From an optimization exercise on the open Yosys and OpenROAD flow, aimed at small area and a short achievable clock period; shortcuts taken in it are not production practice.
Where RTL was checked, it was by simulation tests only, not by an equivalence proof against the original.
Some runs may be left out. An edit can pass the tests and still lose a function that they never use.
Function not checked in run 3: the RTL went through the layout flow alone.

--- design.v ---
module intt4point(
    input clk, rst,
    input [15:0] in0, in1, in2, in3,
    output [15:0] out0, out1, out2, out3
);
  wire s1 = in0[0] ^ in2[0];
  wire c2 = in0[0] & in2[0];
  wire s3 = in0[1] ^ in2[1] ^ c2;
  wire c4 = (in0[1] & in2[1]) | (in0[1] & c2) | (in2[1] & c2);
  wire s5 = in0[2] ^ in2[2] ^ c4;
  wire c6 = (in0[2] & in2[2]) | (in0[2] & c4) | (in2[2] & c4);
  wire s7 = in0[3] ^ in2[3] ^ c6;
  wire c8 = (in0[3] & in2[3]) | (in0[3] & c6) | (in2[3] & c6);
  wire s9 = in0[4] ^ in2[4] ^ c8;
  wire c10 = (in0[4] & in2[4]) | (in0[4] & c8) | (in2[4] & c8);
  wire s11 = in0[5] ^ in2[5] ^ c10;
  wire c12 = (in0[5] & in2[5]) | (in0[5] & c10) | (in2[5] & c10);
  wire s13 = in0[6] ^ in2[6] ^ c12;
  wire c14 = (in0[6] & in2[6]) | (in0[6] & c12) | (in2[6] & c12);
  wire s15 = in0[7] ^ in2[7] ^ c14;
  wire c16 = (in0[7] & in2[7]) | (in0[7] & c14) | (in2[7] & c14);
  wire s17 = in0[8] ^ in2[8] ^ c16;
  wire c18 = (in0[8] & in2[8]) | (in0[8] & c16) | (in2[8] & c16);
  wire s19 = in0[9] ^ in2[9] ^ c18;
  wire c20 = (in0[9] & in2[9]) | (in0[9] & c18) | (in2[9] & c18);
  wire s21 = in0[10] ^ in2[10] ^ c20;
  wire c22 = (in0[10] & in2[10]) | (in0[10] & c20) | (in2[10] & c20);
  wire s23 = in0[11] ^ in2[11] ^ c22;
  wire c24 = (in0[11] & in2[11]) | (in0[11] & c22) | (in2[11] & c22);
  wire s25 = in0[12] ^ in2[12] ^ c24;
  wire c26 = (in0[12] & in2[12]) | (in0[12] & c24) | (in2[12] & c24);
  wire s27 = in1[0] ^ in3[0];
  wire c28 = in1[0] & in3[0];
  wire s29 = in1[1] ^ in3[1] ^ c28;
  wire c30 = (in1[1] & in3[1]) | (in1[1] & c28) | (in3[1] & c28);
  wire s31 = in1[2] ^ in3[2] ^ c30;
  wire c32 = (in1[2] & in3[2]) | (in1[2] & c30) | (in3[2] & c30);
  wire s33 = in1[3] ^ in3[3] ^ c32;
  wire c34 = (in1[3] & in3[3]) | (in1[3] & c32) | (in3[3] & c32);
  wire s35 = in1[4] ^ in3[4] ^ c34;
  wire c36 = (in1[4] & in3[4]) | (in1[4] & c34) | (in3[4] & c34);
  wire s37 = in1[5] ^ in3[5] ^ c36;
  wire c38 = (in1[5] & in3[5]) | (in1[5] & c36) | (in3[5] & c36);
  wire s39 = in1[6] ^ in3[6] ^ c38;
  wire c40 = (in1[6] & in3[6]) | (in1[6] & c38) | (in3[6] & c38);
  wire s41 = in1[7] ^ in3[7] ^ c40;
  wire c42 = (in1[7] & in3[7]) | (in1[7] & c40) | (in3[7] & c40);
  wire s43 = in1[8] ^ in3[8] ^ c42;
  wire c44 = (in1[8] & in3[8]) | (in1[8] & c42) | (in3[8] & c42);
  wire s45 = in1[9] ^ in3[9] ^ c44;
  wire c46 = (in1[9] & in3[9]) | (in1[9] & c44) | (in3[9] & c44);
  wire s47 = in1[10] ^ in3[10] ^ c46;
  wire c48 = (in1[10] & in3[10]) | (in1[10] & c46) | (in3[10] & c46);
  wire s49 = in1[11] ^ in3[11] ^ c48;
  wire c50 = (in1[11] & in3[11]) | (in1[11] & c48) | (in3[11] & c48);
  wire s51 = in1[12] ^ in3[12] ^ c50;
  wire c52 = (in1[12] & in3[12]) | (in1[12] & c50) | (in3[12] & c50);
  wire n53 = ~in2[0];
  wire n54 = ~in2[1];
  wire n55 = ~in2[2];
  wire n56 = ~in2[3];
  wire n57 = ~in2[4];
  wire n58 = ~in2[5];
  wire n59 = ~in2[6];
  wire n60 = ~in2[7];
  wire n61 = ~in2[8];
  wire n62 = ~in2[9];
  wire n63 = ~in2[10];
  wire n64 = ~in2[11];
  wire n65 = ~in2[12];
  wire s66 = in0[0] ^ n53 ^ 1'b1;
  wire c67 = (in0[0] & n53) | (in0[0] & 1'b1) | (n53 & 1'b1);
  wire s68 = in0[1] ^ n54 ^ c67;
  wire c69 = (in0[1] & n54) | (in0[1] & c67) | (n54 & c67);
  wire s70 = in0[2] ^ n55 ^ c69;
  wire c71 = (in0[2] & n55) | (in0[2] & c69) | (n55 & c69);
  wire s72 = in0[3] ^ n56 ^ c71;
  wire c73 = (in0[3] & n56) | (in0[3] & c71) | (n56 & c71);
  wire s74 = in0[4] ^ n57 ^ c73;
  wire c75 = (in0[4] & n57) | (in0[4] & c73) | (n57 & c73);
  wire s76 = in0[5] ^ n58 ^ c75;
  wire c77 = (in0[5] & n58) | (in0[5] & c75) | (n58 & c75);
  wire s78 = in0[6] ^ n59 ^ c77;
  wire c79 = (in0[6] & n59) | (in0[6] & c77) | (n59 & c77);
  wire s80 = in0[7] ^ n60 ^ c79;
  wire c81 = (in0[7] & n60) | (in0[7] & c79) | (n60 & c79);
  wire s82 = in0[8] ^ n61 ^ c81;
  wire c83 = (in0[8] & n61) | (in0[8] & c81) | (n61 & c81);
  wire s84 = in0[9] ^ n62 ^ c83;
  wire c85 = (in0[9] & n62) | (in0[9] & c83) | (n62 & c83);
  wire s86 = in0[10] ^ n63 ^ c85;
  wire c87 = (in0[10] & n63) | (in0[10] & c85) | (n63 & c85);
  wire s88 = in0[11] ^ n64 ^ c87;
  wire c89 = (in0[11] & n64) | (in0[11] & c87) | (n64 & c87);
  wire s90 = in0[12] ^ n65 ^ c89;
  wire c91 = (in0[12] & n65) | (in0[12] & c89) | (n65 & c89);
  wire n92 = ~c91;
  wire n93 = ~in3[0];
  wire n94 = ~in3[1];
  wire n95 = ~in3[2];
  wire n96 = ~in3[3];
  wire n97 = ~in3[4];
  wire n98 = ~in3[5];
  wire n99 = ~in3[6];
  wire n100 = ~in3[7];
  wire n101 = ~in3[8];
  wire n102 = ~in3[9];
  wire n103 = ~in3[10];
  wire n104 = ~in3[11];
  wire n105 = ~in3[12];
  wire s106 = in1[0] ^ n93 ^ 1'b1;
  wire c107 = (in1[0] & n93) | (in1[0] & 1'b1) | (n93 & 1'b1);
  wire s108 = in1[1] ^ n94 ^ c107;
  wire c109 = (in1[1] & n94) | (in1[1] & c107) | (n94 & c107);
  wire s110 = in1[2] ^ n95 ^ c109;
  wire c111 = (in1[2] & n95) | (in1[2] & c109) | (n95 & c109);
  wire s112 = in1[3] ^ n96 ^ c111;
  wire c113 = (in1[3] & n96) | (in1[3] & c111) | (n96 & c111);
  wire s114 = in1[4] ^ n97 ^ c113;
  wire c115 = (in1[4] & n97) | (in1[4] & c113) | (n97 & c113);
  wire s116 = in1[5] ^ n98 ^ c115;
  wire c117 = (in1[5] & n98) | (in1[5] & c115) | (n98 & c115);
  wire s118 = in1[6] ^ n99 ^ c117;
  wire c119 = (in1[6] & n99) | (in1[6] & c117) | (n99 & c117);
  wire s120 = in1[7] ^ n100 ^ c119;
  wire c121 = (in1[7] & n100) | (in1[7] & c119) | (n100 & c119);
  wire s122 = in1[8] ^ n101 ^ c121;
  wire c123 = (in1[8] & n101) | (in1[8] & c121) | (n101 & c121);
  wire s124 = in1[9] ^ n102 ^ c123;
  wire c125 = (in1[9] & n102) | (in1[9] & c123) | (n102 & c123);
  wire s126 = in1[10] ^ n103 ^ c125;
  wire c127 = (in1[10] & n103) | (in1[10] & c125) | (n103 & c125);
  wire s128 = in1[11] ^ n104 ^ c127;
  wire c129 = (in1[11] & n104) | (in1[11] & c127) | (n104 & c127);
  wire s130 = in1[12] ^ n105 ^ c129;
  wire c131 = (in1[12] & n105) | (in1[12] & c129) | (n105 & c129);
  wire n132 = ~c131;
  wire n133 = ~s27;
  wire n134 = ~s29;
  wire n135 = ~s31;
  wire n136 = ~s33;
  wire n137 = ~s35;
  wire n138 = ~s37;
  wire n139 = ~s39;
  wire n140 = ~s41;
  wire n141 = ~s43;
  wire n142 = ~s45;
  wire n143 = ~s47;
  wire n144 = ~s49;
  wire n145 = ~s51;
  wire n146 = ~c52;
  wire s147 = s1 ^ n133 ^ 1'b1;
  wire c148 = (s1 & n133) | (s1 & 1'b1) | (n133 & 1'b1);
  wire s149 = s3 ^ n134 ^ c148;
  wire c150 = (s3 & n134) | (s3 & c148) | (n134 & c148);
  wire s151 = s5 ^ n135 ^ c150;
  wire c152 = (s5 & n135) | (s5 & c150) | (n135 & c150);
  wire s153 = s7 ^ n136 ^ c152;
  wire c154 = (s7 & n136) | (s7 & c152) | (n136 & c152);
  wire s155 = s9 ^ n137 ^ c154;
  wire c156 = (s9 & n137) | (s9 & c154) | (n137 & c154);
  wire s157 = s11 ^ n138 ^ c156;
  wire c158 = (s11 & n138) | (s11 & c156) | (n138 & c156);
  wire s159 = s13 ^ n139 ^ c158;
  wire c160 = (s13 & n139) | (s13 & c158) | (n139 & c158);
  wire s161 = s15 ^ n140 ^ c160;
  wire c162 = (s15 & n140) | (s15 & c160) | (n140 & c160);
  wire s163 = s17 ^ n141 ^ c162;
  wire c164 = (s17 & n141) | (s17 & c162) | (n141 & c162);
  wire s165 = s19 ^ n142 ^ c164;
  wire c166 = (s19 & n142) | (s19 & c164) | (n142 & c164);
  wire s167 = s21 ^ n143 ^ c166;
  wire c168 = (s21 & n143) | (s21 & c166) | (n143 & c166);
  wire s169 = s23 ^ n144 ^ c168;
  wire c170 = (s23 & n144) | (s23 & c168) | (n144 & c168);
  wire s171 = s25 ^ n145 ^ c170;
  wire c172 = (s25 & n145) | (s25 & c170) | (n145 & c170);
  wire s173 = c26 ^ n146 ^ c172;
  wire c174 = (c26 & n146) | (c26 & c172) | (n146 & c172);
  wire n175 = ~c174;
  wire s176 = s1 ^ s27;
  wire c177 = s1 & s27;
  wire s178 = s3 ^ s29 ^ c177;
  wire c179 = (s3 & s29) | (s3 & c177) | (s29 & c177);
  wire s180 = s5 ^ s31 ^ c179;
  wire c181 = (s5 & s31) | (s5 & c179) | (s31 & c179);
  wire s182 = s7 ^ s33 ^ c181;
  wire c183 = (s7 & s33) | (s7 & c181) | (s33 & c181);
  wire s184 = s9 ^ s35 ^ c183;
  wire c185 = (s9 & s35) | (s9 & c183) | (s35 & c183);
  wire s186 = s11 ^ s37 ^ c185;
  wire c187 = (s11 & s37) | (s11 & c185) | (s37 & c185);
  wire s188 = s13 ^ s39 ^ c187;
  wire c189 = (s13 & s39) | (s13 & c187) | (s39 & c187);
  wire s190 = s15 ^ s41 ^ c189;
  wire c191 = (s15 & s41) | (s15 & c189) | (s41 & c189);
  wire s192 = s17 ^ s43 ^ c191;
  wire c193 = (s17 & s43) | (s17 & c191) | (s43 & c191);
  wire s194 = s19 ^ s45 ^ c193;
  wire c195 = (s19 & s45) | (s19 & c193) | (s45 & c193);
  wire s196 = s21 ^ s47 ^ c195;
  wire c197 = (s21 & s47) | (s21 & c195) | (s47 & c195);
  wire s198 = s23 ^ s49 ^ c197;
  wire c199 = (s23 & s49) | (s23 & c197) | (s49 & c197);
  wire s200 = s25 ^ s51 ^ c199;
  wire c201 = (s25 & s51) | (s25 & c199) | (s51 & c199);
  wire s202 = c26 ^ c52 ^ c201;
  wire c203 = (c26 & c52) | (c26 & c201) | (c52 & c201);
  wire [13:0] ra_d = {n92, s90, s88, s86, s84, s82, s80, s78, s76, s74, s72, s70, s68, s66};
  reg [13:0] ra;
  wire [13:0] rb_d = {n132, s130, s128, s126, s124, s122, s120, s118, s116, s114, s112, s110, s108, s106};
  reg [13:0] rb;
  wire [14:0] rs_d = {c203, s202, s200, s198, s196, s194, s192, s190, s188, s186, s184, s182, s180, s178, s176};
  reg [14:0] rs;
  wire [14:0] rd_d = {n175, s173, s171, s169, s167, s165, s163, s161, s159, s157, s155, s153, s151, s149, s147};
  reg [14:0] rd;
  wire s204 = rs[0] ^ rs[9] ^ 1'b1;
  wire c205 = (rs[0] & rs[9]) | (rs[0] & 1'b1) | (rs[9] & 1'b1);
  wire s206 = rs[1] ^ rs[10] ^ 1'b1;
  wire c207 = (rs[1] & rs[10]) | (rs[1] & 1'b1) | (rs[10] & 1'b1);
  wire n208 = ~rs[1];
  wire s209 = n208 ^ rs[14];
  wire c210 = n208 & rs[14];
  wire n211 = ~c210;
  wire s212 = rs[2] ^ 1'b1 ^ n211;
  wire c213 = (rs[2] & 1'b1) | (rs[2] & n211) | (1'b1 & n211);
  wire s214 = rs[3] ^ 1'b1 ^ c213;
  wire c215 = (rs[3] & 1'b1) | (rs[3] & c213) | (1'b1 & c213);
  wire s216 = rs[4] ^ 1'b1 ^ c215;
  wire c217 = (rs[4] & 1'b1) | (rs[4] & c215) | (1'b1 & c215);
  wire s218 = rs[5] ^ 1'b1 ^ c217;
  wire c219 = (rs[5] & 1'b1) | (rs[5] & c217) | (1'b1 & c217);
  wire s220 = rs[6] ^ 1'b1 ^ c219;
  wire c221 = (rs[6] & 1'b1) | (rs[6] & c219) | (1'b1 & c219);
  wire s222 = rs[7] ^ 1'b1 ^ c221;
  wire c223 = (rs[7] & 1'b1) | (rs[7] & c221) | (1'b1 & c221);
  wire s224 = rs[8] ^ 1'b1 ^ c223;
  wire c225 = (rs[8] & 1'b1) | (rs[8] & c223) | (1'b1 & c223);
  wire s226 = rs[11] ^ c210 ^ c207;
  wire c227 = (rs[11] & c210) | (rs[11] & c207) | (c210 & c207);
  wire s228 = rs[12] ^ 1'b1 ^ c227;
  wire c229 = (rs[12] & 1'b1) | (rs[12] & c227) | (1'b1 & c227);
  wire n230 = ~rs[0];
  wire s231 = n230 ^ rs[13] ^ c229;
  wire c232 = (n230 & rs[13]) | (n230 & c229) | (rs[13] & c229);
  wire s233 = s209 ^ c232;
  wire c234 = s209 & c232;
  wire n235 = ~c234;
  wire s236 = s212 ^ n235;
  wire c237 = s212 & n235;
  wire s238 = s214 ^ 1'b0 ^ c237;
  wire c239 = (s214 & 1'b0) | (s214 & c237) | (1'b0 & c237);
  wire s240 = s216 ^ 1'b0 ^ c239;
  wire c241 = (s216 & 1'b0) | (s216 & c239) | (1'b0 & c239);
  wire s242 = s218 ^ 1'b0 ^ c241;
  wire c243 = (s218 & 1'b0) | (s218 & c241) | (1'b0 & c241);
  wire s244 = s220 ^ 1'b0 ^ c243;
  wire c245 = (s220 & 1'b0) | (s220 & c243) | (1'b0 & c243);
  wire s246 = s222 ^ 1'b0 ^ c245;
  wire c247 = (s222 & 1'b0) | (s222 & c245) | (1'b0 & c245);
  wire s248 = s224 ^ 1'b0 ^ c247;
  wire c249 = (s224 & 1'b0) | (s224 & c247) | (1'b0 & c247);
  wire s250 = s204 ^ c225 ^ c249;
  wire c251 = (s204 & c225) | (s204 & c249) | (c225 & c249);
  wire s252 = c205 ^ s206 ^ c251;
  wire c253 = (c205 & s206) | (c205 & c251) | (s206 & c251);
  wire s254 = s226 ^ c234 ^ c253;
  wire c255 = (s226 & c234) | (s226 & c253) | (c234 & c253);
  wire s256 = s228 ^ 1'b0 ^ c255;
  wire c257 = (s228 & 1'b0) | (s228 & c255) | (1'b0 & c255);
  wire s258 = s231 ^ 1'b0 ^ c257;
  wire c259 = (s231 & 1'b0) | (s231 & c257) | (1'b0 & c257);
  wire s260 = s233 ^ 1'b0 ^ c259;
  wire c261 = (s233 & 1'b0) | (s233 & c259) | (1'b0 & c259);
  wire [13:0] v0 = {c261, s260, s258, s256, s254, s252, s250, s248, s246, s244, s242, s240, s238, s236};
  wire [14:0] v0m = {1'b0, v0} - 15'd7681;
  wire [12:0] z0 = v0m[14] ? v0[12:0] : v0m[12:0];
  wire n262 = ~ra[2];
  wire s263 = ra[0] ^ n262 ^ ra[5];
  wire c264 = (ra[0] & n262) | (ra[0] & ra[5]) | (n262 & ra[5]);
  wire s265 = ra[7] ^ ra[11] ^ rb[0];
  wire c266 = (ra[7] & ra[11]) | (ra[7] & rb[0]) | (ra[11] & rb[0]);
  wire n267 = ~rb[4];
  wire s268 = rb[2] ^ rb[3] ^ n267;
  wire c269 = (rb[2] & rb[3]) | (rb[2] & n267) | (rb[3] & n267);
  wire n270 = ~1'b1;
  wire s271 = rb[13] ^ n270 ^ s263;
  wire c272 = (rb[13] & n270) | (rb[13] & s263) | (n270 & s263);
  wire s273 = s265 ^ s268 ^ s271;
  wire c274 = (s265 & s268) | (s265 & s271) | (s268 & s271);
  wire n275 = ~ra[3];
  wire s276 = ra[1] ^ n275 ^ ra[6];
  wire c277 = (ra[1] & n275) | (ra[1] & ra[6]) | (n275 & ra[6]);
  wire s278 = ra[8] ^ ra[12] ^ rb[1];
  wire c279 = (ra[8] & ra[12]) | (ra[8] & rb[1]) | (ra[12] & rb[1]);
  wire n280 = ~rb[5];
  wire s281 = n280 ^ c264 ^ c266;
  wire c282 = (n280 & c264) | (n280 & c266) | (c264 & c266);
  wire s283 = c269 ^ s276 ^ s278;
  wire c284 = (c269 & s276) | (c269 & s278) | (s276 & s278);
  wire s285 = c272 ^ s281 ^ s283;
  wire c286 = (c272 & s281) | (c272 & s283) | (s281 & s283);
  wire n287 = ~ra[4];
  wire s288 = ra[2] ^ n287 ^ ra[7];
  wire c289 = (ra[2] & n287) | (ra[2] & ra[7]) | (n287 & ra[7]);
  wire n290 = ~ra[13];
  wire s291 = ra[9] ^ n290 ^ rb[2];
  wire c292 = (ra[9] & n290) | (ra[9] & rb[2]) | (n290 & rb[2]);
  wire s293 = n267 ^ rb[6] ^ 1'b1;
  wire c294 = (n267 & rb[6]) | (n267 & 1'b1) | (rb[6] & 1'b1);
  wire s295 = c277 ^ c279 ^ s288;
  wire c296 = (c277 & c279) | (c277 & s288) | (c279 & s288);
  wire n297 = ~s293;
  wire s298 = s291 ^ n297 ^ c282;
  wire c299 = (s291 & n297) | (s291 & c282) | (n297 & c282);
  wire s300 = c284 ^ s295 ^ s298;
  wire c301 = (c284 & s295) | (c284 & s298) | (s295 & s298);
  wire n302 = ~ra[5];
  wire s303 = ra[3] ^ n302 ^ ra[8];
  wire c304 = (ra[3] & n302) | (ra[3] & ra[8]) | (n302 & ra[8]);
  wire s305 = ra[10] ^ rb[3] ^ rb[5];
  wire c306 = (ra[10] & rb[3]) | (ra[10] & rb[5]) | (rb[3] & rb[5]);
  wire n307 = ~c289;
  wire s308 = rb[7] ^ 1'b1 ^ n307;
  wire c309 = (rb[7] & 1'b1) | (rb[7] & n307) | (1'b1 & n307);
  wire n310 = ~c294;
  wire s311 = c292 ^ n310 ^ s303;
  wire c312 = (c292 & n310) | (c292 & s303) | (n310 & s303);
  wire n313 = ~s308;
  wire s314 = s305 ^ c296 ^ n313;
  wire c315 = (s305 & c296) | (s305 & n313) | (c296 & n313);
  wire s316 = s311 ^ c299 ^ s314;
  wire c317 = (s311 & c299) | (s311 & s314) | (c299 & s314);
  wire n318 = ~ra[6];
  wire s319 = ra[0] ^ ra[4] ^ n318;
  wire c320 = (ra[0] & ra[4]) | (ra[0] & n318) | (ra[4] & n318);
  wire s321 = ra[9] ^ ra[11] ^ rb[4];
  wire c322 = (ra[9] & ra[11]) | (ra[9] & rb[4]) | (ra[11] & rb[4]);
  wire n323 = ~rb[8];
  wire s324 = rb[6] ^ n323 ^ c304;
  wire c325 = (rb[6] & n323) | (rb[6] & c304) | (n323 & c304);
  wire s326 = c306 ^ s319 ^ s321;
  wire c327 = (c306 & s319) | (c306 & s321) | (s319 & s321);
  wire n328 = ~c309;
  wire s329 = n328 ^ c312 ^ s324;
  wire c330 = (n328 & c312) | (n328 & s324) | (c312 & s324);
  wire s331 = s326 ^ c315 ^ s329;
  wire c332 = (s326 & c315) | (s326 & s329) | (c315 & s329);
  wire n333 = ~ra[7];
  wire s334 = ra[1] ^ ra[5] ^ n333;
  wire c335 = (ra[1] & ra[5]) | (ra[1] & n333) | (ra[5] & n333);
  wire n336 = ~rb[0];
  wire s337 = ra[10] ^ ra[12] ^ n336;
  wire c338 = (ra[10] & ra[12]) | (ra[10] & n336) | (ra[12] & n336);
  wire n339 = ~rb[9];
  wire s340 = rb[5] ^ rb[7] ^ n339;
  wire c341 = (rb[5] & rb[7]) | (rb[5] & n339) | (rb[7] & n339);
  wire s342 = c320 ^ c322 ^ s334;
  wire c343 = (c320 & c322) | (c320 & s334) | (c322 & s334);
  wire s344 = s337 ^ s340 ^ c325;
  wire c345 = (s337 & s340) | (s337 & c325) | (s340 & c325);
  wire s346 = c327 ^ s342 ^ c330;
  wire c347 = (c327 & s342) | (c327 & c330) | (s342 & c330);
  wire s348 = s344 ^ s346 ^ c332;
  wire c349 = (s344 & s346) | (s344 & c332) | (s346 & c332);
  wire s350 = ra[0] ^ ra[2] ^ ra[6];
  wire c351 = (ra[0] & ra[2]) | (ra[0] & ra[6]) | (ra[2] & ra[6]);
  wire n352 = ~ra[11];
  wire s353 = ra[8] ^ n352 ^ ra[13];
  wire c354 = (ra[8] & n352) | (ra[8] & ra[13]) | (n352 & ra[13]);
  wire n355 = ~rb[1];
  wire s356 = n355 ^ rb[6] ^ rb[8];
  wire c357 = (n355 & rb[6]) | (n355 & rb[8]) | (rb[6] & rb[8]);
  wire n358 = ~rb[10];
  wire s359 = n358 ^ c335 ^ c338;
  wire c360 = (n358 & c335) | (n358 & c338) | (c335 & c338);
  wire n361 = ~s353;
  wire s362 = c341 ^ s350 ^ n361;
  wire c363 = (c341 & s350) | (c341 & n361) | (s350 & n361);
  wire s364 = s356 ^ c343 ^ s359;
  wire c365 = (s356 & c343) | (s356 & s359) | (c343 & s359);
  wire s366 = s362 ^ c345 ^ s364;
  wire c367 = (s362 & c345) | (s362 & s364) | (c345 & s364);
  wire s368 = c347 ^ s366 ^ c349;
  wire c369 = (c347 & s366) | (c347 & c349) | (s366 & c349);
  wire s370 = ra[1] ^ ra[3] ^ ra[7];
  wire c371 = (ra[1] & ra[3]) | (ra[1] & ra[7]) | (ra[3] & ra[7]);
  wire n372 = ~ra[9];
  wire s373 = n372 ^ ra[12] ^ rb[0];
  wire c374 = (n372 & ra[12]) | (n372 & rb[0]) | (ra[12] & rb[0]);
  wire n375 = ~rb[2];
  wire s376 = n375 ^ rb[7] ^ rb[9];
  wire c377 = (n375 & rb[7]) | (n375 & rb[9]) | (rb[7] & rb[9]);
  wire n378 = ~c351;
  wire s379 = rb[11] ^ 1'b1 ^ n378;
  wire c380 = (rb[11] & 1'b1) | (rb[11] & n378) | (1'b1 & n378);
  wire n381 = ~c354;
  wire s382 = n381 ^ c357 ^ s370;
  wire c383 = (n381 & c357) | (n381 & s370) | (c357 & s370);
  wire s384 = s373 ^ s376 ^ c360;
  wire c385 = (s373 & s376) | (s373 & c360) | (s376 & c360);
  wire n386 = ~s379;
  wire s387 = c363 ^ n386 ^ s382;
  wire c388 = (c363 & n386) | (c363 & s382) | (n386 & s382);
  wire s389 = c365 ^ s384 ^ s387;
  wire c390 = (c365 & s384) | (c365 & s387) | (s384 & s387);
  wire s391 = c367 ^ s389 ^ c369;
  wire c392 = (c367 & s389) | (c367 & c369) | (s389 & c369);
  wire s393 = n262 ^ ra[4] ^ ra[8];
  wire c394 = (n262 & ra[4]) | (n262 & ra[8]) | (ra[4] & ra[8]);
  wire s395 = ra[10] ^ ra[13] ^ n355;
  wire c396 = (ra[10] & ra[13]) | (ra[10] & n355) | (ra[13] & n355);
  wire s397 = rb[3] ^ rb[8] ^ rb[10];
  wire c398 = (rb[3] & rb[8]) | (rb[3] & rb[10]) | (rb[8] & rb[10]);
  wire n399 = ~c371;
  wire s400 = rb[12] ^ 1'b1 ^ n399;
  wire c401 = (rb[12] & 1'b1) | (rb[12] & n399) | (1'b1 & n399);
  wire s402 = c374 ^ c377 ^ s393;
  wire c403 = (c374 & c377) | (c374 & s393) | (c377 & s393);
  wire n404 = ~s397;
  wire s405 = s395 ^ n404 ^ c380;
  wire c406 = (s395 & n404) | (s395 & c380) | (n404 & c380);
  wire n407 = ~s400;
  wire s408 = c383 ^ n407 ^ s402;
  wire c409 = (c383 & n407) | (c383 & s402) | (n407 & s402);
  wire n410 = ~s405;
  wire s411 = c385 ^ n410 ^ c388;
  wire c412 = (c385 & n410) | (c385 & c388) | (n410 & c388);
  wire s413 = s408 ^ c390 ^ s411;
  wire c414 = (s408 & c390) | (s408 & s411) | (c390 & s411);
  wire s415 = ra[0] ^ ra[3] ^ ra[7];
  wire c416 = (ra[0] & ra[3]) | (ra[0] & ra[7]) | (ra[3] & ra[7]);
  wire s417 = ra[9] ^ rb[0] ^ rb[9];
  wire c418 = (ra[9] & rb[0]) | (ra[9] & rb[9]) | (rb[0] & rb[9]);
  wire s419 = rb[11] ^ n270 ^ c394;
  wire c420 = (rb[11] & n270) | (rb[11] & c394) | (n270 & c394);
  wire n421 = ~c398;
  wire s422 = c396 ^ n421 ^ s415;
  wire c423 = (c396 & n421) | (c396 & s415) | (n421 & s415);
  wire n424 = ~c401;
  wire s425 = s417 ^ n424 ^ c403;
  wire c426 = (s417 & n424) | (s417 & c403) | (n424 & c403);
  wire n427 = ~s419;
  wire s428 = n427 ^ s422 ^ c406;
  wire c429 = (n427 & s422) | (n427 & c406) | (s422 & c406);
  wire n430 = ~s428;
  wire s431 = c409 ^ s425 ^ n430;
  wire c432 = (c409 & s425) | (c409 & n430) | (s425 & n430);
  wire s433 = c412 ^ s431 ^ c414;
  wire c434 = (c412 & s431) | (c412 & c414) | (s431 & c414);
  wire s435 = ra[1] ^ ra[2] ^ ra[4];
  wire c436 = (ra[1] & ra[2]) | (ra[1] & ra[4]) | (ra[2] & ra[4]);
  wire n437 = ~ra[8];
  wire s438 = n437 ^ ra[10] ^ ra[11];
  wire c439 = (n437 & ra[10]) | (n437 & ra[11]) | (ra[10] & ra[11]);
  wire s440 = rb[1] ^ rb[10] ^ rb[12];
  wire c441 = (rb[1] & rb[10]) | (rb[1] & rb[12]) | (rb[10] & rb[12]);
  wire n442 = ~c418;
  wire s443 = 1'b1 ^ c416 ^ n442;
  wire c444 = (1'b1 & c416) | (1'b1 & n442) | (c416 & n442);
  wire n445 = ~s435;
  wire s446 = n445 ^ s438 ^ s440;
  wire c447 = (n445 & s438) | (n445 & s440) | (s438 & s440);
  wire n448 = ~c420;
  wire s449 = n448 ^ c423 ^ s443;
  wire c450 = (n448 & c423) | (n448 & s443) | (c423 & s443);
  wire n451 = ~s449;
  wire s452 = s446 ^ c426 ^ n451;
  wire c453 = (s446 & c426) | (s446 & n451) | (c426 & n451);
  wire n454 = ~c429;
  wire s455 = n454 ^ s452 ^ c432;
  wire c456 = (n454 & s452) | (n454 & c432) | (s452 & c432);
  wire n457 = ~ra[0];
  wire s458 = n457 ^ ra[3] ^ ra[5];
  wire c459 = (n457 & ra[3]) | (n457 & ra[5]) | (ra[3] & ra[5]);
  wire n460 = ~ra[12];
  wire s461 = ra[9] ^ n460 ^ rb[0];
  wire c462 = (ra[9] & n460) | (ra[9] & rb[0]) | (n460 & rb[0]);
  wire n463 = ~rb[13];
  wire s464 = rb[2] ^ rb[11] ^ n463;
  wire c465 = (rb[2] & rb[11]) | (rb[2] & n463) | (rb[11] & n463);
  wire n466 = ~c439;
  wire s467 = 1'b1 ^ c436 ^ n466;
  wire c468 = (1'b1 & c436) | (1'b1 & n466) | (c436 & n466);
  wire n469 = ~c441;
  wire s470 = n469 ^ s458 ^ s461;
  wire c471 = (n469 & s458) | (n469 & s461) | (s458 & s461);
  wire n472 = ~c444;
  wire s473 = s464 ^ n472 ^ c447;
  wire c474 = (s464 & n472) | (s464 & c447) | (n472 & c447);
  wire s475 = s467 ^ s470 ^ c450;
  wire c476 = (s467 & s470) | (s467 & c450) | (s470 & c450);
  wire n477 = ~s475;
  wire s478 = s473 ^ n477 ^ c453;
  wire c479 = (s473 & n477) | (s473 & c453) | (n477 & c453);
  wire n480 = ~ra[1];
  wire s481 = n480 ^ ra[4] ^ ra[6];
  wire c482 = (n480 & ra[4]) | (n480 & ra[6]) | (ra[4] & ra[6]);
  wire s483 = ra[10] ^ ra[13] ^ rb[1];
  wire c484 = (ra[10] & ra[13]) | (ra[10] & rb[1]) | (ra[13] & rb[1]);
  wire n485 = ~rb[12];
  wire s486 = rb[3] ^ n485 ^ c459;
  wire c487 = (rb[3] & n485) | (rb[3] & c459) | (n485 & c459);
  wire n488 = ~c465;
  wire s489 = c462 ^ n488 ^ s481;
  wire c490 = (c462 & n488) | (c462 & s481) | (n488 & s481);
  wire s491 = s483 ^ c468 ^ c471;
  wire c492 = (s483 & c468) | (s483 & c471) | (c468 & c471);
  wire n493 = ~c474;
  wire s494 = s486 ^ s489 ^ n493;
  wire c495 = (s486 & s489) | (s486 & n493) | (s489 & n493);
  wire s496 = s491 ^ c476 ^ s494;
  wire c497 = (s491 & c476) | (s491 & s494) | (c476 & s494);
  wire n498 = ~c479;
  wire s499 = n498 ^ s496;
  wire c500 = n498 & s496;
  wire s501 = c482 ^ c484 ^ c487;
  wire c502 = (c482 & c484) | (c482 & c487) | (c484 & c487);
  wire s503 = c490 ^ c492 ^ s501;
  wire c504 = (c490 & c492) | (c490 & s501) | (c492 & s501);
  wire s505 = s273 ^ c495 ^ s503;
  wire c506 = (s273 & c495) | (s273 & s503) | (c495 & s503);
  wire s507 = c497 ^ s505 ^ c500;
  wire c508 = (c497 & s505) | (c497 & c500) | (s505 & c500);
  wire s509 = c502 ^ c274 ^ s285;
  wire c510 = (c502 & c274) | (c502 & s285) | (c274 & s285);
  wire s511 = c504 ^ s509 ^ c506;
  wire c512 = (c504 & s509) | (c504 & c506) | (s509 & c506);
  wire s513 = c286 ^ s300 ^ c510;
  wire c514 = (c286 & s300) | (c286 & c510) | (s300 & c510);
  wire s515 = c301 ^ s316 ^ c514;
  wire c516 = (c301 & s316) | (c301 & c514) | (s316 & c514);
  wire s517 = c317 ^ s331 ^ c516;
  wire c518 = (c317 & s331) | (c317 & c516) | (s331 & c516);
  wire s519 = c482 ^ c484 ^ c487;
  wire c520 = (c482 & c484) | (c482 & c487) | (c484 & c487);
  wire s521 = c490 ^ c492 ^ s519;
  wire c522 = (c490 & c492) | (c490 & s519) | (c492 & s519);
  wire s523 = c495 ^ s521 ^ c497;
  wire c524 = (c495 & s521) | (c495 & c497) | (s521 & c497);
  wire n525 = ~s433;
  wire s526 = c500 ^ s523 ^ n525;
  wire c527 = (c500 & s523) | (c500 & n525) | (s523 & n525);
  wire s528 = c520 ^ c522 ^ c524;
  wire c529 = (c520 & c522) | (c520 & c524) | (c522 & c524);
  wire n530 = ~s528;
  wire s531 = s455 ^ c434 ^ n530;
  wire c532 = (s455 & c434) | (s455 & n530) | (c434 & n530);
  wire n533 = ~c529;
  wire s534 = s478 ^ c456 ^ n533;
  wire c535 = (s478 & c456) | (s478 & n533) | (c456 & n533);
  wire n536 = ~c535;
  wire s537 = s499 ^ n536;
  wire c538 = s499 & n536;
  wire n539 = ~s507;
  wire n540 = ~c538;
  wire n541 = ~c508;
  wire n542 = ~s511;
  wire n543 = ~c512;
  wire n544 = ~s513;
  wire n545 = ~s515;
  wire n546 = ~s517;
  wire n547 = ~s348;
  wire n548 = ~c518;
  wire n549 = ~s368;
  wire n550 = ~s391;
  wire n551 = ~c392;
  wire n552 = ~s413;
  wire n553 = ~s531;
  wire n554 = ~c532;
  wire n555 = ~s534;
  wire g556 = n539 & n540;
  wire g557 = n541 & n542;
  wire g558 = n543 & n544;
  wire g559 = n545 & 1'b0;
  wire g560 = n546 & 1'b0;
  wire g561 = n547 & n548;
  wire g562 = n549 & 1'b0;
  wire g563 = n550 & 1'b0;
  wire g564 = n551 & n552;
  wire g565 = s526 & c538;
  wire g566 = c527 & n553;
  wire g567 = n554 & n555;
  wire g568 = s537 & 1'b0;
  wire p569 = n539 ^ n540;
  wire p570 = n541 ^ n542;
  wire p571 = n543 ^ n544;
  wire p572 = n545 ^ 1'b0;
  wire p573 = n546 ^ 1'b0;
  wire p574 = n547 ^ n548;
  wire p575 = n549 ^ 1'b0;
  wire p576 = n550 ^ 1'b0;
  wire p577 = n551 ^ n552;
  wire p578 = s526 ^ c538;
  wire p579 = c527 ^ n553;
  wire p580 = n554 ^ n555;
  wire p581 = s537 ^ 1'b0;
  wire g582 = g557 | (p570 & g556);
  wire p583 = p570 & p569;
  wire g584 = g559 | (p572 & g558);
  wire p585 = p572 & p571;
  wire g586 = g561 | (p574 & g560);
  wire p587 = p574 & p573;
  wire g588 = g563 | (p576 & g562);
  wire p589 = p576 & p575;
  wire g590 = g565 | (p578 & g564);
  wire p591 = p578 & p577;
  wire g592 = g567 | (p580 & g566);
  wire p593 = p580 & p579;
  wire g594 = g584 | (p585 & g582);
  wire p595 = p585 & p583;
  wire g596 = g588 | (p589 & g586);
  wire p597 = p589 & p587;
  wire g598 = g592 | (p593 & g590);
  wire p599 = p593 & p591;
  wire g600 = g596 | (p597 & g594);
  wire p601 = p597 & p595;
  wire g602 = g598 | (p599 & g600);
  wire p603 = p599 & p601;
  wire g604 = g586 | (p587 & g594);
  wire p605 = p587 & p595;
  wire g606 = g590 | (p591 & g600);
  wire p607 = p591 & p601;
  wire g608 = g558 | (p571 & g582);
  wire p609 = p571 & p583;
  wire g610 = g560 | (p573 & g594);
  wire p611 = p573 & p595;
  wire g612 = g562 | (p575 & g604);
  wire p613 = p575 & p605;
  wire g614 = g564 | (p577 & g600);
  wire p615 = p577 & p601;
  wire g616 = g566 | (p579 & g606);
  wire p617 = p579 & p607;
  wire g618 = g568 | (p581 & g602);
  wire p619 = p581 & p603;
  wire s620 = p570 ^ g556;
  wire s621 = p571 ^ g582;
  wire s622 = p572 ^ g608;
  wire s623 = p573 ^ g594;
  wire s624 = p574 ^ g610;
  wire s625 = p575 ^ g604;
  wire s626 = p576 ^ g612;
  wire s627 = p577 ^ g600;
  wire s628 = p578 ^ g614;
  wire s629 = p579 ^ g606;
  wire s630 = p580 ^ g616;
  wire s631 = p581 ^ g602;
  wire [13:0] v1 = {g618, s631, s630, s629, s628, s627, s626, s625, s624, s623, s622, s621, s620, p569};
  wire [14:0] v1m = {1'b0, v1} - 15'd7681;
  wire [12:0] z1 = v1m[14] ? v1[12:0] : v1m[12:0];
  wire n632 = ~rd[1];
  wire s633 = n632 ^ rd[3] ^ rd[6];
  wire c634 = (n632 & rd[3]) | (n632 & rd[6]) | (rd[3] & rd[6]);
  wire n635 = ~rd[10];
  wire s636 = n635 ^ rd[12] ^ s633;
  wire c637 = (n635 & rd[12]) | (n635 & s633) | (rd[12] & s633);
  wire n638 = ~rd[4];
  wire s639 = rd[0] ^ rd[2] ^ n638;
  wire c640 = (rd[0] & rd[2]) | (rd[0] & n638) | (rd[2] & n638);
  wire n641 = ~rd[11];
  wire s642 = rd[7] ^ n641 ^ rd[13];
  wire c643 = (rd[7] & n641) | (rd[7] & rd[13]) | (n641 & rd[13]);
  wire n644 = ~s639;
  wire s645 = c634 ^ n644 ^ s642;
  wire c646 = (c634 & n644) | (c634 & s642) | (n644 & s642);
  wire n647 = ~rd[5];
  wire s648 = rd[1] ^ rd[3] ^ n647;
  wire c649 = (rd[1] & rd[3]) | (rd[1] & n647) | (rd[3] & n647);
  wire n650 = ~rd[8];
  wire s651 = n650 ^ rd[12] ^ rd[14];
  wire c652 = (n650 & rd[12]) | (n650 & rd[14]) | (rd[12] & rd[14]);
  wire n653 = ~c643;
  wire s654 = 1'b1 ^ c640 ^ n653;
  wire c655 = (1'b1 & c640) | (1'b1 & n653) | (c640 & n653);
  wire n656 = ~c646;
  wire s657 = s648 ^ s651 ^ n656;
  wire c658 = (s648 & s651) | (s648 & n656) | (s651 & n656);
  wire n659 = ~rd[6];
  wire s660 = rd[2] ^ rd[4] ^ n659;
  wire c661 = (rd[2] & rd[4]) | (rd[2] & n659) | (rd[4] & n659);
  wire n662 = ~rd[9];
  wire s663 = n662 ^ rd[13] ^ 1'b1;
  wire c664 = (n662 & rd[13]) | (n662 & 1'b1) | (rd[13] & 1'b1);
  wire s665 = c649 ^ c652 ^ s660;
  wire c666 = (c649 & c652) | (c649 & s660) | (c652 & s660);
  wire s667 = s663 ^ c655 ^ s665;
  wire c668 = (s663 & c655) | (s663 & s665) | (c655 & s665);
  wire n669 = ~rd[0];
  wire s670 = n669 ^ rd[3] ^ rd[5];
  wire c671 = (n669 & rd[3]) | (n669 & rd[5]) | (rd[3] & rd[5]);
  wire s672 = rd[7] ^ rd[10] ^ rd[14];
  wire c673 = (rd[7] & rd[10]) | (rd[7] & rd[14]) | (rd[10] & rd[14]);
  wire s674 = 1'b1 ^ c661 ^ c664;
  wire c675 = (1'b1 & c661) | (1'b1 & c664) | (c661 & c664);
  wire n676 = ~s672;
  wire s677 = s670 ^ n676 ^ c666;
  wire c678 = (s670 & n676) | (s670 & c666) | (n676 & c666);
  wire s679 = s674 ^ c668 ^ s677;
  wire c680 = (s674 & c668) | (s674 & s677) | (c668 & s677);
  wire s681 = n632 ^ rd[4] ^ rd[6];
  wire c682 = (n632 & rd[4]) | (n632 & rd[6]) | (rd[4] & rd[6]);
  wire n683 = ~1'b1;
  wire s684 = rd[8] ^ rd[11] ^ n683;
  wire c685 = (rd[8] & rd[11]) | (rd[8] & n683) | (rd[11] & n683);
  wire n686 = ~c673;
  wire s687 = c671 ^ n686 ^ s681;
  wire c688 = (c671 & n686) | (c671 & s681) | (n686 & s681);
  wire n689 = ~s684;
  wire s690 = n689 ^ c675 ^ s687;
  wire c691 = (n689 & c675) | (n689 & s687) | (c675 & s687);
  wire s692 = c678 ^ s690 ^ c680;
  wire c693 = (c678 & s690) | (c678 & c680) | (s690 & c680);
  wire n694 = ~rd[2];
  wire s695 = rd[0] ^ n694 ^ rd[5];
  wire c696 = (rd[0] & n694) | (rd[0] & rd[5]) | (n694 & rd[5]);
  wire n697 = ~rd[7];
  wire s698 = n697 ^ rd[9] ^ rd[12];
  wire c699 = (n697 & rd[9]) | (n697 & rd[12]) | (rd[9] & rd[12]);
  wire n700 = ~c685;
  wire s701 = 1'b1 ^ c682 ^ n700;
  wire c702 = (1'b1 & c682) | (1'b1 & n700) | (c682 & n700);
  wire n703 = ~s698;
  wire s704 = s695 ^ n703 ^ c688;
  wire c705 = (s695 & n703) | (s695 & c688) | (n703 & c688);
  wire s706 = s701 ^ c691 ^ s704;
  wire c707 = (s701 & c691) | (s701 & s704) | (c691 & s704);
  wire n708 = ~rd[3];
  wire s709 = rd[1] ^ n708 ^ rd[6];
  wire c710 = (rd[1] & n708) | (rd[1] & rd[6]) | (n708 & rd[6]);
  wire s711 = n650 ^ rd[10] ^ rd[13];
  wire c712 = (n650 & rd[10]) | (n650 & rd[13]) | (rd[10] & rd[13]);
  wire n713 = ~c699;
  wire s714 = 1'b1 ^ c696 ^ n713;
  wire c715 = (1'b1 & c696) | (1'b1 & n713) | (c696 & n713);
  wire n716 = ~s711;
  wire s717 = s709 ^ n716 ^ c702;
  wire c718 = (s709 & n716) | (s709 & c702) | (n716 & c702);
  wire s719 = s714 ^ c705 ^ s717;
  wire c720 = (s714 & c705) | (s714 & s717) | (c705 & s717);
  wire s721 = rd[0] ^ rd[2] ^ n638;
  wire c722 = (rd[0] & rd[2]) | (rd[0] & n638) | (rd[2] & n638);
  wire s723 = rd[7] ^ rd[9] ^ n641;
  wire c724 = (rd[7] & rd[9]) | (rd[7] & n641) | (rd[9] & n641);
  wire n725 = ~c712;
  wire s726 = rd[14] ^ c710 ^ n725;
  wire c727 = (rd[14] & c710) | (rd[14] & n725) | (c710 & n725);
  wire s728 = s721 ^ s723 ^ c715;
  wire c729 = (s721 & s723) | (s721 & c715) | (s723 & c715);
  wire s730 = s726 ^ c718 ^ s728;
  wire c731 = (s726 & c718) | (s726 & s728) | (c718 & s728);
  wire s732 = rd[5] ^ rd[6] ^ n650;
  wire c733 = (rd[5] & rd[6]) | (rd[5] & n650) | (rd[6] & n650);
  wire s734 = 1'b1 ^ c722 ^ c724;
  wire c735 = (1'b1 & c722) | (1'b1 & c724) | (c722 & c724);
  wire n736 = ~s732;
  wire s737 = n736 ^ c727 ^ s734;
  wire c738 = (n736 & c727) | (n736 & s734) | (c727 & s734);
  wire s739 = c729 ^ s737 ^ c731;
  wire c740 = (c729 & s737) | (c729 & c731) | (s737 & c731);
  wire s741 = rd[0] ^ rd[3] ^ n697;
  wire c742 = (rd[0] & rd[3]) | (rd[0] & n697) | (rd[3] & n697);
  wire n743 = ~c733;
  wire s744 = rd[9] ^ 1'b1 ^ n743;
  wire c745 = (rd[9] & 1'b1) | (rd[9] & n743) | (1'b1 & n743);
  wire s746 = s741 ^ c735 ^ s744;
  wire c747 = (s741 & c735) | (s741 & s744) | (c735 & s744);
  wire s748 = c738 ^ s746 ^ c740;
  wire c749 = (c738 & s746) | (c738 & c740) | (s746 & c740);
  wire s750 = rd[1] ^ rd[4] ^ n650;
  wire c751 = (rd[1] & rd[4]) | (rd[1] & n650) | (rd[4] & n650);
  wire s752 = rd[10] ^ c742 ^ s750;
  wire c753 = (rd[10] & c742) | (rd[10] & s750) | (c742 & s750);
  wire s754 = c745 ^ s752 ^ c747;
  wire c755 = (c745 & s752) | (c745 & c747) | (s752 & c747);
  wire s756 = n669 ^ rd[2] ^ rd[5];
  wire c757 = (n669 & rd[2]) | (n669 & rd[5]) | (rd[2] & rd[5]);
  wire s758 = n662 ^ rd[11] ^ c751;
  wire c759 = (n662 & rd[11]) | (n662 & c751) | (rd[11] & c751);
  wire s760 = s756 ^ c753 ^ s758;
  wire c761 = (s756 & c753) | (s756 & s758) | (c753 & s758);
  wire s762 = s760 ^ c755;
  wire c763 = s760 & c755;
  wire s764 = c757 ^ c759 ^ s636;
  wire c765 = (c757 & c759) | (c757 & s636) | (c759 & s636);
  wire s766 = c761 ^ s764 ^ c763;
  wire c767 = (c761 & s764) | (c761 & c763) | (s764 & c763);
  wire s768 = c637 ^ s645 ^ c765;
  wire c769 = (c637 & s645) | (c637 & c765) | (s645 & c765);
  wire n770 = ~c769;
  wire s771 = s654 ^ s657 ^ n770;
  wire c772 = (s654 & s657) | (s654 & n770) | (s657 & n770);
  wire s773 = c658 ^ s667 ^ c772;
  wire c774 = (c658 & s667) | (c658 & c772) | (s667 & c772);
  wire s775 = c757 ^ c759 ^ c761;
  wire c776 = (c757 & c759) | (c757 & c761) | (c759 & c761);
  wire s777 = s775 ^ c763 ^ s739;
  wire c778 = (s775 & c763) | (s775 & s739) | (c763 & s739);
  wire s779 = c776 ^ s748 ^ c778;
  wire c780 = (c776 & s748) | (c776 & c778) | (s748 & c778);
  wire s781 = s754 ^ c749 ^ c780;
  wire c782 = (s754 & c749) | (s754 & c780) | (c749 & c780);
  wire s783 = s762 ^ c782;
  wire c784 = s762 & c782;
  wire n785 = ~s766;
  wire n786 = ~c784;
  wire n787 = ~c767;
  wire n788 = ~s768;
  wire g789 = n785 & n786;
  wire g790 = n787 & n788;
  wire g791 = s771 & 1'b0;
  wire g792 = s773 & 1'b0;
  wire g793 = s679 & c774;
  wire g794 = s692 & 1'b0;
  wire g795 = c693 & s706;
  wire g796 = c707 & s719;
  wire g797 = c720 & s730;
  wire g798 = s777 & c784;
  wire g799 = s779 & 1'b0;
  wire g800 = s781 & 1'b0;
  wire g801 = s783 & 1'b0;
  wire p802 = n785 ^ n786;
  wire p803 = n787 ^ n788;
  wire p804 = s771 ^ 1'b0;
  wire p805 = s773 ^ 1'b0;
  wire p806 = s679 ^ c774;
  wire p807 = s692 ^ 1'b0;
  wire p808 = c693 ^ s706;
  wire p809 = c707 ^ s719;
  wire p810 = c720 ^ s730;
  wire p811 = s777 ^ c784;
  wire p812 = s779 ^ 1'b0;
  wire p813 = s781 ^ 1'b0;
  wire p814 = s783 ^ 1'b0;
  wire g815 = g790 | (p803 & g789);
  wire p816 = p803 & p802;
  wire g817 = g792 | (p805 & g791);
  wire p818 = p805 & p804;
  wire g819 = g794 | (p807 & g793);
  wire p820 = p807 & p806;
  wire g821 = g796 | (p809 & g795);
  wire p822 = p809 & p808;
  wire g823 = g798 | (p811 & g797);
  wire p824 = p811 & p810;
  wire g825 = g800 | (p813 & g799);
  wire p826 = p813 & p812;
  wire g827 = g817 | (p818 & g815);
  wire p828 = p818 & p816;
  wire g829 = g821 | (p822 & g819);
  wire p830 = p822 & p820;
  wire g831 = g825 | (p826 & g823);
  wire p832 = p826 & p824;
  wire g833 = g829 | (p830 & g827);
  wire p834 = p830 & p828;
  wire g835 = g831 | (p832 & g833);
  wire p836 = p832 & p834;
  wire g837 = g819 | (p820 & g827);
  wire p838 = p820 & p828;
  wire g839 = g823 | (p824 & g833);
  wire p840 = p824 & p834;
  wire g841 = g791 | (p804 & g815);
  wire p842 = p804 & p816;
  wire g843 = g793 | (p806 & g827);
  wire p844 = p806 & p828;
  wire g845 = g795 | (p808 & g837);
  wire p846 = p808 & p838;
  wire g847 = g797 | (p810 & g833);
  wire p848 = p810 & p834;
  wire g849 = g799 | (p812 & g839);
  wire p850 = p812 & p840;
  wire g851 = g801 | (p814 & g835);
  wire p852 = p814 & p836;
  wire s853 = p803 ^ g789;
  wire s854 = p804 ^ g815;
  wire s855 = p805 ^ g841;
  wire s856 = p806 ^ g827;
  wire s857 = p807 ^ g843;
  wire s858 = p808 ^ g837;
  wire s859 = p809 ^ g845;
  wire s860 = p810 ^ g833;
  wire s861 = p811 ^ g847;
  wire s862 = p812 ^ g839;
  wire s863 = p813 ^ g849;
  wire s864 = p814 ^ g835;
  wire [13:0] v2 = {g851, s864, s863, s862, s861, s860, s859, s858, s857, s856, s855, s854, s853, p802};
  wire [14:0] v2m = {1'b0, v2} - 15'd7681;
  wire [12:0] z2 = v2m[14] ? v2[12:0] : v2m[12:0];
  wire s865 = ra[0] ^ ra[2] ^ ra[3];
  wire c866 = (ra[0] & ra[2]) | (ra[0] & ra[3]) | (ra[2] & ra[3]);
  wire n867 = ~ra[4];
  wire s868 = n867 ^ ra[13] ^ rb[0];
  wire c869 = (n867 & ra[13]) | (n867 & rb[0]) | (ra[13] & rb[0]);
  wire n870 = ~rb[2];
  wire s871 = n870 ^ rb[5] ^ rb[7];
  wire c872 = (n870 & rb[5]) | (n870 & rb[7]) | (rb[5] & rb[7]);
  wire n873 = ~1'b1;
  wire s874 = rb[11] ^ n873 ^ s865;
  wire c875 = (rb[11] & n873) | (rb[11] & s865) | (n873 & s865);
  wire s876 = s868 ^ s871 ^ s874;
  wire c877 = (s868 & s871) | (s868 & s874) | (s871 & s874);
  wire n878 = ~ra[5];
  wire s879 = ra[1] ^ n878 ^ rb[1];
  wire c880 = (ra[1] & n878) | (ra[1] & rb[1]) | (n878 & rb[1]);
  wire n881 = ~rb[3];
  wire s882 = n881 ^ rb[6] ^ rb[8];
  wire c883 = (n881 & rb[6]) | (n881 & rb[8]) | (rb[6] & rb[8]);
  wire s884 = rb[12] ^ c866 ^ c869;
  wire c885 = (rb[12] & c866) | (rb[12] & c869) | (c866 & c869);
  wire s886 = c872 ^ s879 ^ s882;
  wire c887 = (c872 & s879) | (c872 & s882) | (s879 & s882);
  wire s888 = c875 ^ s884 ^ s886;
  wire c889 = (c875 & s884) | (c875 & s886) | (s884 & s886);
  wire n890 = ~ra[6];
  wire s891 = ra[2] ^ ra[4] ^ n890;
  wire c892 = (ra[2] & ra[4]) | (ra[2] & n890) | (ra[4] & n890);
  wire n893 = ~rb[4];
  wire s894 = rb[2] ^ n893 ^ rb[7];
  wire c895 = (rb[2] & n893) | (rb[2] & rb[7]) | (n893 & rb[7]);
  wire n896 = ~rb[9];
  wire s897 = n896 ^ rb[13] ^ 1'b1;
  wire c898 = (n896 & rb[13]) | (n896 & 1'b1) | (rb[13] & 1'b1);
  wire s899 = c880 ^ c883 ^ s891;
  wire c900 = (c880 & c883) | (c880 & s891) | (c883 & s891);
  wire n901 = ~s897;
  wire s902 = s894 ^ n901 ^ c885;
  wire c903 = (s894 & n901) | (s894 & c885) | (n901 & c885);
  wire s904 = c887 ^ s899 ^ s902;
  wire c905 = (c887 & s899) | (c887 & s902) | (s899 & s902);
  wire n906 = ~ra[7];
  wire s907 = ra[3] ^ ra[5] ^ n906;
  wire c908 = (ra[3] & ra[5]) | (ra[3] & n906) | (ra[5] & n906);
  wire n909 = ~rb[5];
  wire s910 = rb[3] ^ n909 ^ rb[8];
  wire c911 = (rb[3] & n909) | (rb[3] & rb[8]) | (n909 & rb[8]);
  wire s912 = rb[10] ^ n873 ^ c892;
  wire c913 = (rb[10] & n873) | (rb[10] & c892) | (n873 & c892);
  wire n914 = ~c898;
  wire s915 = c895 ^ n914 ^ s907;
  wire c916 = (c895 & n914) | (c895 & s907) | (n914 & s907);
  wire s917 = s910 ^ c900 ^ s912;
  wire c918 = (s910 & c900) | (s910 & s912) | (c900 & s912);
  wire s919 = s915 ^ c903 ^ s917;
  wire c920 = (s915 & c903) | (s915 & s917) | (c903 & s917);
  wire n921 = ~ra[8];
  wire s922 = ra[4] ^ ra[6] ^ n921;
  wire c923 = (ra[4] & ra[6]) | (ra[4] & n921) | (ra[6] & n921);
  wire n924 = ~rb[6];
  wire s925 = rb[0] ^ rb[4] ^ n924;
  wire c926 = (rb[0] & rb[4]) | (rb[0] & n924) | (rb[4] & n924);
  wire s927 = rb[9] ^ rb[11] ^ c908;
  wire c928 = (rb[9] & rb[11]) | (rb[9] & c908) | (rb[11] & c908);
  wire s929 = c911 ^ s922 ^ s925;
  wire c930 = (c911 & s922) | (c911 & s925) | (s922 & s925);
  wire s931 = c913 ^ c916 ^ s927;
  wire c932 = (c913 & c916) | (c913 & s927) | (c916 & s927);
  wire s933 = s929 ^ c918 ^ s931;
  wire c934 = (s929 & c918) | (s929 & s931) | (c918 & s931);
  wire n935 = ~ra[0];
  wire s936 = n935 ^ ra[5] ^ ra[7];
  wire c937 = (n935 & ra[5]) | (n935 & ra[7]) | (ra[5] & ra[7]);
  wire n938 = ~ra[9];
  wire s939 = n938 ^ rb[1] ^ rb[5];
  wire c940 = (n938 & rb[1]) | (n938 & rb[5]) | (rb[1] & rb[5]);
  wire n941 = ~rb[7];
  wire s942 = n941 ^ rb[10] ^ rb[12];
  wire c943 = (n941 & rb[10]) | (n941 & rb[12]) | (rb[10] & rb[12]);
  wire s944 = c923 ^ c926 ^ s936;
  wire c945 = (c923 & c926) | (c923 & s936) | (c926 & s936);
  wire s946 = s939 ^ s942 ^ c928;
  wire c947 = (s939 & s942) | (s939 & c928) | (s942 & c928);
  wire s948 = c930 ^ s944 ^ c932;
  wire c949 = (c930 & s944) | (c930 & c932) | (s944 & c932);
  wire s950 = s946 ^ s948 ^ c934;
  wire c951 = (s946 & s948) | (s946 & c934) | (s948 & c934);
  wire n952 = ~ra[1];
  wire s953 = n952 ^ ra[6] ^ ra[8];
  wire c954 = (n952 & ra[6]) | (n952 & ra[8]) | (ra[6] & ra[8]);
  wire n955 = ~ra[10];
  wire s956 = n955 ^ rb[0] ^ rb[2];
  wire c957 = (n955 & rb[0]) | (n955 & rb[2]) | (rb[0] & rb[2]);
  wire n958 = ~rb[8];
  wire s959 = rb[6] ^ n958 ^ rb[11];
  wire c960 = (rb[6] & n958) | (rb[6] & rb[11]) | (n958 & rb[11]);
  wire n961 = ~rb[13];
  wire s962 = n961 ^ c937 ^ c940;
  wire c963 = (n961 & c937) | (n961 & c940) | (c937 & c940);
  wire s964 = c943 ^ s953 ^ s956;
  wire c965 = (c943 & s953) | (c943 & s956) | (s953 & s956);
  wire s966 = s959 ^ c945 ^ s962;
  wire c967 = (s959 & c945) | (s959 & s962) | (c945 & s962);
  wire s968 = s964 ^ c947 ^ s966;
  wire c969 = (s964 & c947) | (s964 & s966) | (c947 & s966);
  wire s970 = c949 ^ s968 ^ c951;
  wire c971 = (c949 & s968) | (c949 & c951) | (s968 & c951);
  wire n972 = ~ra[2];
  wire s973 = ra[0] ^ n972 ^ ra[7];
  wire c974 = (ra[0] & n972) | (ra[0] & ra[7]) | (n972 & ra[7]);
  wire n975 = ~ra[11];
  wire s976 = ra[9] ^ n975 ^ rb[1];
  wire c977 = (ra[9] & n975) | (ra[9] & rb[1]) | (n975 & rb[1]);
  wire s978 = rb[3] ^ rb[7] ^ n896;
  wire c979 = (rb[3] & rb[7]) | (rb[3] & n896) | (rb[7] & n896);
  wire s980 = rb[12] ^ n873 ^ c954;
  wire c981 = (rb[12] & n873) | (rb[12] & c954) | (n873 & c954);
  wire s982 = c957 ^ c960 ^ s973;
  wire c983 = (c957 & c960) | (c957 & s973) | (c960 & s973);
  wire s984 = s976 ^ s978 ^ c963;
  wire c985 = (s976 & s978) | (s976 & c963) | (s978 & c963);
  wire s986 = c965 ^ s980 ^ s982;
  wire c987 = (c965 & s980) | (c965 & s982) | (s980 & s982);
  wire s988 = c967 ^ s984 ^ s986;
  wire c989 = (c967 & s984) | (c967 & s986) | (s984 & s986);
  wire s990 = c969 ^ s988 ^ c971;
  wire c991 = (c969 & s988) | (c969 & c971) | (s988 & c971);
  wire s992 = ra[1] ^ ra[3] ^ ra[8];
  wire c993 = (ra[1] & ra[3]) | (ra[1] & ra[8]) | (ra[3] & ra[8]);
  wire s994 = n955 ^ ra[12] ^ rb[2];
  wire c995 = (n955 & ra[12]) | (n955 & rb[2]) | (ra[12] & rb[2]);
  wire n996 = ~rb[10];
  wire s997 = rb[4] ^ rb[8] ^ n996;
  wire c998 = (rb[4] & rb[8]) | (rb[4] & n996) | (rb[8] & n996);
  wire n999 = ~c974;
  wire s1000 = rb[13] ^ 1'b1 ^ n999;
  wire c1001 = (rb[13] & 1'b1) | (rb[13] & n999) | (1'b1 & n999);
  wire s1002 = c977 ^ c979 ^ s992;
  wire c1003 = (c977 & c979) | (c977 & s992) | (c979 & s992);
  wire n1004 = ~s994;
  wire s1005 = n1004 ^ s997 ^ c981;
  wire c1006 = (n1004 & s997) | (n1004 & c981) | (s997 & c981);
  wire n1007 = ~s1000;
  wire s1008 = c983 ^ n1007 ^ s1002;
  wire c1009 = (c983 & n1007) | (c983 & s1002) | (n1007 & s1002);
  wire s1010 = c985 ^ s1005 ^ c987;
  wire c1011 = (c985 & s1005) | (c985 & c987) | (s1005 & c987);
  wire s1012 = s1008 ^ c989 ^ s1010;
  wire c1013 = (s1008 & c989) | (s1008 & s1010) | (c989 & s1010);
  wire s1014 = ra[0] ^ ra[9] ^ ra[11];
  wire c1015 = (ra[0] & ra[9]) | (ra[0] & ra[11]) | (ra[9] & ra[11]);
  wire s1016 = rb[0] ^ rb[3] ^ rb[7];
  wire c1017 = (rb[0] & rb[3]) | (rb[0] & rb[7]) | (rb[3] & rb[7]);
  wire s1018 = rb[9] ^ n873 ^ c993;
  wire c1019 = (rb[9] & n873) | (rb[9] & c993) | (n873 & c993);
  wire n1020 = ~c995;
  wire s1021 = n1020 ^ c998 ^ s1014;
  wire c1022 = (n1020 & c998) | (n1020 & s1014) | (c998 & s1014);
  wire n1023 = ~c1003;
  wire s1024 = s1016 ^ c1001 ^ n1023;
  wire c1025 = (s1016 & c1001) | (s1016 & n1023) | (c1001 & n1023);
  wire s1026 = s1018 ^ s1021 ^ c1006;
  wire c1027 = (s1018 & s1021) | (s1018 & c1006) | (s1021 & c1006);
  wire n1028 = ~s1024;
  wire s1029 = c1009 ^ n1028 ^ s1026;
  wire c1030 = (c1009 & n1028) | (c1009 & s1026) | (n1028 & s1026);
  wire s1031 = c1011 ^ s1029 ^ c1013;
  wire c1032 = (c1011 & s1029) | (c1011 & c1013) | (s1029 & c1013);
  wire s1033 = ra[1] ^ ra[10] ^ ra[12];
  wire c1034 = (ra[1] & ra[10]) | (ra[1] & ra[12]) | (ra[10] & ra[12]);
  wire s1035 = rb[1] ^ rb[2] ^ rb[4];
  wire c1036 = (rb[1] & rb[2]) | (rb[1] & rb[4]) | (rb[2] & rb[4]);
  wire s1037 = n958 ^ rb[10] ^ rb[11];
  wire c1038 = (n958 & rb[10]) | (n958 & rb[11]) | (rb[10] & rb[11]);
  wire n1039 = ~c1015;
  wire s1040 = 1'b1 ^ n1039 ^ c1017;
  wire c1041 = (1'b1 & n1039) | (1'b1 & c1017) | (n1039 & c1017);
  wire n1042 = ~s1035;
  wire s1043 = s1033 ^ n1042 ^ s1037;
  wire c1044 = (s1033 & n1042) | (s1033 & s1037) | (n1042 & s1037);
  wire n1045 = ~s1040;
  wire s1046 = c1019 ^ c1022 ^ n1045;
  wire c1047 = (c1019 & c1022) | (c1019 & n1045) | (c1022 & n1045);
  wire n1048 = ~c1025;
  wire s1049 = s1043 ^ n1048 ^ s1046;
  wire c1050 = (s1043 & n1048) | (s1043 & s1046) | (n1048 & s1046);
  wire s1051 = c1027 ^ s1049 ^ c1030;
  wire c1052 = (c1027 & s1049) | (c1027 & c1030) | (s1049 & c1030);
  wire s1053 = n935 ^ ra[2] ^ ra[11];
  wire c1054 = (n935 & ra[2]) | (n935 & ra[11]) | (ra[2] & ra[11]);
  wire n1055 = ~rb[0];
  wire s1056 = ra[13] ^ n1055 ^ rb[3];
  wire c1057 = (ra[13] & n1055) | (ra[13] & rb[3]) | (n1055 & rb[3]);
  wire n1058 = ~rb[12];
  wire s1059 = rb[5] ^ rb[9] ^ n1058;
  wire c1060 = (rb[5] & rb[9]) | (rb[5] & n1058) | (rb[9] & n1058);
  wire n1061 = ~c1034;
  wire s1062 = 1'b1 ^ n1061 ^ c1036;
  wire c1063 = (1'b1 & n1061) | (1'b1 & c1036) | (n1061 & c1036);
  wire n1064 = ~s1056;
  wire s1065 = c1038 ^ s1053 ^ n1064;
  wire c1066 = (c1038 & s1053) | (c1038 & n1064) | (s1053 & n1064);
  wire n1067 = ~c1044;
  wire s1068 = s1059 ^ c1041 ^ n1067;
  wire c1069 = (s1059 & c1041) | (s1059 & n1067) | (c1041 & n1067);
  wire n1070 = ~s1062;
  wire s1071 = n1070 ^ s1065 ^ c1047;
  wire c1072 = (n1070 & s1065) | (n1070 & c1047) | (s1065 & c1047);
  wire n1073 = ~s1068;
  wire s1074 = n1073 ^ s1071 ^ c1050;
  wire c1075 = (n1073 & s1071) | (n1073 & c1050) | (s1071 & c1050);
  wire n1076 = ~ra[12];
  wire s1077 = ra[1] ^ ra[3] ^ n1076;
  wire c1078 = (ra[1] & ra[3]) | (ra[1] & n1076) | (ra[3] & n1076);
  wire n1079 = ~rb[1];
  wire s1080 = n1079 ^ rb[4] ^ rb[6];
  wire c1081 = (n1079 & rb[4]) | (n1079 & rb[6]) | (rb[4] & rb[6]);
  wire n1082 = ~c1054;
  wire s1083 = rb[10] ^ rb[13] ^ n1082;
  wire c1084 = (rb[10] & rb[13]) | (rb[10] & n1082) | (rb[13] & n1082);
  wire s1085 = c1057 ^ c1060 ^ s1077;
  wire c1086 = (c1057 & c1060) | (c1057 & s1077) | (c1060 & s1077);
  wire n1087 = ~c1066;
  wire s1088 = s1080 ^ c1063 ^ n1087;
  wire c1089 = (s1080 & c1063) | (s1080 & n1087) | (c1063 & n1087);
  wire s1090 = s1083 ^ s1085 ^ c1069;
  wire c1091 = (s1083 & s1085) | (s1083 & c1069) | (s1085 & c1069);
  wire n1092 = ~c1072;
  wire s1093 = s1088 ^ n1092 ^ s1090;
  wire c1094 = (s1088 & n1092) | (s1088 & s1090) | (n1092 & s1090);
  wire n1095 = ~c1075;
  wire s1096 = n1095 ^ s1093;
  wire c1097 = n1095 & s1093;
  wire s1098 = c1078 ^ c1081 ^ c1084;
  wire c1099 = (c1078 & c1081) | (c1078 & c1084) | (c1081 & c1084);
  wire s1100 = c1086 ^ c1089 ^ s1098;
  wire c1101 = (c1086 & c1089) | (c1086 & s1098) | (c1089 & s1098);
  wire s1102 = s876 ^ c1091 ^ s1100;
  wire c1103 = (s876 & c1091) | (s876 & s1100) | (c1091 & s1100);
  wire s1104 = c1094 ^ s1102 ^ c1097;
  wire c1105 = (c1094 & s1102) | (c1094 & c1097) | (s1102 & c1097);
  wire s1106 = c1099 ^ c877 ^ s888;
  wire c1107 = (c1099 & c877) | (c1099 & s888) | (c877 & s888);
  wire s1108 = c1101 ^ s1106 ^ c1103;
  wire c1109 = (c1101 & s1106) | (c1101 & c1103) | (s1106 & c1103);
  wire s1110 = c889 ^ s904 ^ c1107;
  wire c1111 = (c889 & s904) | (c889 & c1107) | (s904 & c1107);
  wire s1112 = c905 ^ s919 ^ c1111;
  wire c1113 = (c905 & s919) | (c905 & c1111) | (s919 & c1111);
  wire s1114 = c920 ^ s933 ^ c1113;
  wire c1115 = (c920 & s933) | (c920 & c1113) | (s933 & c1113);
  wire s1116 = c1078 ^ c1081 ^ c1084;
  wire c1117 = (c1078 & c1081) | (c1078 & c1084) | (c1081 & c1084);
  wire s1118 = c1086 ^ c1089 ^ s1116;
  wire c1119 = (c1086 & c1089) | (c1086 & s1116) | (c1089 & s1116);
  wire s1120 = c1091 ^ s1118 ^ c1094;
  wire c1121 = (c1091 & s1118) | (c1091 & c1094) | (s1118 & c1094);
  wire n1122 = ~s1031;
  wire s1123 = c1097 ^ s1120 ^ n1122;
  wire c1124 = (c1097 & s1120) | (c1097 & n1122) | (s1120 & n1122);
  wire s1125 = c1117 ^ c1119 ^ c1121;
  wire c1126 = (c1117 & c1119) | (c1117 & c1121) | (c1119 & c1121);
  wire n1127 = ~s1125;
  wire s1128 = s1051 ^ c1032 ^ n1127;
  wire c1129 = (s1051 & c1032) | (s1051 & n1127) | (c1032 & n1127);
  wire n1130 = ~c1126;
  wire s1131 = s1074 ^ c1052 ^ n1130;
  wire c1132 = (s1074 & c1052) | (s1074 & n1130) | (c1052 & n1130);
  wire n1133 = ~c1132;
  wire s1134 = s1096 ^ n1133;
  wire c1135 = s1096 & n1133;
  wire n1136 = ~s1104;
  wire n1137 = ~c1135;
  wire n1138 = ~c1105;
  wire n1139 = ~s1108;
  wire n1140 = ~c1109;
  wire n1141 = ~s1110;
  wire n1142 = ~s1112;
  wire n1143 = ~s1114;
  wire n1144 = ~s950;
  wire n1145 = ~c1115;
  wire n1146 = ~s970;
  wire n1147 = ~s990;
  wire n1148 = ~c991;
  wire n1149 = ~s1012;
  wire n1150 = ~s1128;
  wire n1151 = ~c1129;
  wire n1152 = ~s1131;
  wire g1153 = n1136 & n1137;
  wire g1154 = n1138 & n1139;
  wire g1155 = n1140 & n1141;
  wire g1156 = n1142 & 1'b0;
  wire g1157 = n1143 & 1'b0;
  wire g1158 = n1144 & n1145;
  wire g1159 = n1146 & 1'b0;
  wire g1160 = n1147 & 1'b0;
  wire g1161 = n1148 & n1149;
  wire g1162 = s1123 & c1135;
  wire g1163 = c1124 & n1150;
  wire g1164 = n1151 & n1152;
  wire g1165 = s1134 & 1'b0;
  wire p1166 = n1136 ^ n1137;
  wire p1167 = n1138 ^ n1139;
  wire p1168 = n1140 ^ n1141;
  wire p1169 = n1142 ^ 1'b0;
  wire p1170 = n1143 ^ 1'b0;
  wire p1171 = n1144 ^ n1145;
  wire p1172 = n1146 ^ 1'b0;
  wire p1173 = n1147 ^ 1'b0;
  wire p1174 = n1148 ^ n1149;
  wire p1175 = s1123 ^ c1135;
  wire p1176 = c1124 ^ n1150;
  wire p1177 = n1151 ^ n1152;
  wire p1178 = s1134 ^ 1'b0;
  wire g1179 = g1154 | (p1167 & g1153);
  wire p1180 = p1167 & p1166;
  wire g1181 = g1156 | (p1169 & g1155);
  wire p1182 = p1169 & p1168;
  wire g1183 = g1158 | (p1171 & g1157);
  wire p1184 = p1171 & p1170;
  wire g1185 = g1160 | (p1173 & g1159);
  wire p1186 = p1173 & p1172;
  wire g1187 = g1162 | (p1175 & g1161);
  wire p1188 = p1175 & p1174;
  wire g1189 = g1164 | (p1177 & g1163);
  wire p1190 = p1177 & p1176;
  wire g1191 = g1181 | (p1182 & g1179);
  wire p1192 = p1182 & p1180;
  wire g1193 = g1185 | (p1186 & g1183);
  wire p1194 = p1186 & p1184;
  wire g1195 = g1189 | (p1190 & g1187);
  wire p1196 = p1190 & p1188;
  wire g1197 = g1193 | (p1194 & g1191);
  wire p1198 = p1194 & p1192;
  wire g1199 = g1195 | (p1196 & g1197);
  wire p1200 = p1196 & p1198;
  wire g1201 = g1183 | (p1184 & g1191);
  wire p1202 = p1184 & p1192;
  wire g1203 = g1187 | (p1188 & g1197);
  wire p1204 = p1188 & p1198;
  wire g1205 = g1155 | (p1168 & g1179);
  wire p1206 = p1168 & p1180;
  wire g1207 = g1157 | (p1170 & g1191);
  wire p1208 = p1170 & p1192;
  wire g1209 = g1159 | (p1172 & g1201);
  wire p1210 = p1172 & p1202;
  wire g1211 = g1161 | (p1174 & g1197);
  wire p1212 = p1174 & p1198;
  wire g1213 = g1163 | (p1176 & g1203);
  wire p1214 = p1176 & p1204;
  wire g1215 = g1165 | (p1178 & g1199);
  wire p1216 = p1178 & p1200;
  wire s1217 = p1167 ^ g1153;
  wire s1218 = p1168 ^ g1179;
  wire s1219 = p1169 ^ g1205;
  wire s1220 = p1170 ^ g1191;
  wire s1221 = p1171 ^ g1207;
  wire s1222 = p1172 ^ g1201;
  wire s1223 = p1173 ^ g1209;
  wire s1224 = p1174 ^ g1197;
  wire s1225 = p1175 ^ g1211;
  wire s1226 = p1176 ^ g1203;
  wire s1227 = p1177 ^ g1213;
  wire s1228 = p1178 ^ g1199;
  wire [13:0] v3 = {g1215, s1228, s1227, s1226, s1225, s1224, s1223, s1222, s1221, s1220, s1219, s1218, s1217, p1166};
  wire [14:0] v3m = {1'b0, v3} - 15'd7681;
  wire [12:0] z3 = v3m[14] ? v3[12:0] : v3m[12:0];
  always @(posedge clk) begin
    if (rst) begin
      ra <= 14'd0;
      rb <= 14'd0;
      rs <= 15'd0;
      rd <= 15'd0;
    end else begin
      ra <= ra_d;
      rb <= rb_d;
      rs <= rs_d;
      rd <= rd_d;
    end
  end
  assign out0 = {3'b000, z0};
  assign out1 = {3'b000, z1};
  assign out2 = {3'b000, z2};
  assign out3 = {3'b000, z3};
endmodule
--- flow/run.sh ---
#!/bin/bash
# Standard ORFS layout, with one extra step between synthesis and floorplan:
# flow/fixinv.py removes inverters between full adders by flipping the
# polarity of self-dual full-adder cells (registers and ports untouched)
# and gives the latest-arriving input of each full adder its fastest pin.
# Port buffers are plain sky130 buf_1 cells instead of the delay buffer that
# buffer_ports picks by default; every input and output still gets its buffer.
set -euo pipefail
export BUFFER_PORTS_ARGS="-buffer_cell sky130_fd_sc_hd__buf_1"
cd "$(dirname "$0")/.."
R=orfs/results/${FLOW_PLATFORM:-sky130hd}/intt4point/base
bash standard.sh synth > synth.log 2>&1
cp $R/1_2_yosys.v 1_2_yosys.orig.v
python3 flow/fixinv.py 1_2_yosys.orig.v $R/1_2_yosys.v > fixinv.log 2>&1
rm -f $R/1_synth.odb $R/1_synth.sdc
bash standard.sh > layout.log 2>&1
--- flow/fixinv.py ---
#!/usr/bin/env python3
"""Remove inverters between full adders by flipping full-adder polarity.

A full adder is self-dual: FA(~a, ~b, ~c) = (~sum, ~cout). This pass
collapses inverter chains, chooses for every sky130 fa cell whether it
computes the true or the complemented function, and re-inserts only the
inverters the chosen polarities need. Registers, ports and all other cells
are left as they are. usage: fixinv.py IN.v OUT.v
"""
import re, sys
from collections import defaultdict

OUTPINS = {'X', 'Y', 'Q', 'Q_N', 'SUM', 'COUT', 'HI', 'LO'}
src = open(sys.argv[1]).read()
inst_re = re.compile(r'^  (sky130_fd_sc_hd__\w+) (\S+(?: )?) \(\n(.*?)\n  \);\n', re.S | re.M)
pin_re = re.compile(r'\.(\w+)\((.*?)\)(?:,)?$')

cells = []
first = None; last = None
for m in inst_re.finditer(src):
    if first is None: first = m.start()
    last = m.end()
    pins = []
    for line in m.group(3).split('\n'):
        pm = pin_re.match(line.strip())
        if not pm: raise SystemExit('cannot parse pin line: ' + line)
        pins.append([pm.group(1), pm.group(2)])
    cells.append({'type': m.group(1), 'name': m.group(2), 'pins': pins})
head = src[:first]; tail = src[last:]
if inst_re.sub('', src[first:last]).strip():
    raise SystemExit('unparsed text between instances')

ports = set()
for m in re.finditer(r'^\s*(input|output)\s+(?:\[(\d+):(\d+)\]\s+)?(\w+);', head, re.M):
    if m.group(2):
        for i in range(int(m.group(3)), int(m.group(2)) + 1): ports.add(f'{m.group(4)}[{i}]')
    else:
        ports.add(m.group(4))

def is_inv(c):
    return re.match(r'sky130_fd_sc_hd__(clk)?inv_\d+$', c['type']) is not None

driver = {}
for c in cells:
    for p, n in c['pins']:
        if p in OUTPINS: driver[n] = (c, p)

removable = []
for c in cells:
    if is_inv(c):
        pd = dict(c['pins'])
        if pd['Y'] not in ports and pd['A'] != 'clk':
            c['rm'] = True; removable.append(c)

def root(n):
    par = 0
    while n in driver and driver[n][0].get('rm'):
        n = dict(driver[n][0]['pins'])['A']; par ^= 1
    return n, par

fa = [c for c in cells if c['type'].startswith('sky130_fd_sc_hd__fa_')]
for c in fa:
    c['flip'] = 0
    c['can'] = all(n not in ports for p, n in c['pins'] if p in OUTPINS)

# loads: (cell, pin index, root, parity)
loads = defaultdict(list)
for c in cells:
    if c.get('rm'): continue
    for i, (p, n) in enumerate(c['pins']):
        if p in OUTPINS: continue
        r, par = root(n)
        loads[r].append((c, i, par))
# roots whose logical value is required at a port through a removed inverter chain cannot happen
# (inverters driving ports are kept).

ha_in = {}   # id(ha) -> {'A': (root, par), 'B': (root, par)}
for c in cells:
    if c.get('rm') or not c['type'].startswith('sky130_fd_sc_hd__ha_'): continue
    d = {}
    for p, n in c['pins']:
        if p in ('A', 'B'): d[p] = root(n)
    ha_in[id(c)] = d
partner = defaultdict(set)
for d in ha_in.values():
    partner[d['A'][0]].add(d['B'][0]); partner[d['B'][0]].add(d['A'][0])

def rootflip(r):
    d = driver.get(r)
    return d[0].get('flip', 0) if d else 0

def is_ha(c): return c['type'].startswith('sky130_fd_sc_hd__ha_')
XTOG = {'sky130_fd_sc_hd__xor2_1': 'sky130_fd_sc_hd__xnor2_1', 'sky130_fd_sc_hd__xnor2_1': 'sky130_fd_sc_hd__xor2_1',
        'sky130_fd_sc_hd__xor2_2': 'sky130_fd_sc_hd__xnor2_2', 'sky130_fd_sc_hd__xnor2_2': 'sky130_fd_sc_hd__xor2_2'}
def is_x(c): return c['type'] in XTOG
def pinneed(c, i, par, r):
    """1 if this load pin needs the complement of root r's physical net."""
    n = par ^ rootflip(r) ^ c.get('flip', 0)
    if n and is_x(c):
        return 0         # an xor/xnor input of the other polarity: swap xor2 <-> xnor2
    if n and is_ha(c):
        pa = ha_in[id(c)]
        other = pa['B'] if c['pins'][i][0] == 'A' else pa['A']
        if other[1] ^ rootflip(other[0]):
            return 0     # both inputs complemented: becomes xor2 + nor2
    return n
def need(r):
    return any(pinneed(c, i, par, r) for c, i, par in loads[r])

fa_roots = defaultdict(set)   # fa cell -> roots it touches
for r, ls in loads.items():
    for c, i, par in ls:
        if c in fa: fa_roots[id(c)].add(r)
for c in fa:
    for p, n in c['pins']:
        if p in OUTPINS: fa_roots[id(c)].add(n)
for c in fa:
    extra_r = set()
    for r in fa_roots[id(c)]: extra_r |= partner.get(r, set())
    fa_roots[id(c)] |= extra_r

before = sum(1 for r in loads if need(r))
import random, math
rng = random.Random(1)
flippable = [c for c in fa if c['can']]
def total(): return sum(1 for r in loads if need(r))
def greedy():
    improved = True
    while improved:
        improved = False
        for c in flippable:
            rs = fa_roots[id(c)]
            old = sum(1 for r in rs if need(r))
            c['flip'] ^= 1
            new = sum(1 for r in rs if need(r))
            if new < old: improved = True
            else: c['flip'] ^= 1
greedy()
cur = total(); best = cur; bestf = [c['flip'] for c in flippable]
T = 2.0
steps = 400000 if flippable else 0
for it in range(steps):
    c = rng.choice(flippable)
    rs = fa_roots[id(c)]
    old = sum(1 for r in rs if need(r))
    c['flip'] ^= 1
    new = sum(1 for r in rs if need(r))
    dlt = new - old
    if dlt <= 0 or rng.random() < math.exp(-dlt / T):
        cur += dlt
        if cur < best:
            best = cur; bestf = [x['flip'] for x in flippable]
    else:
        c['flip'] ^= 1
    T = max(0.05, 2.0 * (1 - it / steps))
for c, f in zip(flippable, bestf): c['flip'] = f
greedy()
after = total()

newwires = []; newcells = []
invnet = {}
k = 0
nconv = 0
for c in cells:
    if c.get('rm') or not is_ha(c): continue
    d = ha_in[id(c)]
    if (d['A'][1] ^ rootflip(d['A'][0])) and (d['B'][1] ^ rootflip(d['B'][0])):
        c['conv'] = True; nconv += 1
for r, ls in loads.items():
    f = rootflip(r)
    for c, i, par in ls:
        if c.get('conv'):
            c['pins'][i][1] = r
            continue
        if is_x(c):
            if par ^ f ^ c.get('flip', 0):
                c['xtog'] = c.get('xtog', 0) ^ 1
            c['pins'][i][1] = r
            continue
        if par ^ f ^ c.get('flip', 0):
            if r not in invnet:
                k += 1
                nn = f'_fixinv_n{k}_'
                invnet[r] = nn; newwires.append(nn)
                newcells.append({'type': 'sky130_fd_sc_hd__inv_1', 'name': f'_fixinv_c{k}_',
                                 'pins': [['A', r], ['Y', nn]]})
            c['pins'][i][1] = invnet[r]
        else:
            c['pins'][i][1] = r

# Full-adder inputs are interchangeable: give the latest-arriving net the CIN
# pin (the fastest one) and the earliest the A pin (the slowest), using a
# rough unit-delay estimate of arrival times.
def swap_fa_pins(allcells):
    drv = {}
    for c in allcells:
        for p, n in c['pins']:
            if p in OUTPINS: drv[n] = c
    arr = {}
    busy = set()
    def cell_in(c):
        return [n for p, n in c['pins'] if p not in OUTPINS and p != 'CLK']
    def arrival(n):
        if n in arr: return arr[n]
        c = drv.get(n)
        if c is None: arr[n] = 0.0; return 0.0
        t = c['type']
        if 'dfxtp' in t: arr[n] = 0.5; return 0.5
        if id(c) in busy: return 0.0
        busy.add(id(c))
        ins = [arrival(x) for x in cell_in(c)]
        busy.discard(id(c))
        m = max(ins) if ins else 0.0
        if '__fa_' in t:
            pd = dict(c['pins']); pin = [p for p, x in c['pins'] if x == n][0]
            ta, tb, tc = arrival(pd['A']), arrival(pd['B']), arrival(pd['CIN'])
            if pin == 'COUT': d = max(ta + 0.40, tb + 0.37, tc + 0.34)
            else: d = max(ta + 0.50, tb + 0.47, tc + 0.45)
        elif '__ha_' in t: d = m + 0.25
        elif 'inv' in t: d = m + 0.08
        else: d = m + 0.2
        arr[n] = d
        return d
    import sys
    sys.setrecursionlimit(100000)
    nsw = 0
    order = sorted([c for c in allcells if '__fa_' in c['type']], key=lambda c: max(arrival(n) for p, n in c['pins'] if p in ('A','B','CIN')))
    for c in order:
        idx = {p: i for i, (p, n) in enumerate(c['pins'])}
        ins = sorted([c['pins'][idx[p]][1] for p in ('A', 'B', 'CIN')], key=arrival)
        old = [c['pins'][idx[p]][1] for p in ('A', 'B', 'CIN')]
        if old != ins:
            nsw += 1
            for p, n in zip(('A', 'B', 'CIN'), ins): c['pins'][idx[p]][1] = n
            for p, n in c['pins']:
                if p in OUTPINS: arr.pop(n, None)
    return nsw

def emit(c):
    if c.get('xtog'):
        c = dict(c); c['type'] = XTOG[c['type']]
        c['pins'] = [[{'X': 'Y', 'Y': 'X'}.get(p, p), n] for p, n in c['pins']]
    if c.get('conv'):
        d = dict(c['pins'])
        return (f'  sky130_fd_sc_hd__xor2_1 {c["name"]}_x (\n    .A({d["A"]}),\n    .B({d["B"]}),\n    .X({d["SUM"]})\n  );\n'
                f'  sky130_fd_sc_hd__nor2_1 {c["name"]}_n (\n    .A({d["A"]}),\n    .B({d["B"]}),\n    .Y({d["COUT"]})\n  );\n')
    body = ',\n'.join(f'    .{p}({n})' for p, n in c['pins'])
    return f'  {c["type"]} {c["name"]} (\n{body}\n  );\n'

nswap = swap_fa_pins([c for c in cells if not c.get('rm')] + newcells)
out = head.rstrip('\n') + '\n' + ''.join(f'  wire {w};\n' for w in newwires)
out += ''.join(emit(c) for c in cells if not c.get('rm')) + ''.join(emit(c) for c in newcells) + tail
open(sys.argv[2], 'w').write(out)
print(f'fixinv: {len(removable)} inverters removed, {len(newcells)} added; '
      f'{nswap} full adders with inputs reordered; {sum(c["flip"] for c in fa)} of {len(fa)} full adders flipped; {nconv} half adders to xor2+nor2; roots needing inverter {before} -> {after}',
      file=sys.stderr)
--- standard.sh ---
#!/bin/bash
# synth_recipe.tcl (not shown) runs the flow's synth.tcl, then flattens the netlist and writes it again
# the make line also repeats each setting of config.mk as NAME=value (left out here)
make -C /OpenROAD-flow-scripts/flow DESIGN_CONFIG=/design/flow/config.mk WORK_HOME=/design/flow/orfs CLKGATE_MAP_FILE= SYNTH_SCRIPT=/design/flow/synth_recipe.tcl "${@:-finish}"
--- config.mk ---
export PLATFORM = sky130hd
export DESIGN_NAME = intt4point
export DESIGN_NICKNAME = intt4point
export VERILOG_FILES = /design/flow/design.v
export SDC_FILE = /design/flow/constraint.sdc
export NUM_CORES = 4
export LEC_CHECK = 0
export CAP_MARGIN = 20
export CORE_MARGIN = 2
export CORE_UTILIZATION = 75
export CTS_BUF_LIST = sky130_fd_sc_hd__clkbuf_8
export CTS_CLUSTER_DIAMETER = 100
export CTS_CLUSTER_SIZE = 30
export SLEW_MARGIN = 60
--- constraint.sdc ---
create_clock -name core_clock -period 95.0 [get_ports {clk}]
set_input_delay 19.0000 -clock core_clock [delete_from_list [all_inputs] [get_ports {clk}]]
set_output_delay 19.0000 -clock core_clock [all_outputs]
set_load 0.01 [all_outputs]
### Metal layers overlaid, run 1

Only two layers are drawn.
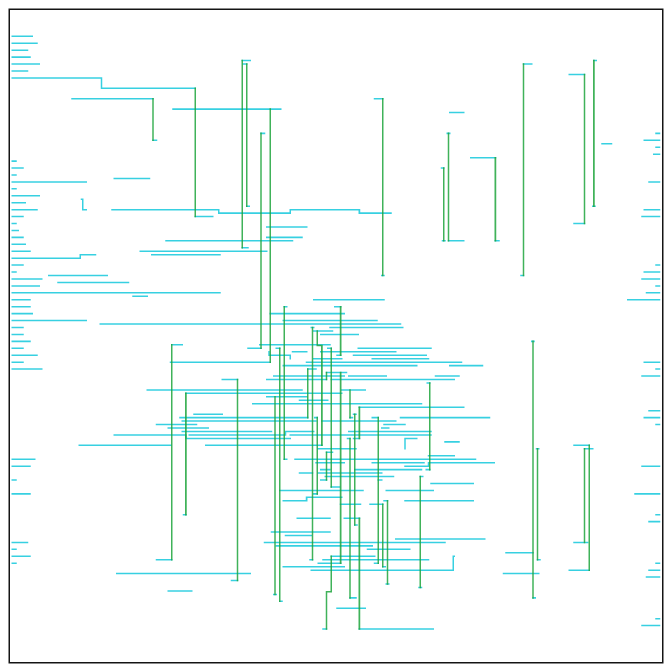
Green marks M4, wire length 1090 um. Cyan marks M3, wire length 1800 um.
Routed WL: 24700 um
Routed WL per cell: 19.7 um
Via Count: 7146
Global Route Usage Sum: 0.337

### Cell density map, run 1

The bar under the picture is 50 um long. The die is cut into 13 by 13 equal tiles; black is low, pale yellow is high, 0 to 100% covered.
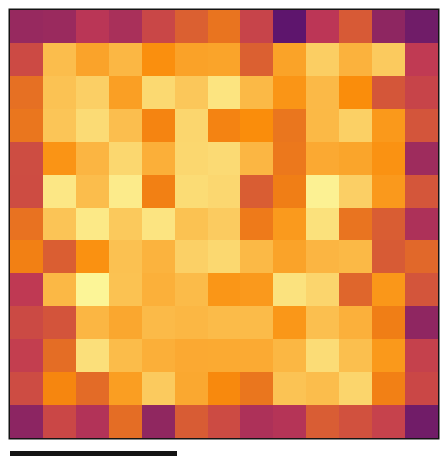
The mean over all tiles is 74%. 58% of the tiles are over 75% full. The fullest tile reaches 98%.

==> summary.txt, run 1 <==
status no timing/DRC/antenna violations; cell area after placement 0.0121 mm2; # setup viols final 0; Finished Core Util 0.812; die area 0.0164 mm2; Rel. slew slack 0.634; Crit path top cell by count fa_1; GR Overflow Total 0; Placer Congestion 0.999; fin worst setup slack between 60 and 70 ns; cts hold-fix bufs 0; critical path depth in cells 24; critical path endpoint category output pin; hold worst-path end ra[11]; Fin Hold WS 19.06 ns; CP max-delay cell dfxtp_1; Initial Utilization 0.763; initial antenna violation count 0; met1 wire length 9280 um; Fin Setup TNS 0 ns; crit path buf inv count 4; # IOs 130; hold path cells 4; Root Driver clkbuf_8; H-tree levels 3; Resized cells post-CTS 0; drt pass-1 iters 4; period utilization 0.286; CTS Buf Count 9; clock buffer depth 2; Placed Instances roughly 1200; Setup Buffers After CTS 0; initial drt markers about 360; area occupied by multi-input gates 0.00972 mm2; Cell Count, Final, Fillers Out ~1300; CTS tree done; vias per inst 5.70; GR Layer Usage met1 0.431
### Met4 routing, run 1

Supply wires on this layer in gray. Cells faint in the background.
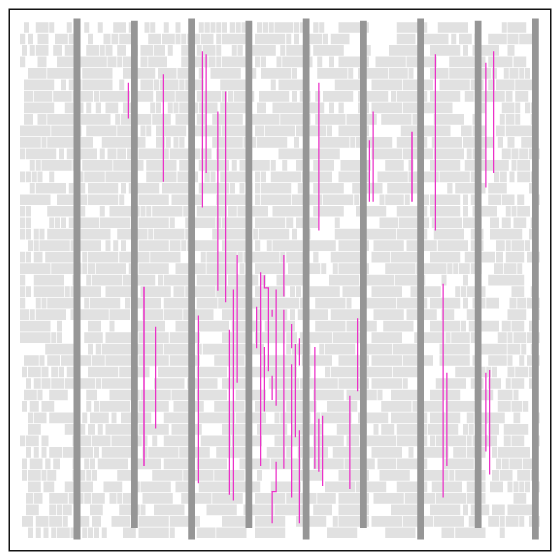
41 nets have wire on it. The layer holds 4.4% of the routed length. The longest straight run is 50.3 um. The layer carries 1090 um of wire. The wires run mostly vertical.

==> run 1: tightest hold or removal path: stages <==
cell and delay (ns):
buf_1 0.10, inv_1 0.08, fa_1 0.16, nor2_1 0.04
==> run 1: worst max path at each step <==
stage	slack (ns)	startpoint	endpoint
2_1_floorplan	69.05	ra[1]	out1[4]
3_3_place_gp	68.17	ra[0]	out1[4]
3_5_place_dp	68.18	ra[1]	out1[4]
4_1_cts	67.78	ra[1]	out1[4]
5_1_grt	67.50	rb[2]	out3[7]
6_report	67.86	ra[2]	out1[4]
==> run 1: flip-flops by register name, indices dropped and copies added, names as in the netlist <==
name  flops
rb       14
ra       14
rd       15
rs       14
==> run 1: layout make-up <==
class / instances / share of cell area
multi-input cells: 735 / 0.793
flip-flops and latches: 57 / 0.0939
inverters: 152 / 0.0466
repair buffers: 105 / 0.0330
well taps: 188 / 0.0192
clock buffers: 9 / 0.0101
clock inverters: 7 / 0.00388
==> run 1: placed cells by master (no fill, tap or decap), types with 2 or more instances in the layout <==
| cell | n |
|---|---|
| fa_1 | 339 |
| inv_1 | 152 |
| buf_1 | 104 |
| nor2_1 | 84 |
| ha_1 | 63 |
| dfxtp_1 | 50 |
| xor2_1 | 48 |
| xnor2_1 | 35 |
| nand2_1 | 29 |
| nor2b_1 | 22 |
| conb_1 | 12 |
| nand3_1 | 11 |
| a21oi_1 | 10 |
| clkbuf_8 | 10 |
| nor3_1 | 9 |
| dfxtp_2 | 7 |
| o21ai_0 | 6 |
| nand4_1 | 6 |
| a21o_1 | 5 |
| nand2b_1 | 5 |
| and3_1 | 3 |
| nand3b_1 | 3 |
| nand4b_1 | 3 |
| o31ai_1 | 3 |
| clkinv_2 | 3 |
| xor2_2 | 2 |
| a41oi_1 | 2 |
| and2_1 | 2 |
| nor4_1 | 2 |
| xnor2_2 | 2 |
| nor4_4 | 2 |
| a31oi_4 | 2 |
| or3_1 | 2 |
| nor3b_2 | 2 |
| o31a_1 | 2 |
| a31o_2 | 2 |
| clkinvlp_4 | 2 |
| clkinv_4 | 2 |
### Pin map, run 1

Pins as bars across the die edge, other pins in gray.
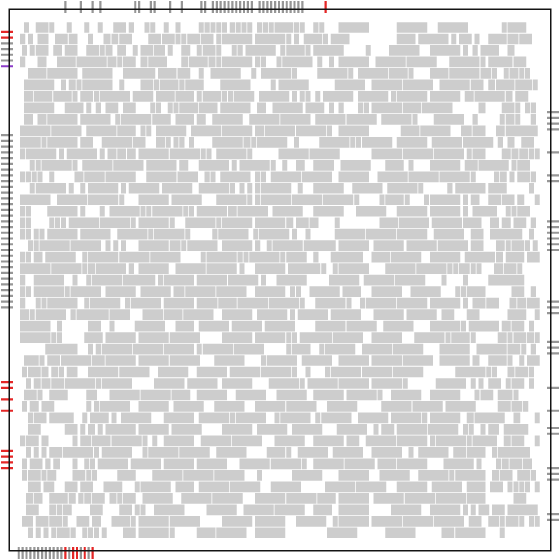

==> inputs of run 2 (changes only) <==
--- a/config.mk
+++ b/config.mk
@@ -8,7 +8,5 @@
 export CAP_MARGIN = 20
 export CORE_MARGIN = 2
-export CORE_UTILIZATION = 75
+export CORE_UTILIZATION = 85
 export CTS_BUF_LIST = sky130_fd_sc_hd__clkbuf_8
-export CTS_CLUSTER_DIAMETER = 100
-export CTS_CLUSTER_SIZE = 30
 export SLEW_MARGIN = 60
### Pin map, run 2

Pins as bars across the die edge, other pins in gray.
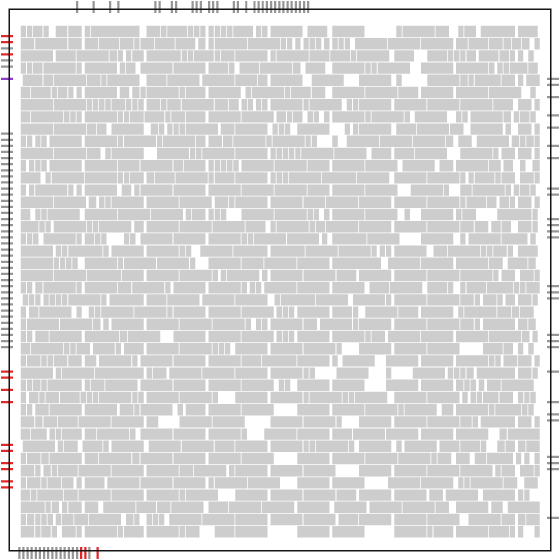
Purple marks `clk`, pins 1, direction input, edge left. Red marks `out3`, pins 16, direction output, edge 13 left, 3 bottom.
All pins by edge: 53 left, 31 top, 27 right, 19 bottom.
die extent in y: 120 um
DIE WIDTH: 120 um
port buffer count: 105

==> summary.txt, run 2 <==
period utilization 0.294; Placed Instances 1225; clock buffer depth 2; fin. max-slew vios 0; Root Driver clkbuf_8; drt pass-1 iters 7; largest net degree at the start of global routing 58; Routed WL per cell about 32 um; crit path launch type register; Fin Setup TNS 0 ns; # IOs 130; Initial Utilization 0.870; share of layout cells above drive strength 1 0.0460; synthesized area approximately 0.012 mm2; die area roughly 0.014 mm2; Setup Buffers After CTS 0; commonest non-fill, non-tap cell in the layout fa_1; vias in the first global route approximately 10000; initial antenna violation count 0; Syn-to-layout area delta 7.14%; Max Clk Rate about 36 MHz; hpwl dp ~25000 um; Worst Path Arrival a little under 9 ns; CTS tree done; cts hold-fix bufs 0; Global Route Usage Sum 0.537; CTS sink cnt 57; Final Hold Fails 0; flip-flop count of the largest register after layout 15; hold path startpoint rst; Rel. slew slack 0.561; Row Count 42; cells after synthesis ~950; dpl ws roughly 68 ns; most frequent cells in the layout fa_1 (339), inv_1 (152), buf_1 (104); CTS Buf Count 9; diode count 0; Worst EP required between 70 and 80 ns; Biggest register rd; critical path endpoint category output pin; worst-path fanout max 7; status no timing/DRC/antenna violations; Routed WL between 30000 and 40000 um; Worst Hold Class input pin to register; GR Overflow Total 0; Placer Congestion a little under 1; Resized cells post-CTS 0; Crit Path Category register to output pin; RSZ-0062 raised after global routing no; Syn Area/Cell 12.1 um2; initial drt markers approximately 1400; Worst-path clk slew about 0.090 ns; DRC 0; vias per inst ~7.4; Layout Nets about 1500; worst slew pin tran between 0.6 and 0.7 ns; fin worst setup slack ~67 ns; H-tree levels 3; crit path from rb[8]; Via Count about 9200; MaxCap Viol Count 0; # setup viols final 0; Cell Count, Final, Fillers Out 1241
### Placed standard cells, run 2

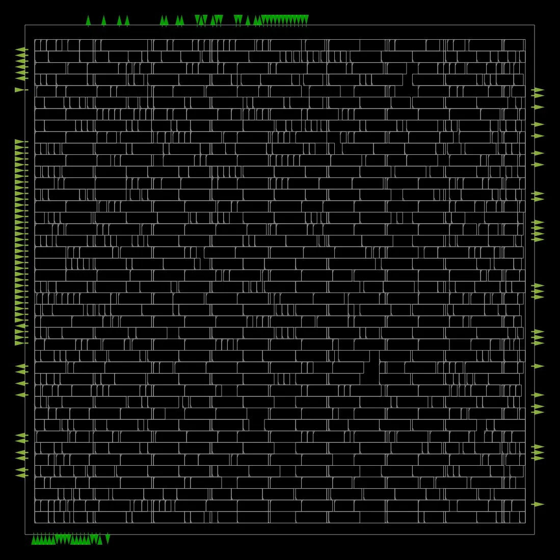
Finished Core Util: 0.932
# fillers: 367

run 2: final timing paths:
check                  to  slack (ns)  depth (start not counted)
setup / recovery  out3[7]       67.11                         24
hold / removal     rb[12]       18.99                          2
run 2: layer usage:
metal  track usage  vias to the layer above  share of wire
li1              -                     3093              -
met1         0.594                     4321           0.28
met2         0.851                     1224           0.44
met3         0.189                      517           0.14
met4         0.415                        0           0.13
met5             0                        -              0
run 2: layout make-up:
| cell class | instances | area (um2) | area share |
|---|---|---|---|
| inverters | 152 | 571 | 0.0462 |
| multi-input cells | 735 | 9740 | 0.790 |
| clock inverters | 7 | 125 | 0.0101 |
| repair buffers | 105 | 402 | 0.0326 |
| flip-flops and latches | 57 | 1150 | 0.0936 |
| clock buffers | 9 | 124 | 0.0100 |
| well taps | 176 | 220 | 0.0178 |
run 2: metrics by stage:
step                hold WS, ns  area [um2]
detailed placement        19.44       12100
CTS                       19.09       12300
global route              19.02       12300
finish                    18.99       12300
global placement          19.43       12000
floorplan                 19.23       11600
run 2: critical path, stage by stage (launching register included):
cell and delay (ns):
dfxtp_1 0.68, inv_1 0.29, fa_1 0.58, fa_1 0.47
fa_1 0.42, fa_1 0.49, fa_1 0.47, fa_1 0.42
fa_1 0.44, fa_1 0.41, inv_1 0.09, ha_1 0.19
inv_1 0.05, ha_1 0.19, fa_1 0.41, a21oi_1 0.24
o31a_1 0.33, o31ai_1 0.19, fa_1 0.42, xor2_1 0.38
a41oi_1 0.34, a21oi_2 0.39, nand3_1 0.17, xnor2_1 0.26
buf_1 0.20
### Metal layers overlaid, run 2

Only two layers are drawn.
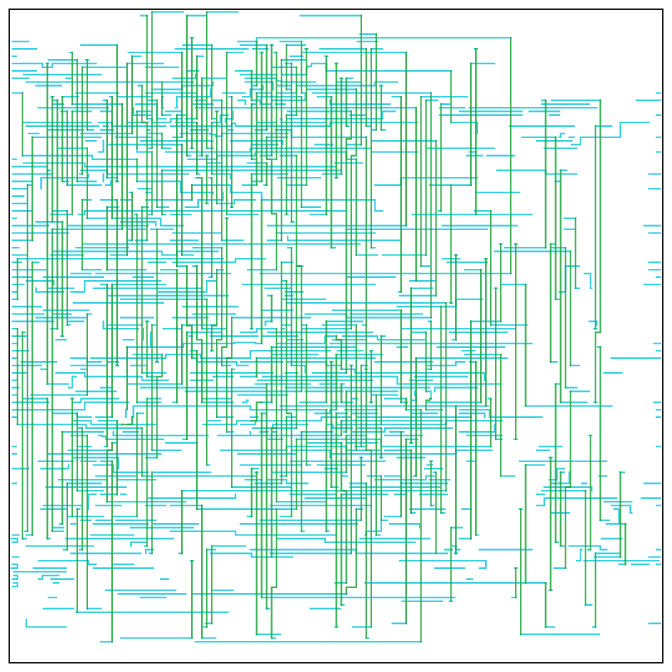

==> inputs of run 3 (changes only) <==
--- a/design.v
+++ b/design.v
@@ -274,5 +274,7 @@
   wire c261 = (s233 & 1'b0) | (s233 & c259) | (1'b0 & c259);
   wire [13:0] v0 = {c261, s260, s258, s256, s254, s252, s250, s248, s246, s244, s242, s240, s238, s236};
-  wire [14:0] v0m = {1'b0, v0} - 15'd7681;
+  wire v0ge = v0[13] | (&v0[12:9] & |v0[8:0]);
+  wire [12:0] v0s = v0[12:0] - 13'd7681;
+  wire [14:0] v0m = {~v0ge, 1'b0, v0s};
   wire [12:0] z0 = v0m[14] ? v0[12:0] : v0m[12:0];
   wire n262 = ~ra[2];
@@ -647,5 +649,7 @@
   wire s631 = p581 ^ g602;
   wire [13:0] v1 = {g618, s631, s630, s629, s628, s627, s626, s625, s624, s623, s622, s621, s620, p569};
-  wire [14:0] v1m = {1'b0, v1} - 15'd7681;
+  wire v1ge = v1[13] | (&v1[12:9] & |v1[8:0]);
+  wire [12:0] v1s = v1[12:0] - 13'd7681;
+  wire [14:0] v1m = {~v1ge, 1'b0, v1s};
   wire [12:0] z1 = v1m[14] ? v1[12:0] : v1m[12:0];
   wire n632 = ~rd[1];
@@ -883,5 +887,7 @@
   wire s864 = p814 ^ g835;
   wire [13:0] v2 = {g851, s864, s863, s862, s861, s860, s859, s858, s857, s856, s855, s854, s853, p802};
-  wire [14:0] v2m = {1'b0, v2} - 15'd7681;
+  wire v2ge = v2[13] | (&v2[12:9] & |v2[8:0]);
+  wire [12:0] v2s = v2[12:0] - 13'd7681;
+  wire [14:0] v2m = {~v2ge, 1'b0, v2s};
   wire [12:0] z2 = v2m[14] ? v2[12:0] : v2m[12:0];
   wire s865 = ra[0] ^ ra[2] ^ ra[3];
@@ -1250,5 +1256,7 @@
   wire s1228 = p1178 ^ g1199;
   wire [13:0] v3 = {g1215, s1228, s1227, s1226, s1225, s1224, s1223, s1222, s1221, s1220, s1219, s1218, s1217, p1166};
-  wire [14:0] v3m = {1'b0, v3} - 15'd7681;
+  wire v3ge = v3[13] | (&v3[12:9] & |v3[8:0]);
+  wire [12:0] v3s = v3[12:0] - 13'd7681;
+  wire [14:0] v3m = {~v3ge, 1'b0, v3s};
   wire [12:0] z3 = v3m[14] ? v3[12:0] : v3m[12:0];
   always @(posedge clk) begin
--- a/config.mk
+++ b/config.mk
@@ -8,5 +8,5 @@
 export CAP_MARGIN = 20
 export CORE_MARGIN = 2
-export CORE_UTILIZATION = 85
+export CORE_UTILIZATION = 75
 export CTS_BUF_LIST = sky130_fd_sc_hd__clkbuf_8
 export SLEW_MARGIN = 60
### Metal layers overlaid, run 3

Only two layers are drawn.
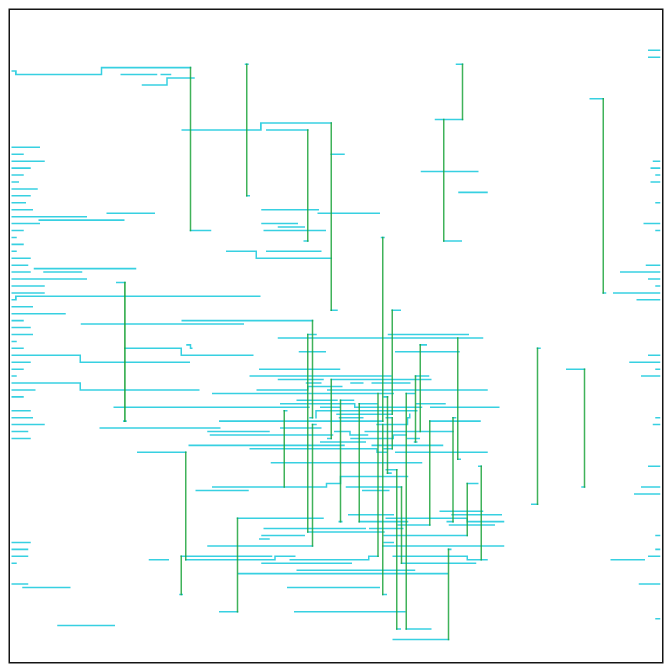
Cyan marks M3, wire length 1950 um. Green marks M4, wire length 848 um.
Global Route Usage Sum: 0.337
Routed WL: 24500 um
Routed WL per cell: 19.4 um
Via Count: 7211

### Pin map, run 3

Pins as bars across the die edge, other pins in gray.
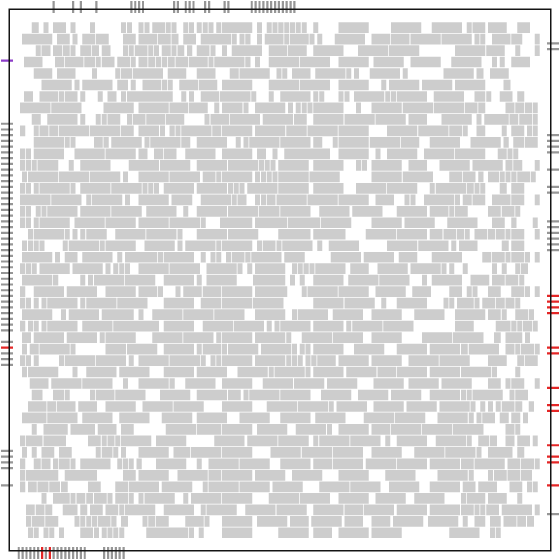
Purple marks `clk`, pins 1, direction input, edge left. Red marks `out3`, pins 16, direction output, edge 13 right, 2 bottom, 1 left.
All pins by edge: 48 left, 29 top, 29 right, 24 bottom.
die extent in y: 128 um
DIE WIDTH: 128 um

==> summary.txt, run 3 <==
status no timing/DRC/antenna violations; port buffer count roughly 110; period utilization 0.286; GR Overflow Total 0; cts hold-fix bufs 0; hold path cells 2; first-pass GRT wire length just over 40000 um; Worst Path Arrival between 8 and 9 ns; Cell Count, Final, Fillers Out 1261; flip-flop count of the largest register after layout 15; Fin Setup TNS 0 ns; hpwl dp between 20000 and 25000 um; Routed Antenna Nets 0; # fillers just under 900; hold path startpoint rst; CTS Buf Count 9; Worst EP required approximately 76 ns; Layout Nets 1537; Placer Congestion 0.967; Rel. slew slack 0.629; Worst Hold Class input pin to register; MaxCap Viol Count 0; RSZ-0062 raised after global routing no; Crit path top cell by count fa_1; cell area after placement 0.0121 mm2; Final Hold Fails 0; critical path endpoint category output pin; Root Driver clkbuf_8; vias per inst about 5.7; crit path from rb[2]; Syn-to-layout area delta 7.26%; Crit Path Category register to output pin; Row Count between 40 and 50; Syn Area/Cell approximately 12 um2; Finished Core Util 0.819; initial antenna violation count 1; worst slew pin tran between 0.5 and 0.6 ns; crit path time final ~27 ns; yosys synthesis warning count 1; initial drt markers a little over 300; largest net degree at the start of global routing between 50 and 60; Initial Utilization 0.763; Placed Instances between 1000 and 1500; Worst-path clk slew roughly 0.070 ns; DRC 0; core area 0.0151 mm2; # IOs between 100 and 150; cells after synthesis 960; CP max-delay cell dfxtp_1; Setup Buffers After CTS 0; clock buffer depth 2; die area about 0.016 mm2; drt pass-1 iters 4; Biggest register rd; fin area between 0.01 and 0.015 mm2; crit path launch type register; Resized cells post-CTS 0; CP peak stage delay 0.56 ns; CTS sink cnt 57; worst-path fanout max 11; commonest non-fill, non-tap cell in the layout fa_1; hold worst-path end ra[10]; Max Clk Rate 36.8 MHz; fin. max-slew vios 0; most frequent cells in the layout fa_1 (339), inv_1 (164), buf_1 (104); vias in the first global route 8158; share of layout cells above drive strength 1 0.0401; CP cell instances inv_1, fa_1, fa_1, fa_1, fa_1, fa_1, fa_1, fa_1, fa_1, inv_1, ha_1, inv_1, ha_1, fa_1, a21oi_1, o41a_1, o31ai_1, fa_1, xor2_1, a41oi_1, a21oi_2, o2111ai_1, xnor2_1, buf_1; synthesized area between 0.01 and 0.015 mm2; H-tree levels 3; # setup viols final 0; CTS tree done
-- run 3: per-stage QoR --
stage	worst slack, ns	hold WS, ns
floorplan	69.16	19.23
detailed placement	68.21	19.42
CTS	67.81	19.06
finish	67.85	19.06
global route	67.44	19.08
global placement	67.88	19.43
-- run 3: layout make-up --
| cell class | instances | area [um2] | area share |
|---|---|---|---|
| well taps | 188 | 235 | 0.0190 |
| multi-input cells | 730 | 9700 | 0.785 |
| inverters | 164 | 616 | 0.0498 |
| flip-flops and latches | 57 | 1150 | 0.0933 |
| diodes | 1 | 2.50 | 0.000203 |
| clock buffers | 9 | 124 | 0.0100 |
| repair buffers | 105 | 404 | 0.0327 |
| clock inverters | 7 | 125 | 0.0101 |
-- run 3: critical path: cells and delay by family, from the launching register on --
family                   cells  cell delay [ns]
AO/OA/AOI/OAI                6             1.51
XOR/XNOR                     2             0.44
flip-flops                   1             0.56
buffers and inverters        4             0.60
adder cells (fa/ha/maj)     12             4.69
-- run 3: worst max path at each step --
stage	to	slack, ns	depth (start not counted)
4_1_cts	out3[11]	67.81	24
6_report	out3[11]	67.85	24
3_3_place_gp	out3[11]	67.88	24
2_1_floorplan	out3[4]	69.16	24
3_5_place_dp	out3[11]	68.21	24
5_1_grt	out3[11]	67.44	24
-- run 3: metal layers --
metal	share of wire	track usage	routed length (um)	up-vias
met5	0	0	0	-
met4	0.035	0.111	847	0
met3	0.080	0.0835	1950	81
met2	0.51	0.573	12400	314
met1	0.38	0.435	9300	3694
li1	-	-	-	3122
### Met4 routing, run 3

Supply wires on this layer in gray. Cells faint in the background.
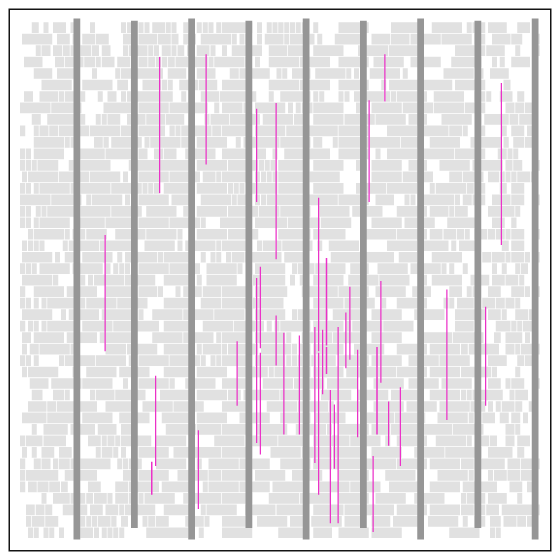

==> inputs of run 4 (changes only) <==
--- a/design.v
+++ b/design.v
@@ -274,7 +274,5 @@
   wire c261 = (s233 & 1'b0) | (s233 & c259) | (1'b0 & c259);
   wire [13:0] v0 = {c261, s260, s258, s256, s254, s252, s250, s248, s246, s244, s242, s240, s238, s236};
-  wire v0ge = v0[13] | (&v0[12:9] & |v0[8:0]);
-  wire [12:0] v0s = v0[12:0] - 13'd7681;
-  wire [14:0] v0m = {~v0ge, 1'b0, v0s};
+  wire [14:0] v0m = {1'b0, v0} - 15'd7681;
   wire [12:0] z0 = v0m[14] ? v0[12:0] : v0m[12:0];
   wire n262 = ~ra[2];
@@ -649,7 +647,5 @@
   wire s631 = p581 ^ g602;
   wire [13:0] v1 = {g618, s631, s630, s629, s628, s627, s626, s625, s624, s623, s622, s621, s620, p569};
-  wire v1ge = v1[13] | (&v1[12:9] & |v1[8:0]);
-  wire [12:0] v1s = v1[12:0] - 13'd7681;
-  wire [14:0] v1m = {~v1ge, 1'b0, v1s};
+  wire [14:0] v1m = {1'b0, v1} - 15'd7681;
   wire [12:0] z1 = v1m[14] ? v1[12:0] : v1m[12:0];
   wire n632 = ~rd[1];
@@ -887,7 +883,5 @@
   wire s864 = p814 ^ g835;
   wire [13:0] v2 = {g851, s864, s863, s862, s861, s860, s859, s858, s857, s856, s855, s854, s853, p802};
-  wire v2ge = v2[13] | (&v2[12:9] & |v2[8:0]);
-  wire [12:0] v2s = v2[12:0] - 13'd7681;
-  wire [14:0] v2m = {~v2ge, 1'b0, v2s};
+  wire [14:0] v2m = {1'b0, v2} - 15'd7681;
   wire [12:0] z2 = v2m[14] ? v2[12:0] : v2m[12:0];
   wire s865 = ra[0] ^ ra[2] ^ ra[3];
@@ -1256,7 +1250,5 @@
   wire s1228 = p1178 ^ g1199;
   wire [13:0] v3 = {g1215, s1228, s1227, s1226, s1225, s1224, s1223, s1222, s1221, s1220, s1219, s1218, s1217, p1166};
-  wire v3ge = v3[13] | (&v3[12:9] & |v3[8:0]);
-  wire [12:0] v3s = v3[12:0] - 13'd7681;
-  wire [14:0] v3m = {~v3ge, 1'b0, v3s};
+  wire [14:0] v3m = {1'b0, v3} - 15'd7681;
   wire [12:0] z3 = v3m[14] ? v3[12:0] : v3m[12:0];
   always @(posedge clk) begin
--- a/flow/run.sh
+++ b/flow/run.sh
@@ -3,5 +3,6 @@
 # flow/fixinv.py removes inverters between full adders by flipping the
 # polarity of self-dual full-adder cells (registers and ports untouched)
-# and gives the latest-arriving input of each full adder its fastest pin.
+# and gives the latest-arriving input of each full adder its fastest pin;
+# flip-flops and inverters driving four or more pins get the x2 drive.
 # Port buffers are plain sky130 buf_1 cells instead of the delay buffer that
 # buffer_ports picks by default; every input and output still gets its buffer.
--- a/flow/fixinv.py
+++ b/flow/fixinv.py
@@ -249,8 +249,22 @@
 
 nswap = swap_fa_pins([c for c in cells if not c.get('rm')] + newcells)
+# Upsize flip-flops and inverters that drive many pins (drive strength only;
+# the cell types stay the same).
+UPF = int(__import__('os').environ.get('FIXINV_UPSIZE', '4'))
+fan = defaultdict(int)
+for c in [c for c in cells if not c.get('rm')] + newcells:
+    for p, n in c['pins']:
+        if p not in OUTPINS: fan[n] += 1
+nup = 0
+if UPF > 0:
+    for c in [c for c in cells if not c.get('rm')] + newcells:
+        if c['type'] in ('sky130_fd_sc_hd__dfxtp_1', 'sky130_fd_sc_hd__inv_1'):
+            outn = [n for p, n in c['pins'] if p in OUTPINS][0]
+            if fan[outn] >= UPF:
+                c['type'] = c['type'][:-1] + '2'; nup += 1
 out = head.rstrip('\n') + '\n' + ''.join(f'  wire {w};\n' for w in newwires)
 out += ''.join(emit(c) for c in cells if not c.get('rm')) + ''.join(emit(c) for c in newcells) + tail
 open(sys.argv[2], 'w').write(out)
 print(f'fixinv: {len(removable)} inverters removed, {len(newcells)} added; '
-      f'{nswap} full adders with inputs reordered; {sum(c["flip"] for c in fa)} of {len(fa)} full adders flipped; {nconv} half adders to xor2+nor2; roots needing inverter {before} -> {after}',
+      f'{nswap} full adders with inputs reordered; {nup} cells upsized; {sum(c["flip"] for c in fa)} of {len(fa)} full adders flipped; {nconv} half adders to xor2+nor2; roots needing inverter {before} -> {after}',
       file=sys.stderr)
--- a/config.mk
+++ b/config.mk
@@ -8,5 +8,5 @@
 export CAP_MARGIN = 20
 export CORE_MARGIN = 2
-export CORE_UTILIZATION = 75
-export CTS_BUF_LIST = sky130_fd_sc_hd__clkbuf_8
+export CORE_UTILIZATION = 80
+export CTS_BUF_LIST = sky130_fd_sc_hd__clkbuf_16
 export SLEW_MARGIN = 60
### Met4 routing, run 4

Supply wires on this layer in gray. Cells faint in the background.
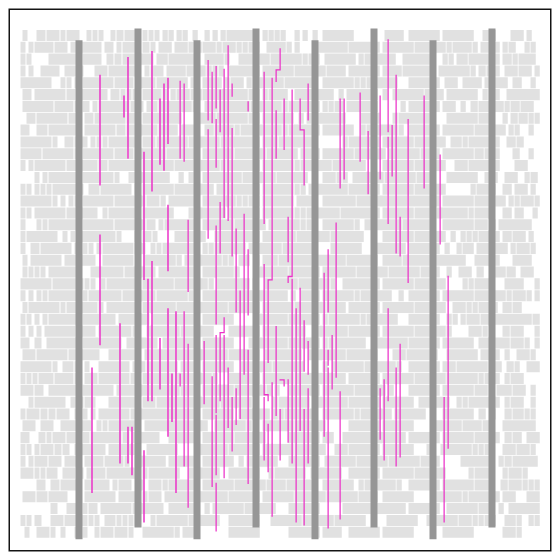
The layer holds 7.5% of the routed length. The wires run mostly vertical.

### Cell density map, run 4

The bar under the picture is 20 um long. The die is cut into 12 by 12 equal tiles; black is low, pale yellow is high, 0 to 100% covered.
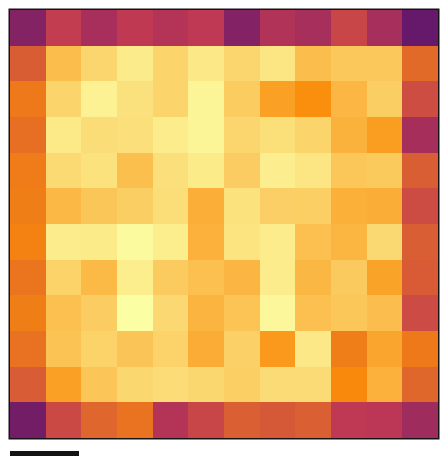
The mean over all tiles is 79%. The fullest tile reaches 100%. 68% of the tiles are over 75% full.

==> summary.txt, run 4 <==
status no timing/DRC/antenna violations; critical path endpoint category output pin; Worst EP required about 76 ns; core area approximately 0.014 mm2; CTS sink cnt between 50 and 60; MaxCap Viol Count 0; Setup Buffers After CTS 0; Fin Setup TNS 0 ns; gr busiest metal met2; cell area after placement 0.0121 mm2; clock buffer depth 2; synthesized area about 0.012 mm2; die area 0.0154 mm2; Row Count 43; Routed WL per cell between 20 and 25 um; Global Route Usage Sum 0.426; Worst-path clk slew 0.05 ns; DIE WIDTH 124 um; cts hold-fix bufs 0; # IOs 130; Max Clk Rate 36.8 MHz; CTS tree done; die extent in y around 120 um; crit path launch type register; Rel. slew slack 0.632; crit path time final 27.19 ns; Worst Hold Class input pin to register; fin area 0.0124 mm2; Crit Path Category register to output pin; diode count 0; GR Layer Usage met3 0.126; Syn-to-layout area delta 7.28%; Fin Hold WS 19.10 ns; RSZ-0062 raised after global routing no; Cell Count, Final, Fillers Out about 1200; vias per inst about 6.3; vias in the first global route between 8000 and 9000; initial drt markers about 540; # setup viols final 0; largest net degree at the start of global routing 58; Root Driver clkbuf_16; Routed WL ~30000 um; Syn Area/Cell about 12 um2; port buffer count around 110; Via Count 7893; Routed Antenna Nets 0; fin. max-slew vios 0; Initial Utilization 0.826; GR Layer Usage met1 0.476; worst slew pin tran ~0.55 ns; cells after synthesis around 950; flip-flop count of the largest register after layout 15; commonest non-fill, non-tap cell in the layout fa_1; Worst Path Arrival just over 8 ns; Placed Instances about 1200; Layout Nets roughly 1500; drt pass-1 iters 5; CTS Buf Count 9; DRC 0; initial antenna violation count 0; Finished Core Util 0.886; met2 Use GR 0.719; most frequent cells in the layout fa_1 (339), inv_1 (139), buf_1 (104); yosys synthesis warning count 1; hpwl dp between 20000 and 25000 um; Placer Congestion around 1.0; Resized cells post-CTS 0; share of layout cells above drive strength 1 0.0742; period utilization 0.286; worst-path fanout max 8; H-tree levels 3; first-pass GRT wire length 46400 um; Biggest register rd; Final Hold Fails 0; GR Overflow Total 0
[run 4: cell type report]
cell class / instances / area [um2]
clock buffer: 9 / 225
clock inverter: 7 / 62.6
fill: 593 / 1590
inverter: 152 / 571
multi-input combinational: 735 / 9730
sequential: 57 / 1180
tap: 180 / 225
timing repair buffer: 105 / 404
[run 4: worst max-delay path: stages (launching register included)]
cell and delay (ns):
dfxtp_2 0.54, inv_1 0.22, fa_1 0.55, fa_1 0.41
fa_1 0.41, fa_1 0.50, fa_1 0.45, fa_1 0.44
fa_1 0.44, fa_1 0.38, inv_1 0.07, ha_1 0.20
inv_1 0.07, ha_1 0.20, fa_1 0.40, a21oi_1 0.26
o31a_1 0.27, o31ai_1 0.16, fa_1 0.39, xor2_1 0.31
a41oi_1 0.28, a211oi_2 0.37, nand2_1 0.14, xnor2_1 0.21
buf_1 0.18
[run 4: per-layer routing]
metal  share of wire  wire [um]
met1            0.33       9810
met4           0.075       2240
met3           0.096       2890
met2            0.50      15100
met5               0          0
[run 4: worst paths after layout]
kind	from	to	depth (start not counted)
worst max-delay path	rb[1]	out3[6]	24
worst min-delay path	in0[12]	ra[12]	4
[run 4: metrics by stage]
stage / setup slack (ns)
after floorplan: 69.29
after global placement: 68.59
after detailed placement: 68.43
after CTS: 67.92
after global routing: 67.59
final: 67.81
### Placed standard cells, run 4

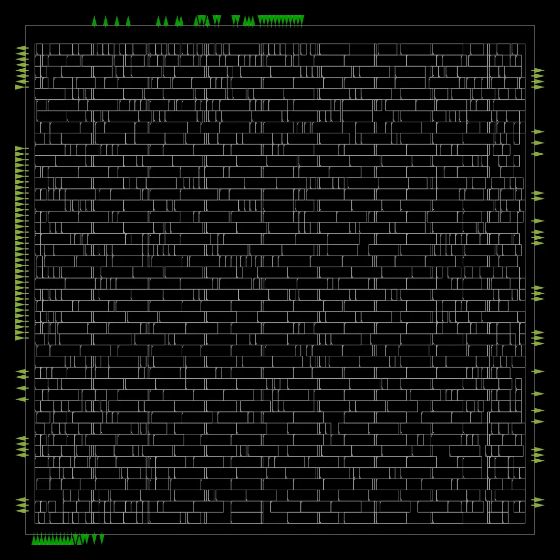

==> inputs of run 5 (changes only) <==
--- a/config.mk
+++ b/config.mk
@@ -8,5 +8,5 @@
 export CAP_MARGIN = 20
 export CORE_MARGIN = 2
-export CORE_UTILIZATION = 80
-export CTS_BUF_LIST = sky130_fd_sc_hd__clkbuf_16
+export CORE_UTILIZATION = 75
+export CTS_BUF_LIST = sky130_fd_sc_hd__clkbuf_8
 export SLEW_MARGIN = 60
### Placed standard cells, run 5

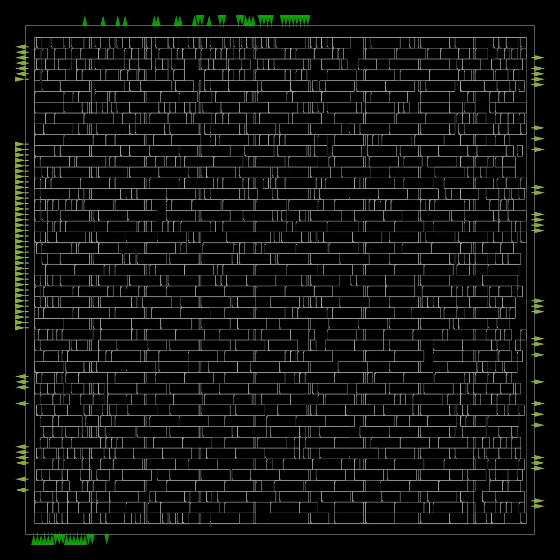
Finished Core Util: 0.813
Row Count: 45
number of sequential cells: 57
# fillers: 920
Cell Count, Final, Fillers Out: 1253

### Pin map, run 5

Pins as bars across the die edge, other pins in gray.
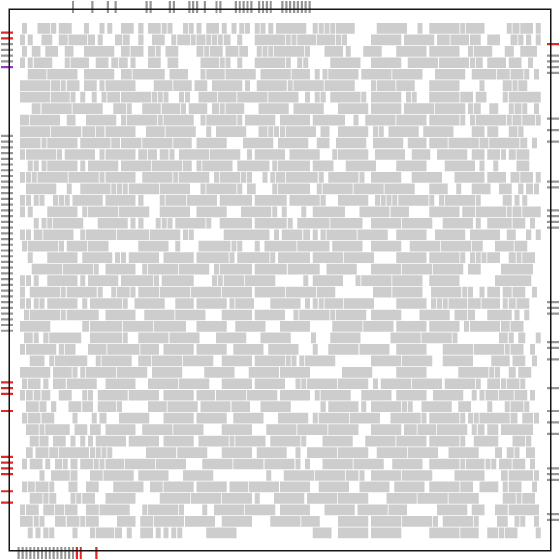
Purple marks `clk`, pins 1, direction input, edge left. Red marks `out3`, pins 16, direction output, edge 12 left, 3 bottom, 1 right.
All pins by edge: 52 left, 31 top, 29 right, 18 bottom.

==> summary.txt, run 5 <==
diode count 0; period utilization 0.283; Placer Congestion around 1; Resized cells post-CTS 0; Layout Nets about 1500; # IOs 130; drt pass-1 iters 4; die area 0.0164 mm2; commonest non-fill, non-tap cell in the layout fa_1; critical path endpoint category output pin; crit path launch type register; status no timing/DRC/antenna violations; DRC 0; Via Count about 7000; port buffer count 105; Initial Utilization 0.763; crit path time final ~27 ns; core area 0.0151 mm2; RSZ-0062 raised after global routing no; DIE WIDTH approximately 130 um; H-tree levels 3; Placed Instances between 1000 and 1500; yosys synthesis warning count 1; hpwl dp 21700 um; Crit Path Category register to output pin; Setup Buffers After CTS 0; Routed WL per cell slightly below 20 um; CTS Buf Count 9; delay-heaviest family, CP adder cells; cells after synthesis 952; Biggest register rd; worst-path fanout max 10; CP cell instances inv_2, fa_1, fa_1, fa_1, fa_1, fa_1, fa_1, fa_1, fa_1, inv_1, ha_1, inv_1, ha_1, fa_1, a21oi_1, o31a_1, o31ai_1, fa_1, xor2_1, a41oi_2, a31oi_4, nor3b_2, xor2_1, buf_1; Max Clk Rate around 37 MHz; Worst Path Arrival between 7 and 8 ns; die extent in y 128 um; crit path buf inv count 4; most frequent cells in the layout fa_1 (339), inv_1 (138), buf_1 (104); CP max-delay cell dfxtp_2; share of layout cells above drive strength 1 0.0770; synthesized area 0.0116 mm2; Worst Hold Class input pin to register; fin. max-slew vios 0; MaxCap Viol Count 0; Global Route Usage Sum 0.331; Routed WL 24500 um; Final Hold Fails 0; Syn-to-layout area delta 6.56%; Routed Antenna Nets 0; cts hold-fix bufs 0; # setup viols final 0; Syn Area/Cell 12.1 um2; vias in the first global route approximately 8000; initial antenna violation count 0; CTS tree done; largest net degree at the start of global routing between 50 and 60; Worst-path clk slew roughly 0.070 ns; clock buffer depth 2; GR Overflow Total 0; CP peak stage delay 0.54 ns; Fin Setup TNS 0 ns; Root Driver clkbuf_8; first-pass GRT wire length between 40000 and 50000 um; initial drt markers between 300 and 400; CTS sink cnt 57; flip-flop count of the largest register after layout 15; Crit path top cell by count fa_1; vias per inst about 5.6; Worst EP required between 70 and 80 ns
-- run 5: changes by cell type in the layout (fill, tap and decap cells not counted) --
cell,delta
clkbuf_16,-9
inv_1,-1
clkbuf_8,+9
xnor2_1,-1
clkinv_2,+2
nor4_1,+1
clkinv_1,-2
nor4_2,-1
xnor2_2,+1
inv_6,+1
-- run 5: area by class of cell --
| class | count | area [um2] | share of cell area |
|---|---|---|---|
| Inverter | 152 | 571 | 0.0463 |
| Sequential cell | 57 | 1180 | 0.0959 |
| Clock buffer | 9 | 124 | 0.0101 |
| Timing Repair Buffer | 105 | 404 | 0.0328 |
| Tap cell | 188 | 235 | 0.0191 |
| Clock inverter | 7 | 70.1 | 0.00569 |
| Multi-Input combinational cell | 735 | 9730 | 0.790 |
-- run 5: layer usage --
metal / GRT usage / share of wire / up-vias
met5: 0 / 0 / -
met4: 0.0970 / 0.032 / 0
met3: 0.0818 / 0.076 / 66
met2: 0.564 / 0.51 / 301
met1: 0.431 / 0.38 / 3603
li1: - / - / 3096
-- run 5: path summary, 6_finish.rpt --
| kind | from | to | slack (ns) | cells past startpoint |
|---|---|---|---|---|
| worst min-delay path | in0[11] | ra[11] | 19.07 | 4 |
| worst max-delay path | ra[1] | out1[4] | 68.15 | 24 |
-- run 5: worst min-delay path, delay by kind of cell --
family / cells / cell delay [ns]
buffers and inverters: 2 / 0.18
adder cells (fa/ha/maj): 1 / 0.15
AND/OR/NAND/NOR: 1 / 0.04
-- run 5: stage by stage --
| stage | cell area, um2 | hold WS (ns) | worst slack, ns |
|---|---|---|---|
| finish | 12300 | 19.07 | 68.15 |
| global route | 12300 | 19.09 | 67.73 |
| CTS | 12300 | 19.06 | 68.12 |
| detailed placement | 12100 | 19.42 | 68.49 |
| global placement | 12100 | 19.42 | 68.60 |
| floorplan | 11600 | 19.22 | 69.29 |

## Gallery

Cell density map.
picture 1
The bar under the picture is 50 um long. The die is cut into 13 by 13 equal tiles; black is low, pale yellow is high, 0 to 100% covered.
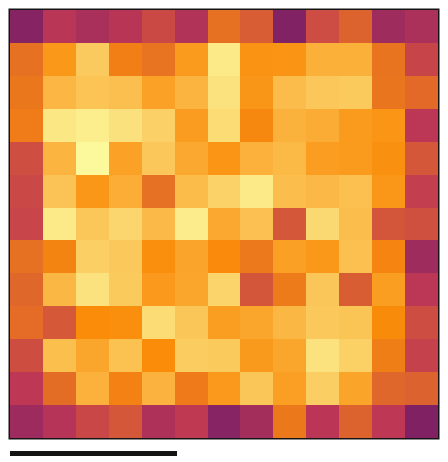
picture 2
The bar under the picture is 20 um long. The die is cut into 12 by 12 equal tiles; black is low, pale yellow is high, 0 to 100% covered.
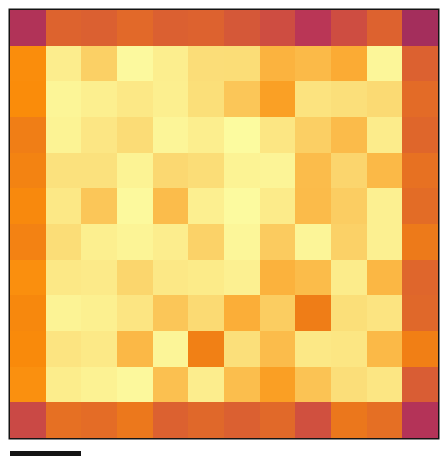
picture 3
The bar under the picture is 50 um long. The die is cut into 13 by 13 equal tiles; black is low, pale yellow is high, 0 to 100% covered.
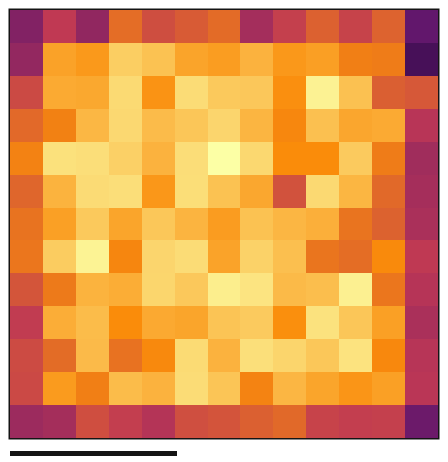
picture 1 -> run 5
picture 2 -> run 2
picture 3 -> run 3

Key to picture 3:
The fullest tile reaches 100%. 57% of the tiles are over 75% full. The mean over all tiles is 74%.

## afterwards: timing with drivers on the ports
In the flow no input, the clock included, has a driving cell. The finished layouts below were timed again as built, in two steps. Step 1 assumes that a clkbuf_16 drives the clock port and a buf_2 every other input. Step 2 also shifts input and output timing later by t, the mid clock arrival at the registers, as if the neighbouring blocks saw the same clock. a / b / c = ideal ports / drivers / drivers and shift; a / b = the first two.
run | t, ns | setup slack, ns | hold WS [ns] | worst data-port slew with drivers (ns)
run 1 | 0.373 | 67.856 / 67.827 / 68.200 | 19.064 / 19.053 / 19.426 | 0.05
run 2 | 0.403 | 67.107 / 67.077 / 67.481 | 18.992 / 18.998 / 19.401 | 0.09
run 3 | 0.379 | 67.848 / 67.815 / 68.194 | 19.064 / 19.063 / 19.442 | 0.07
run 4 | 0.364 | 67.805 / 67.768 / 68.132 | 19.098 / 19.082 / 19.446 | 0.06
run 5 | 0.366 | 68.150 / 68.120 / 68.486 | 19.068 / 19.062 / 19.428 | 0.06
After both steps every run listed still meets setup and hold.
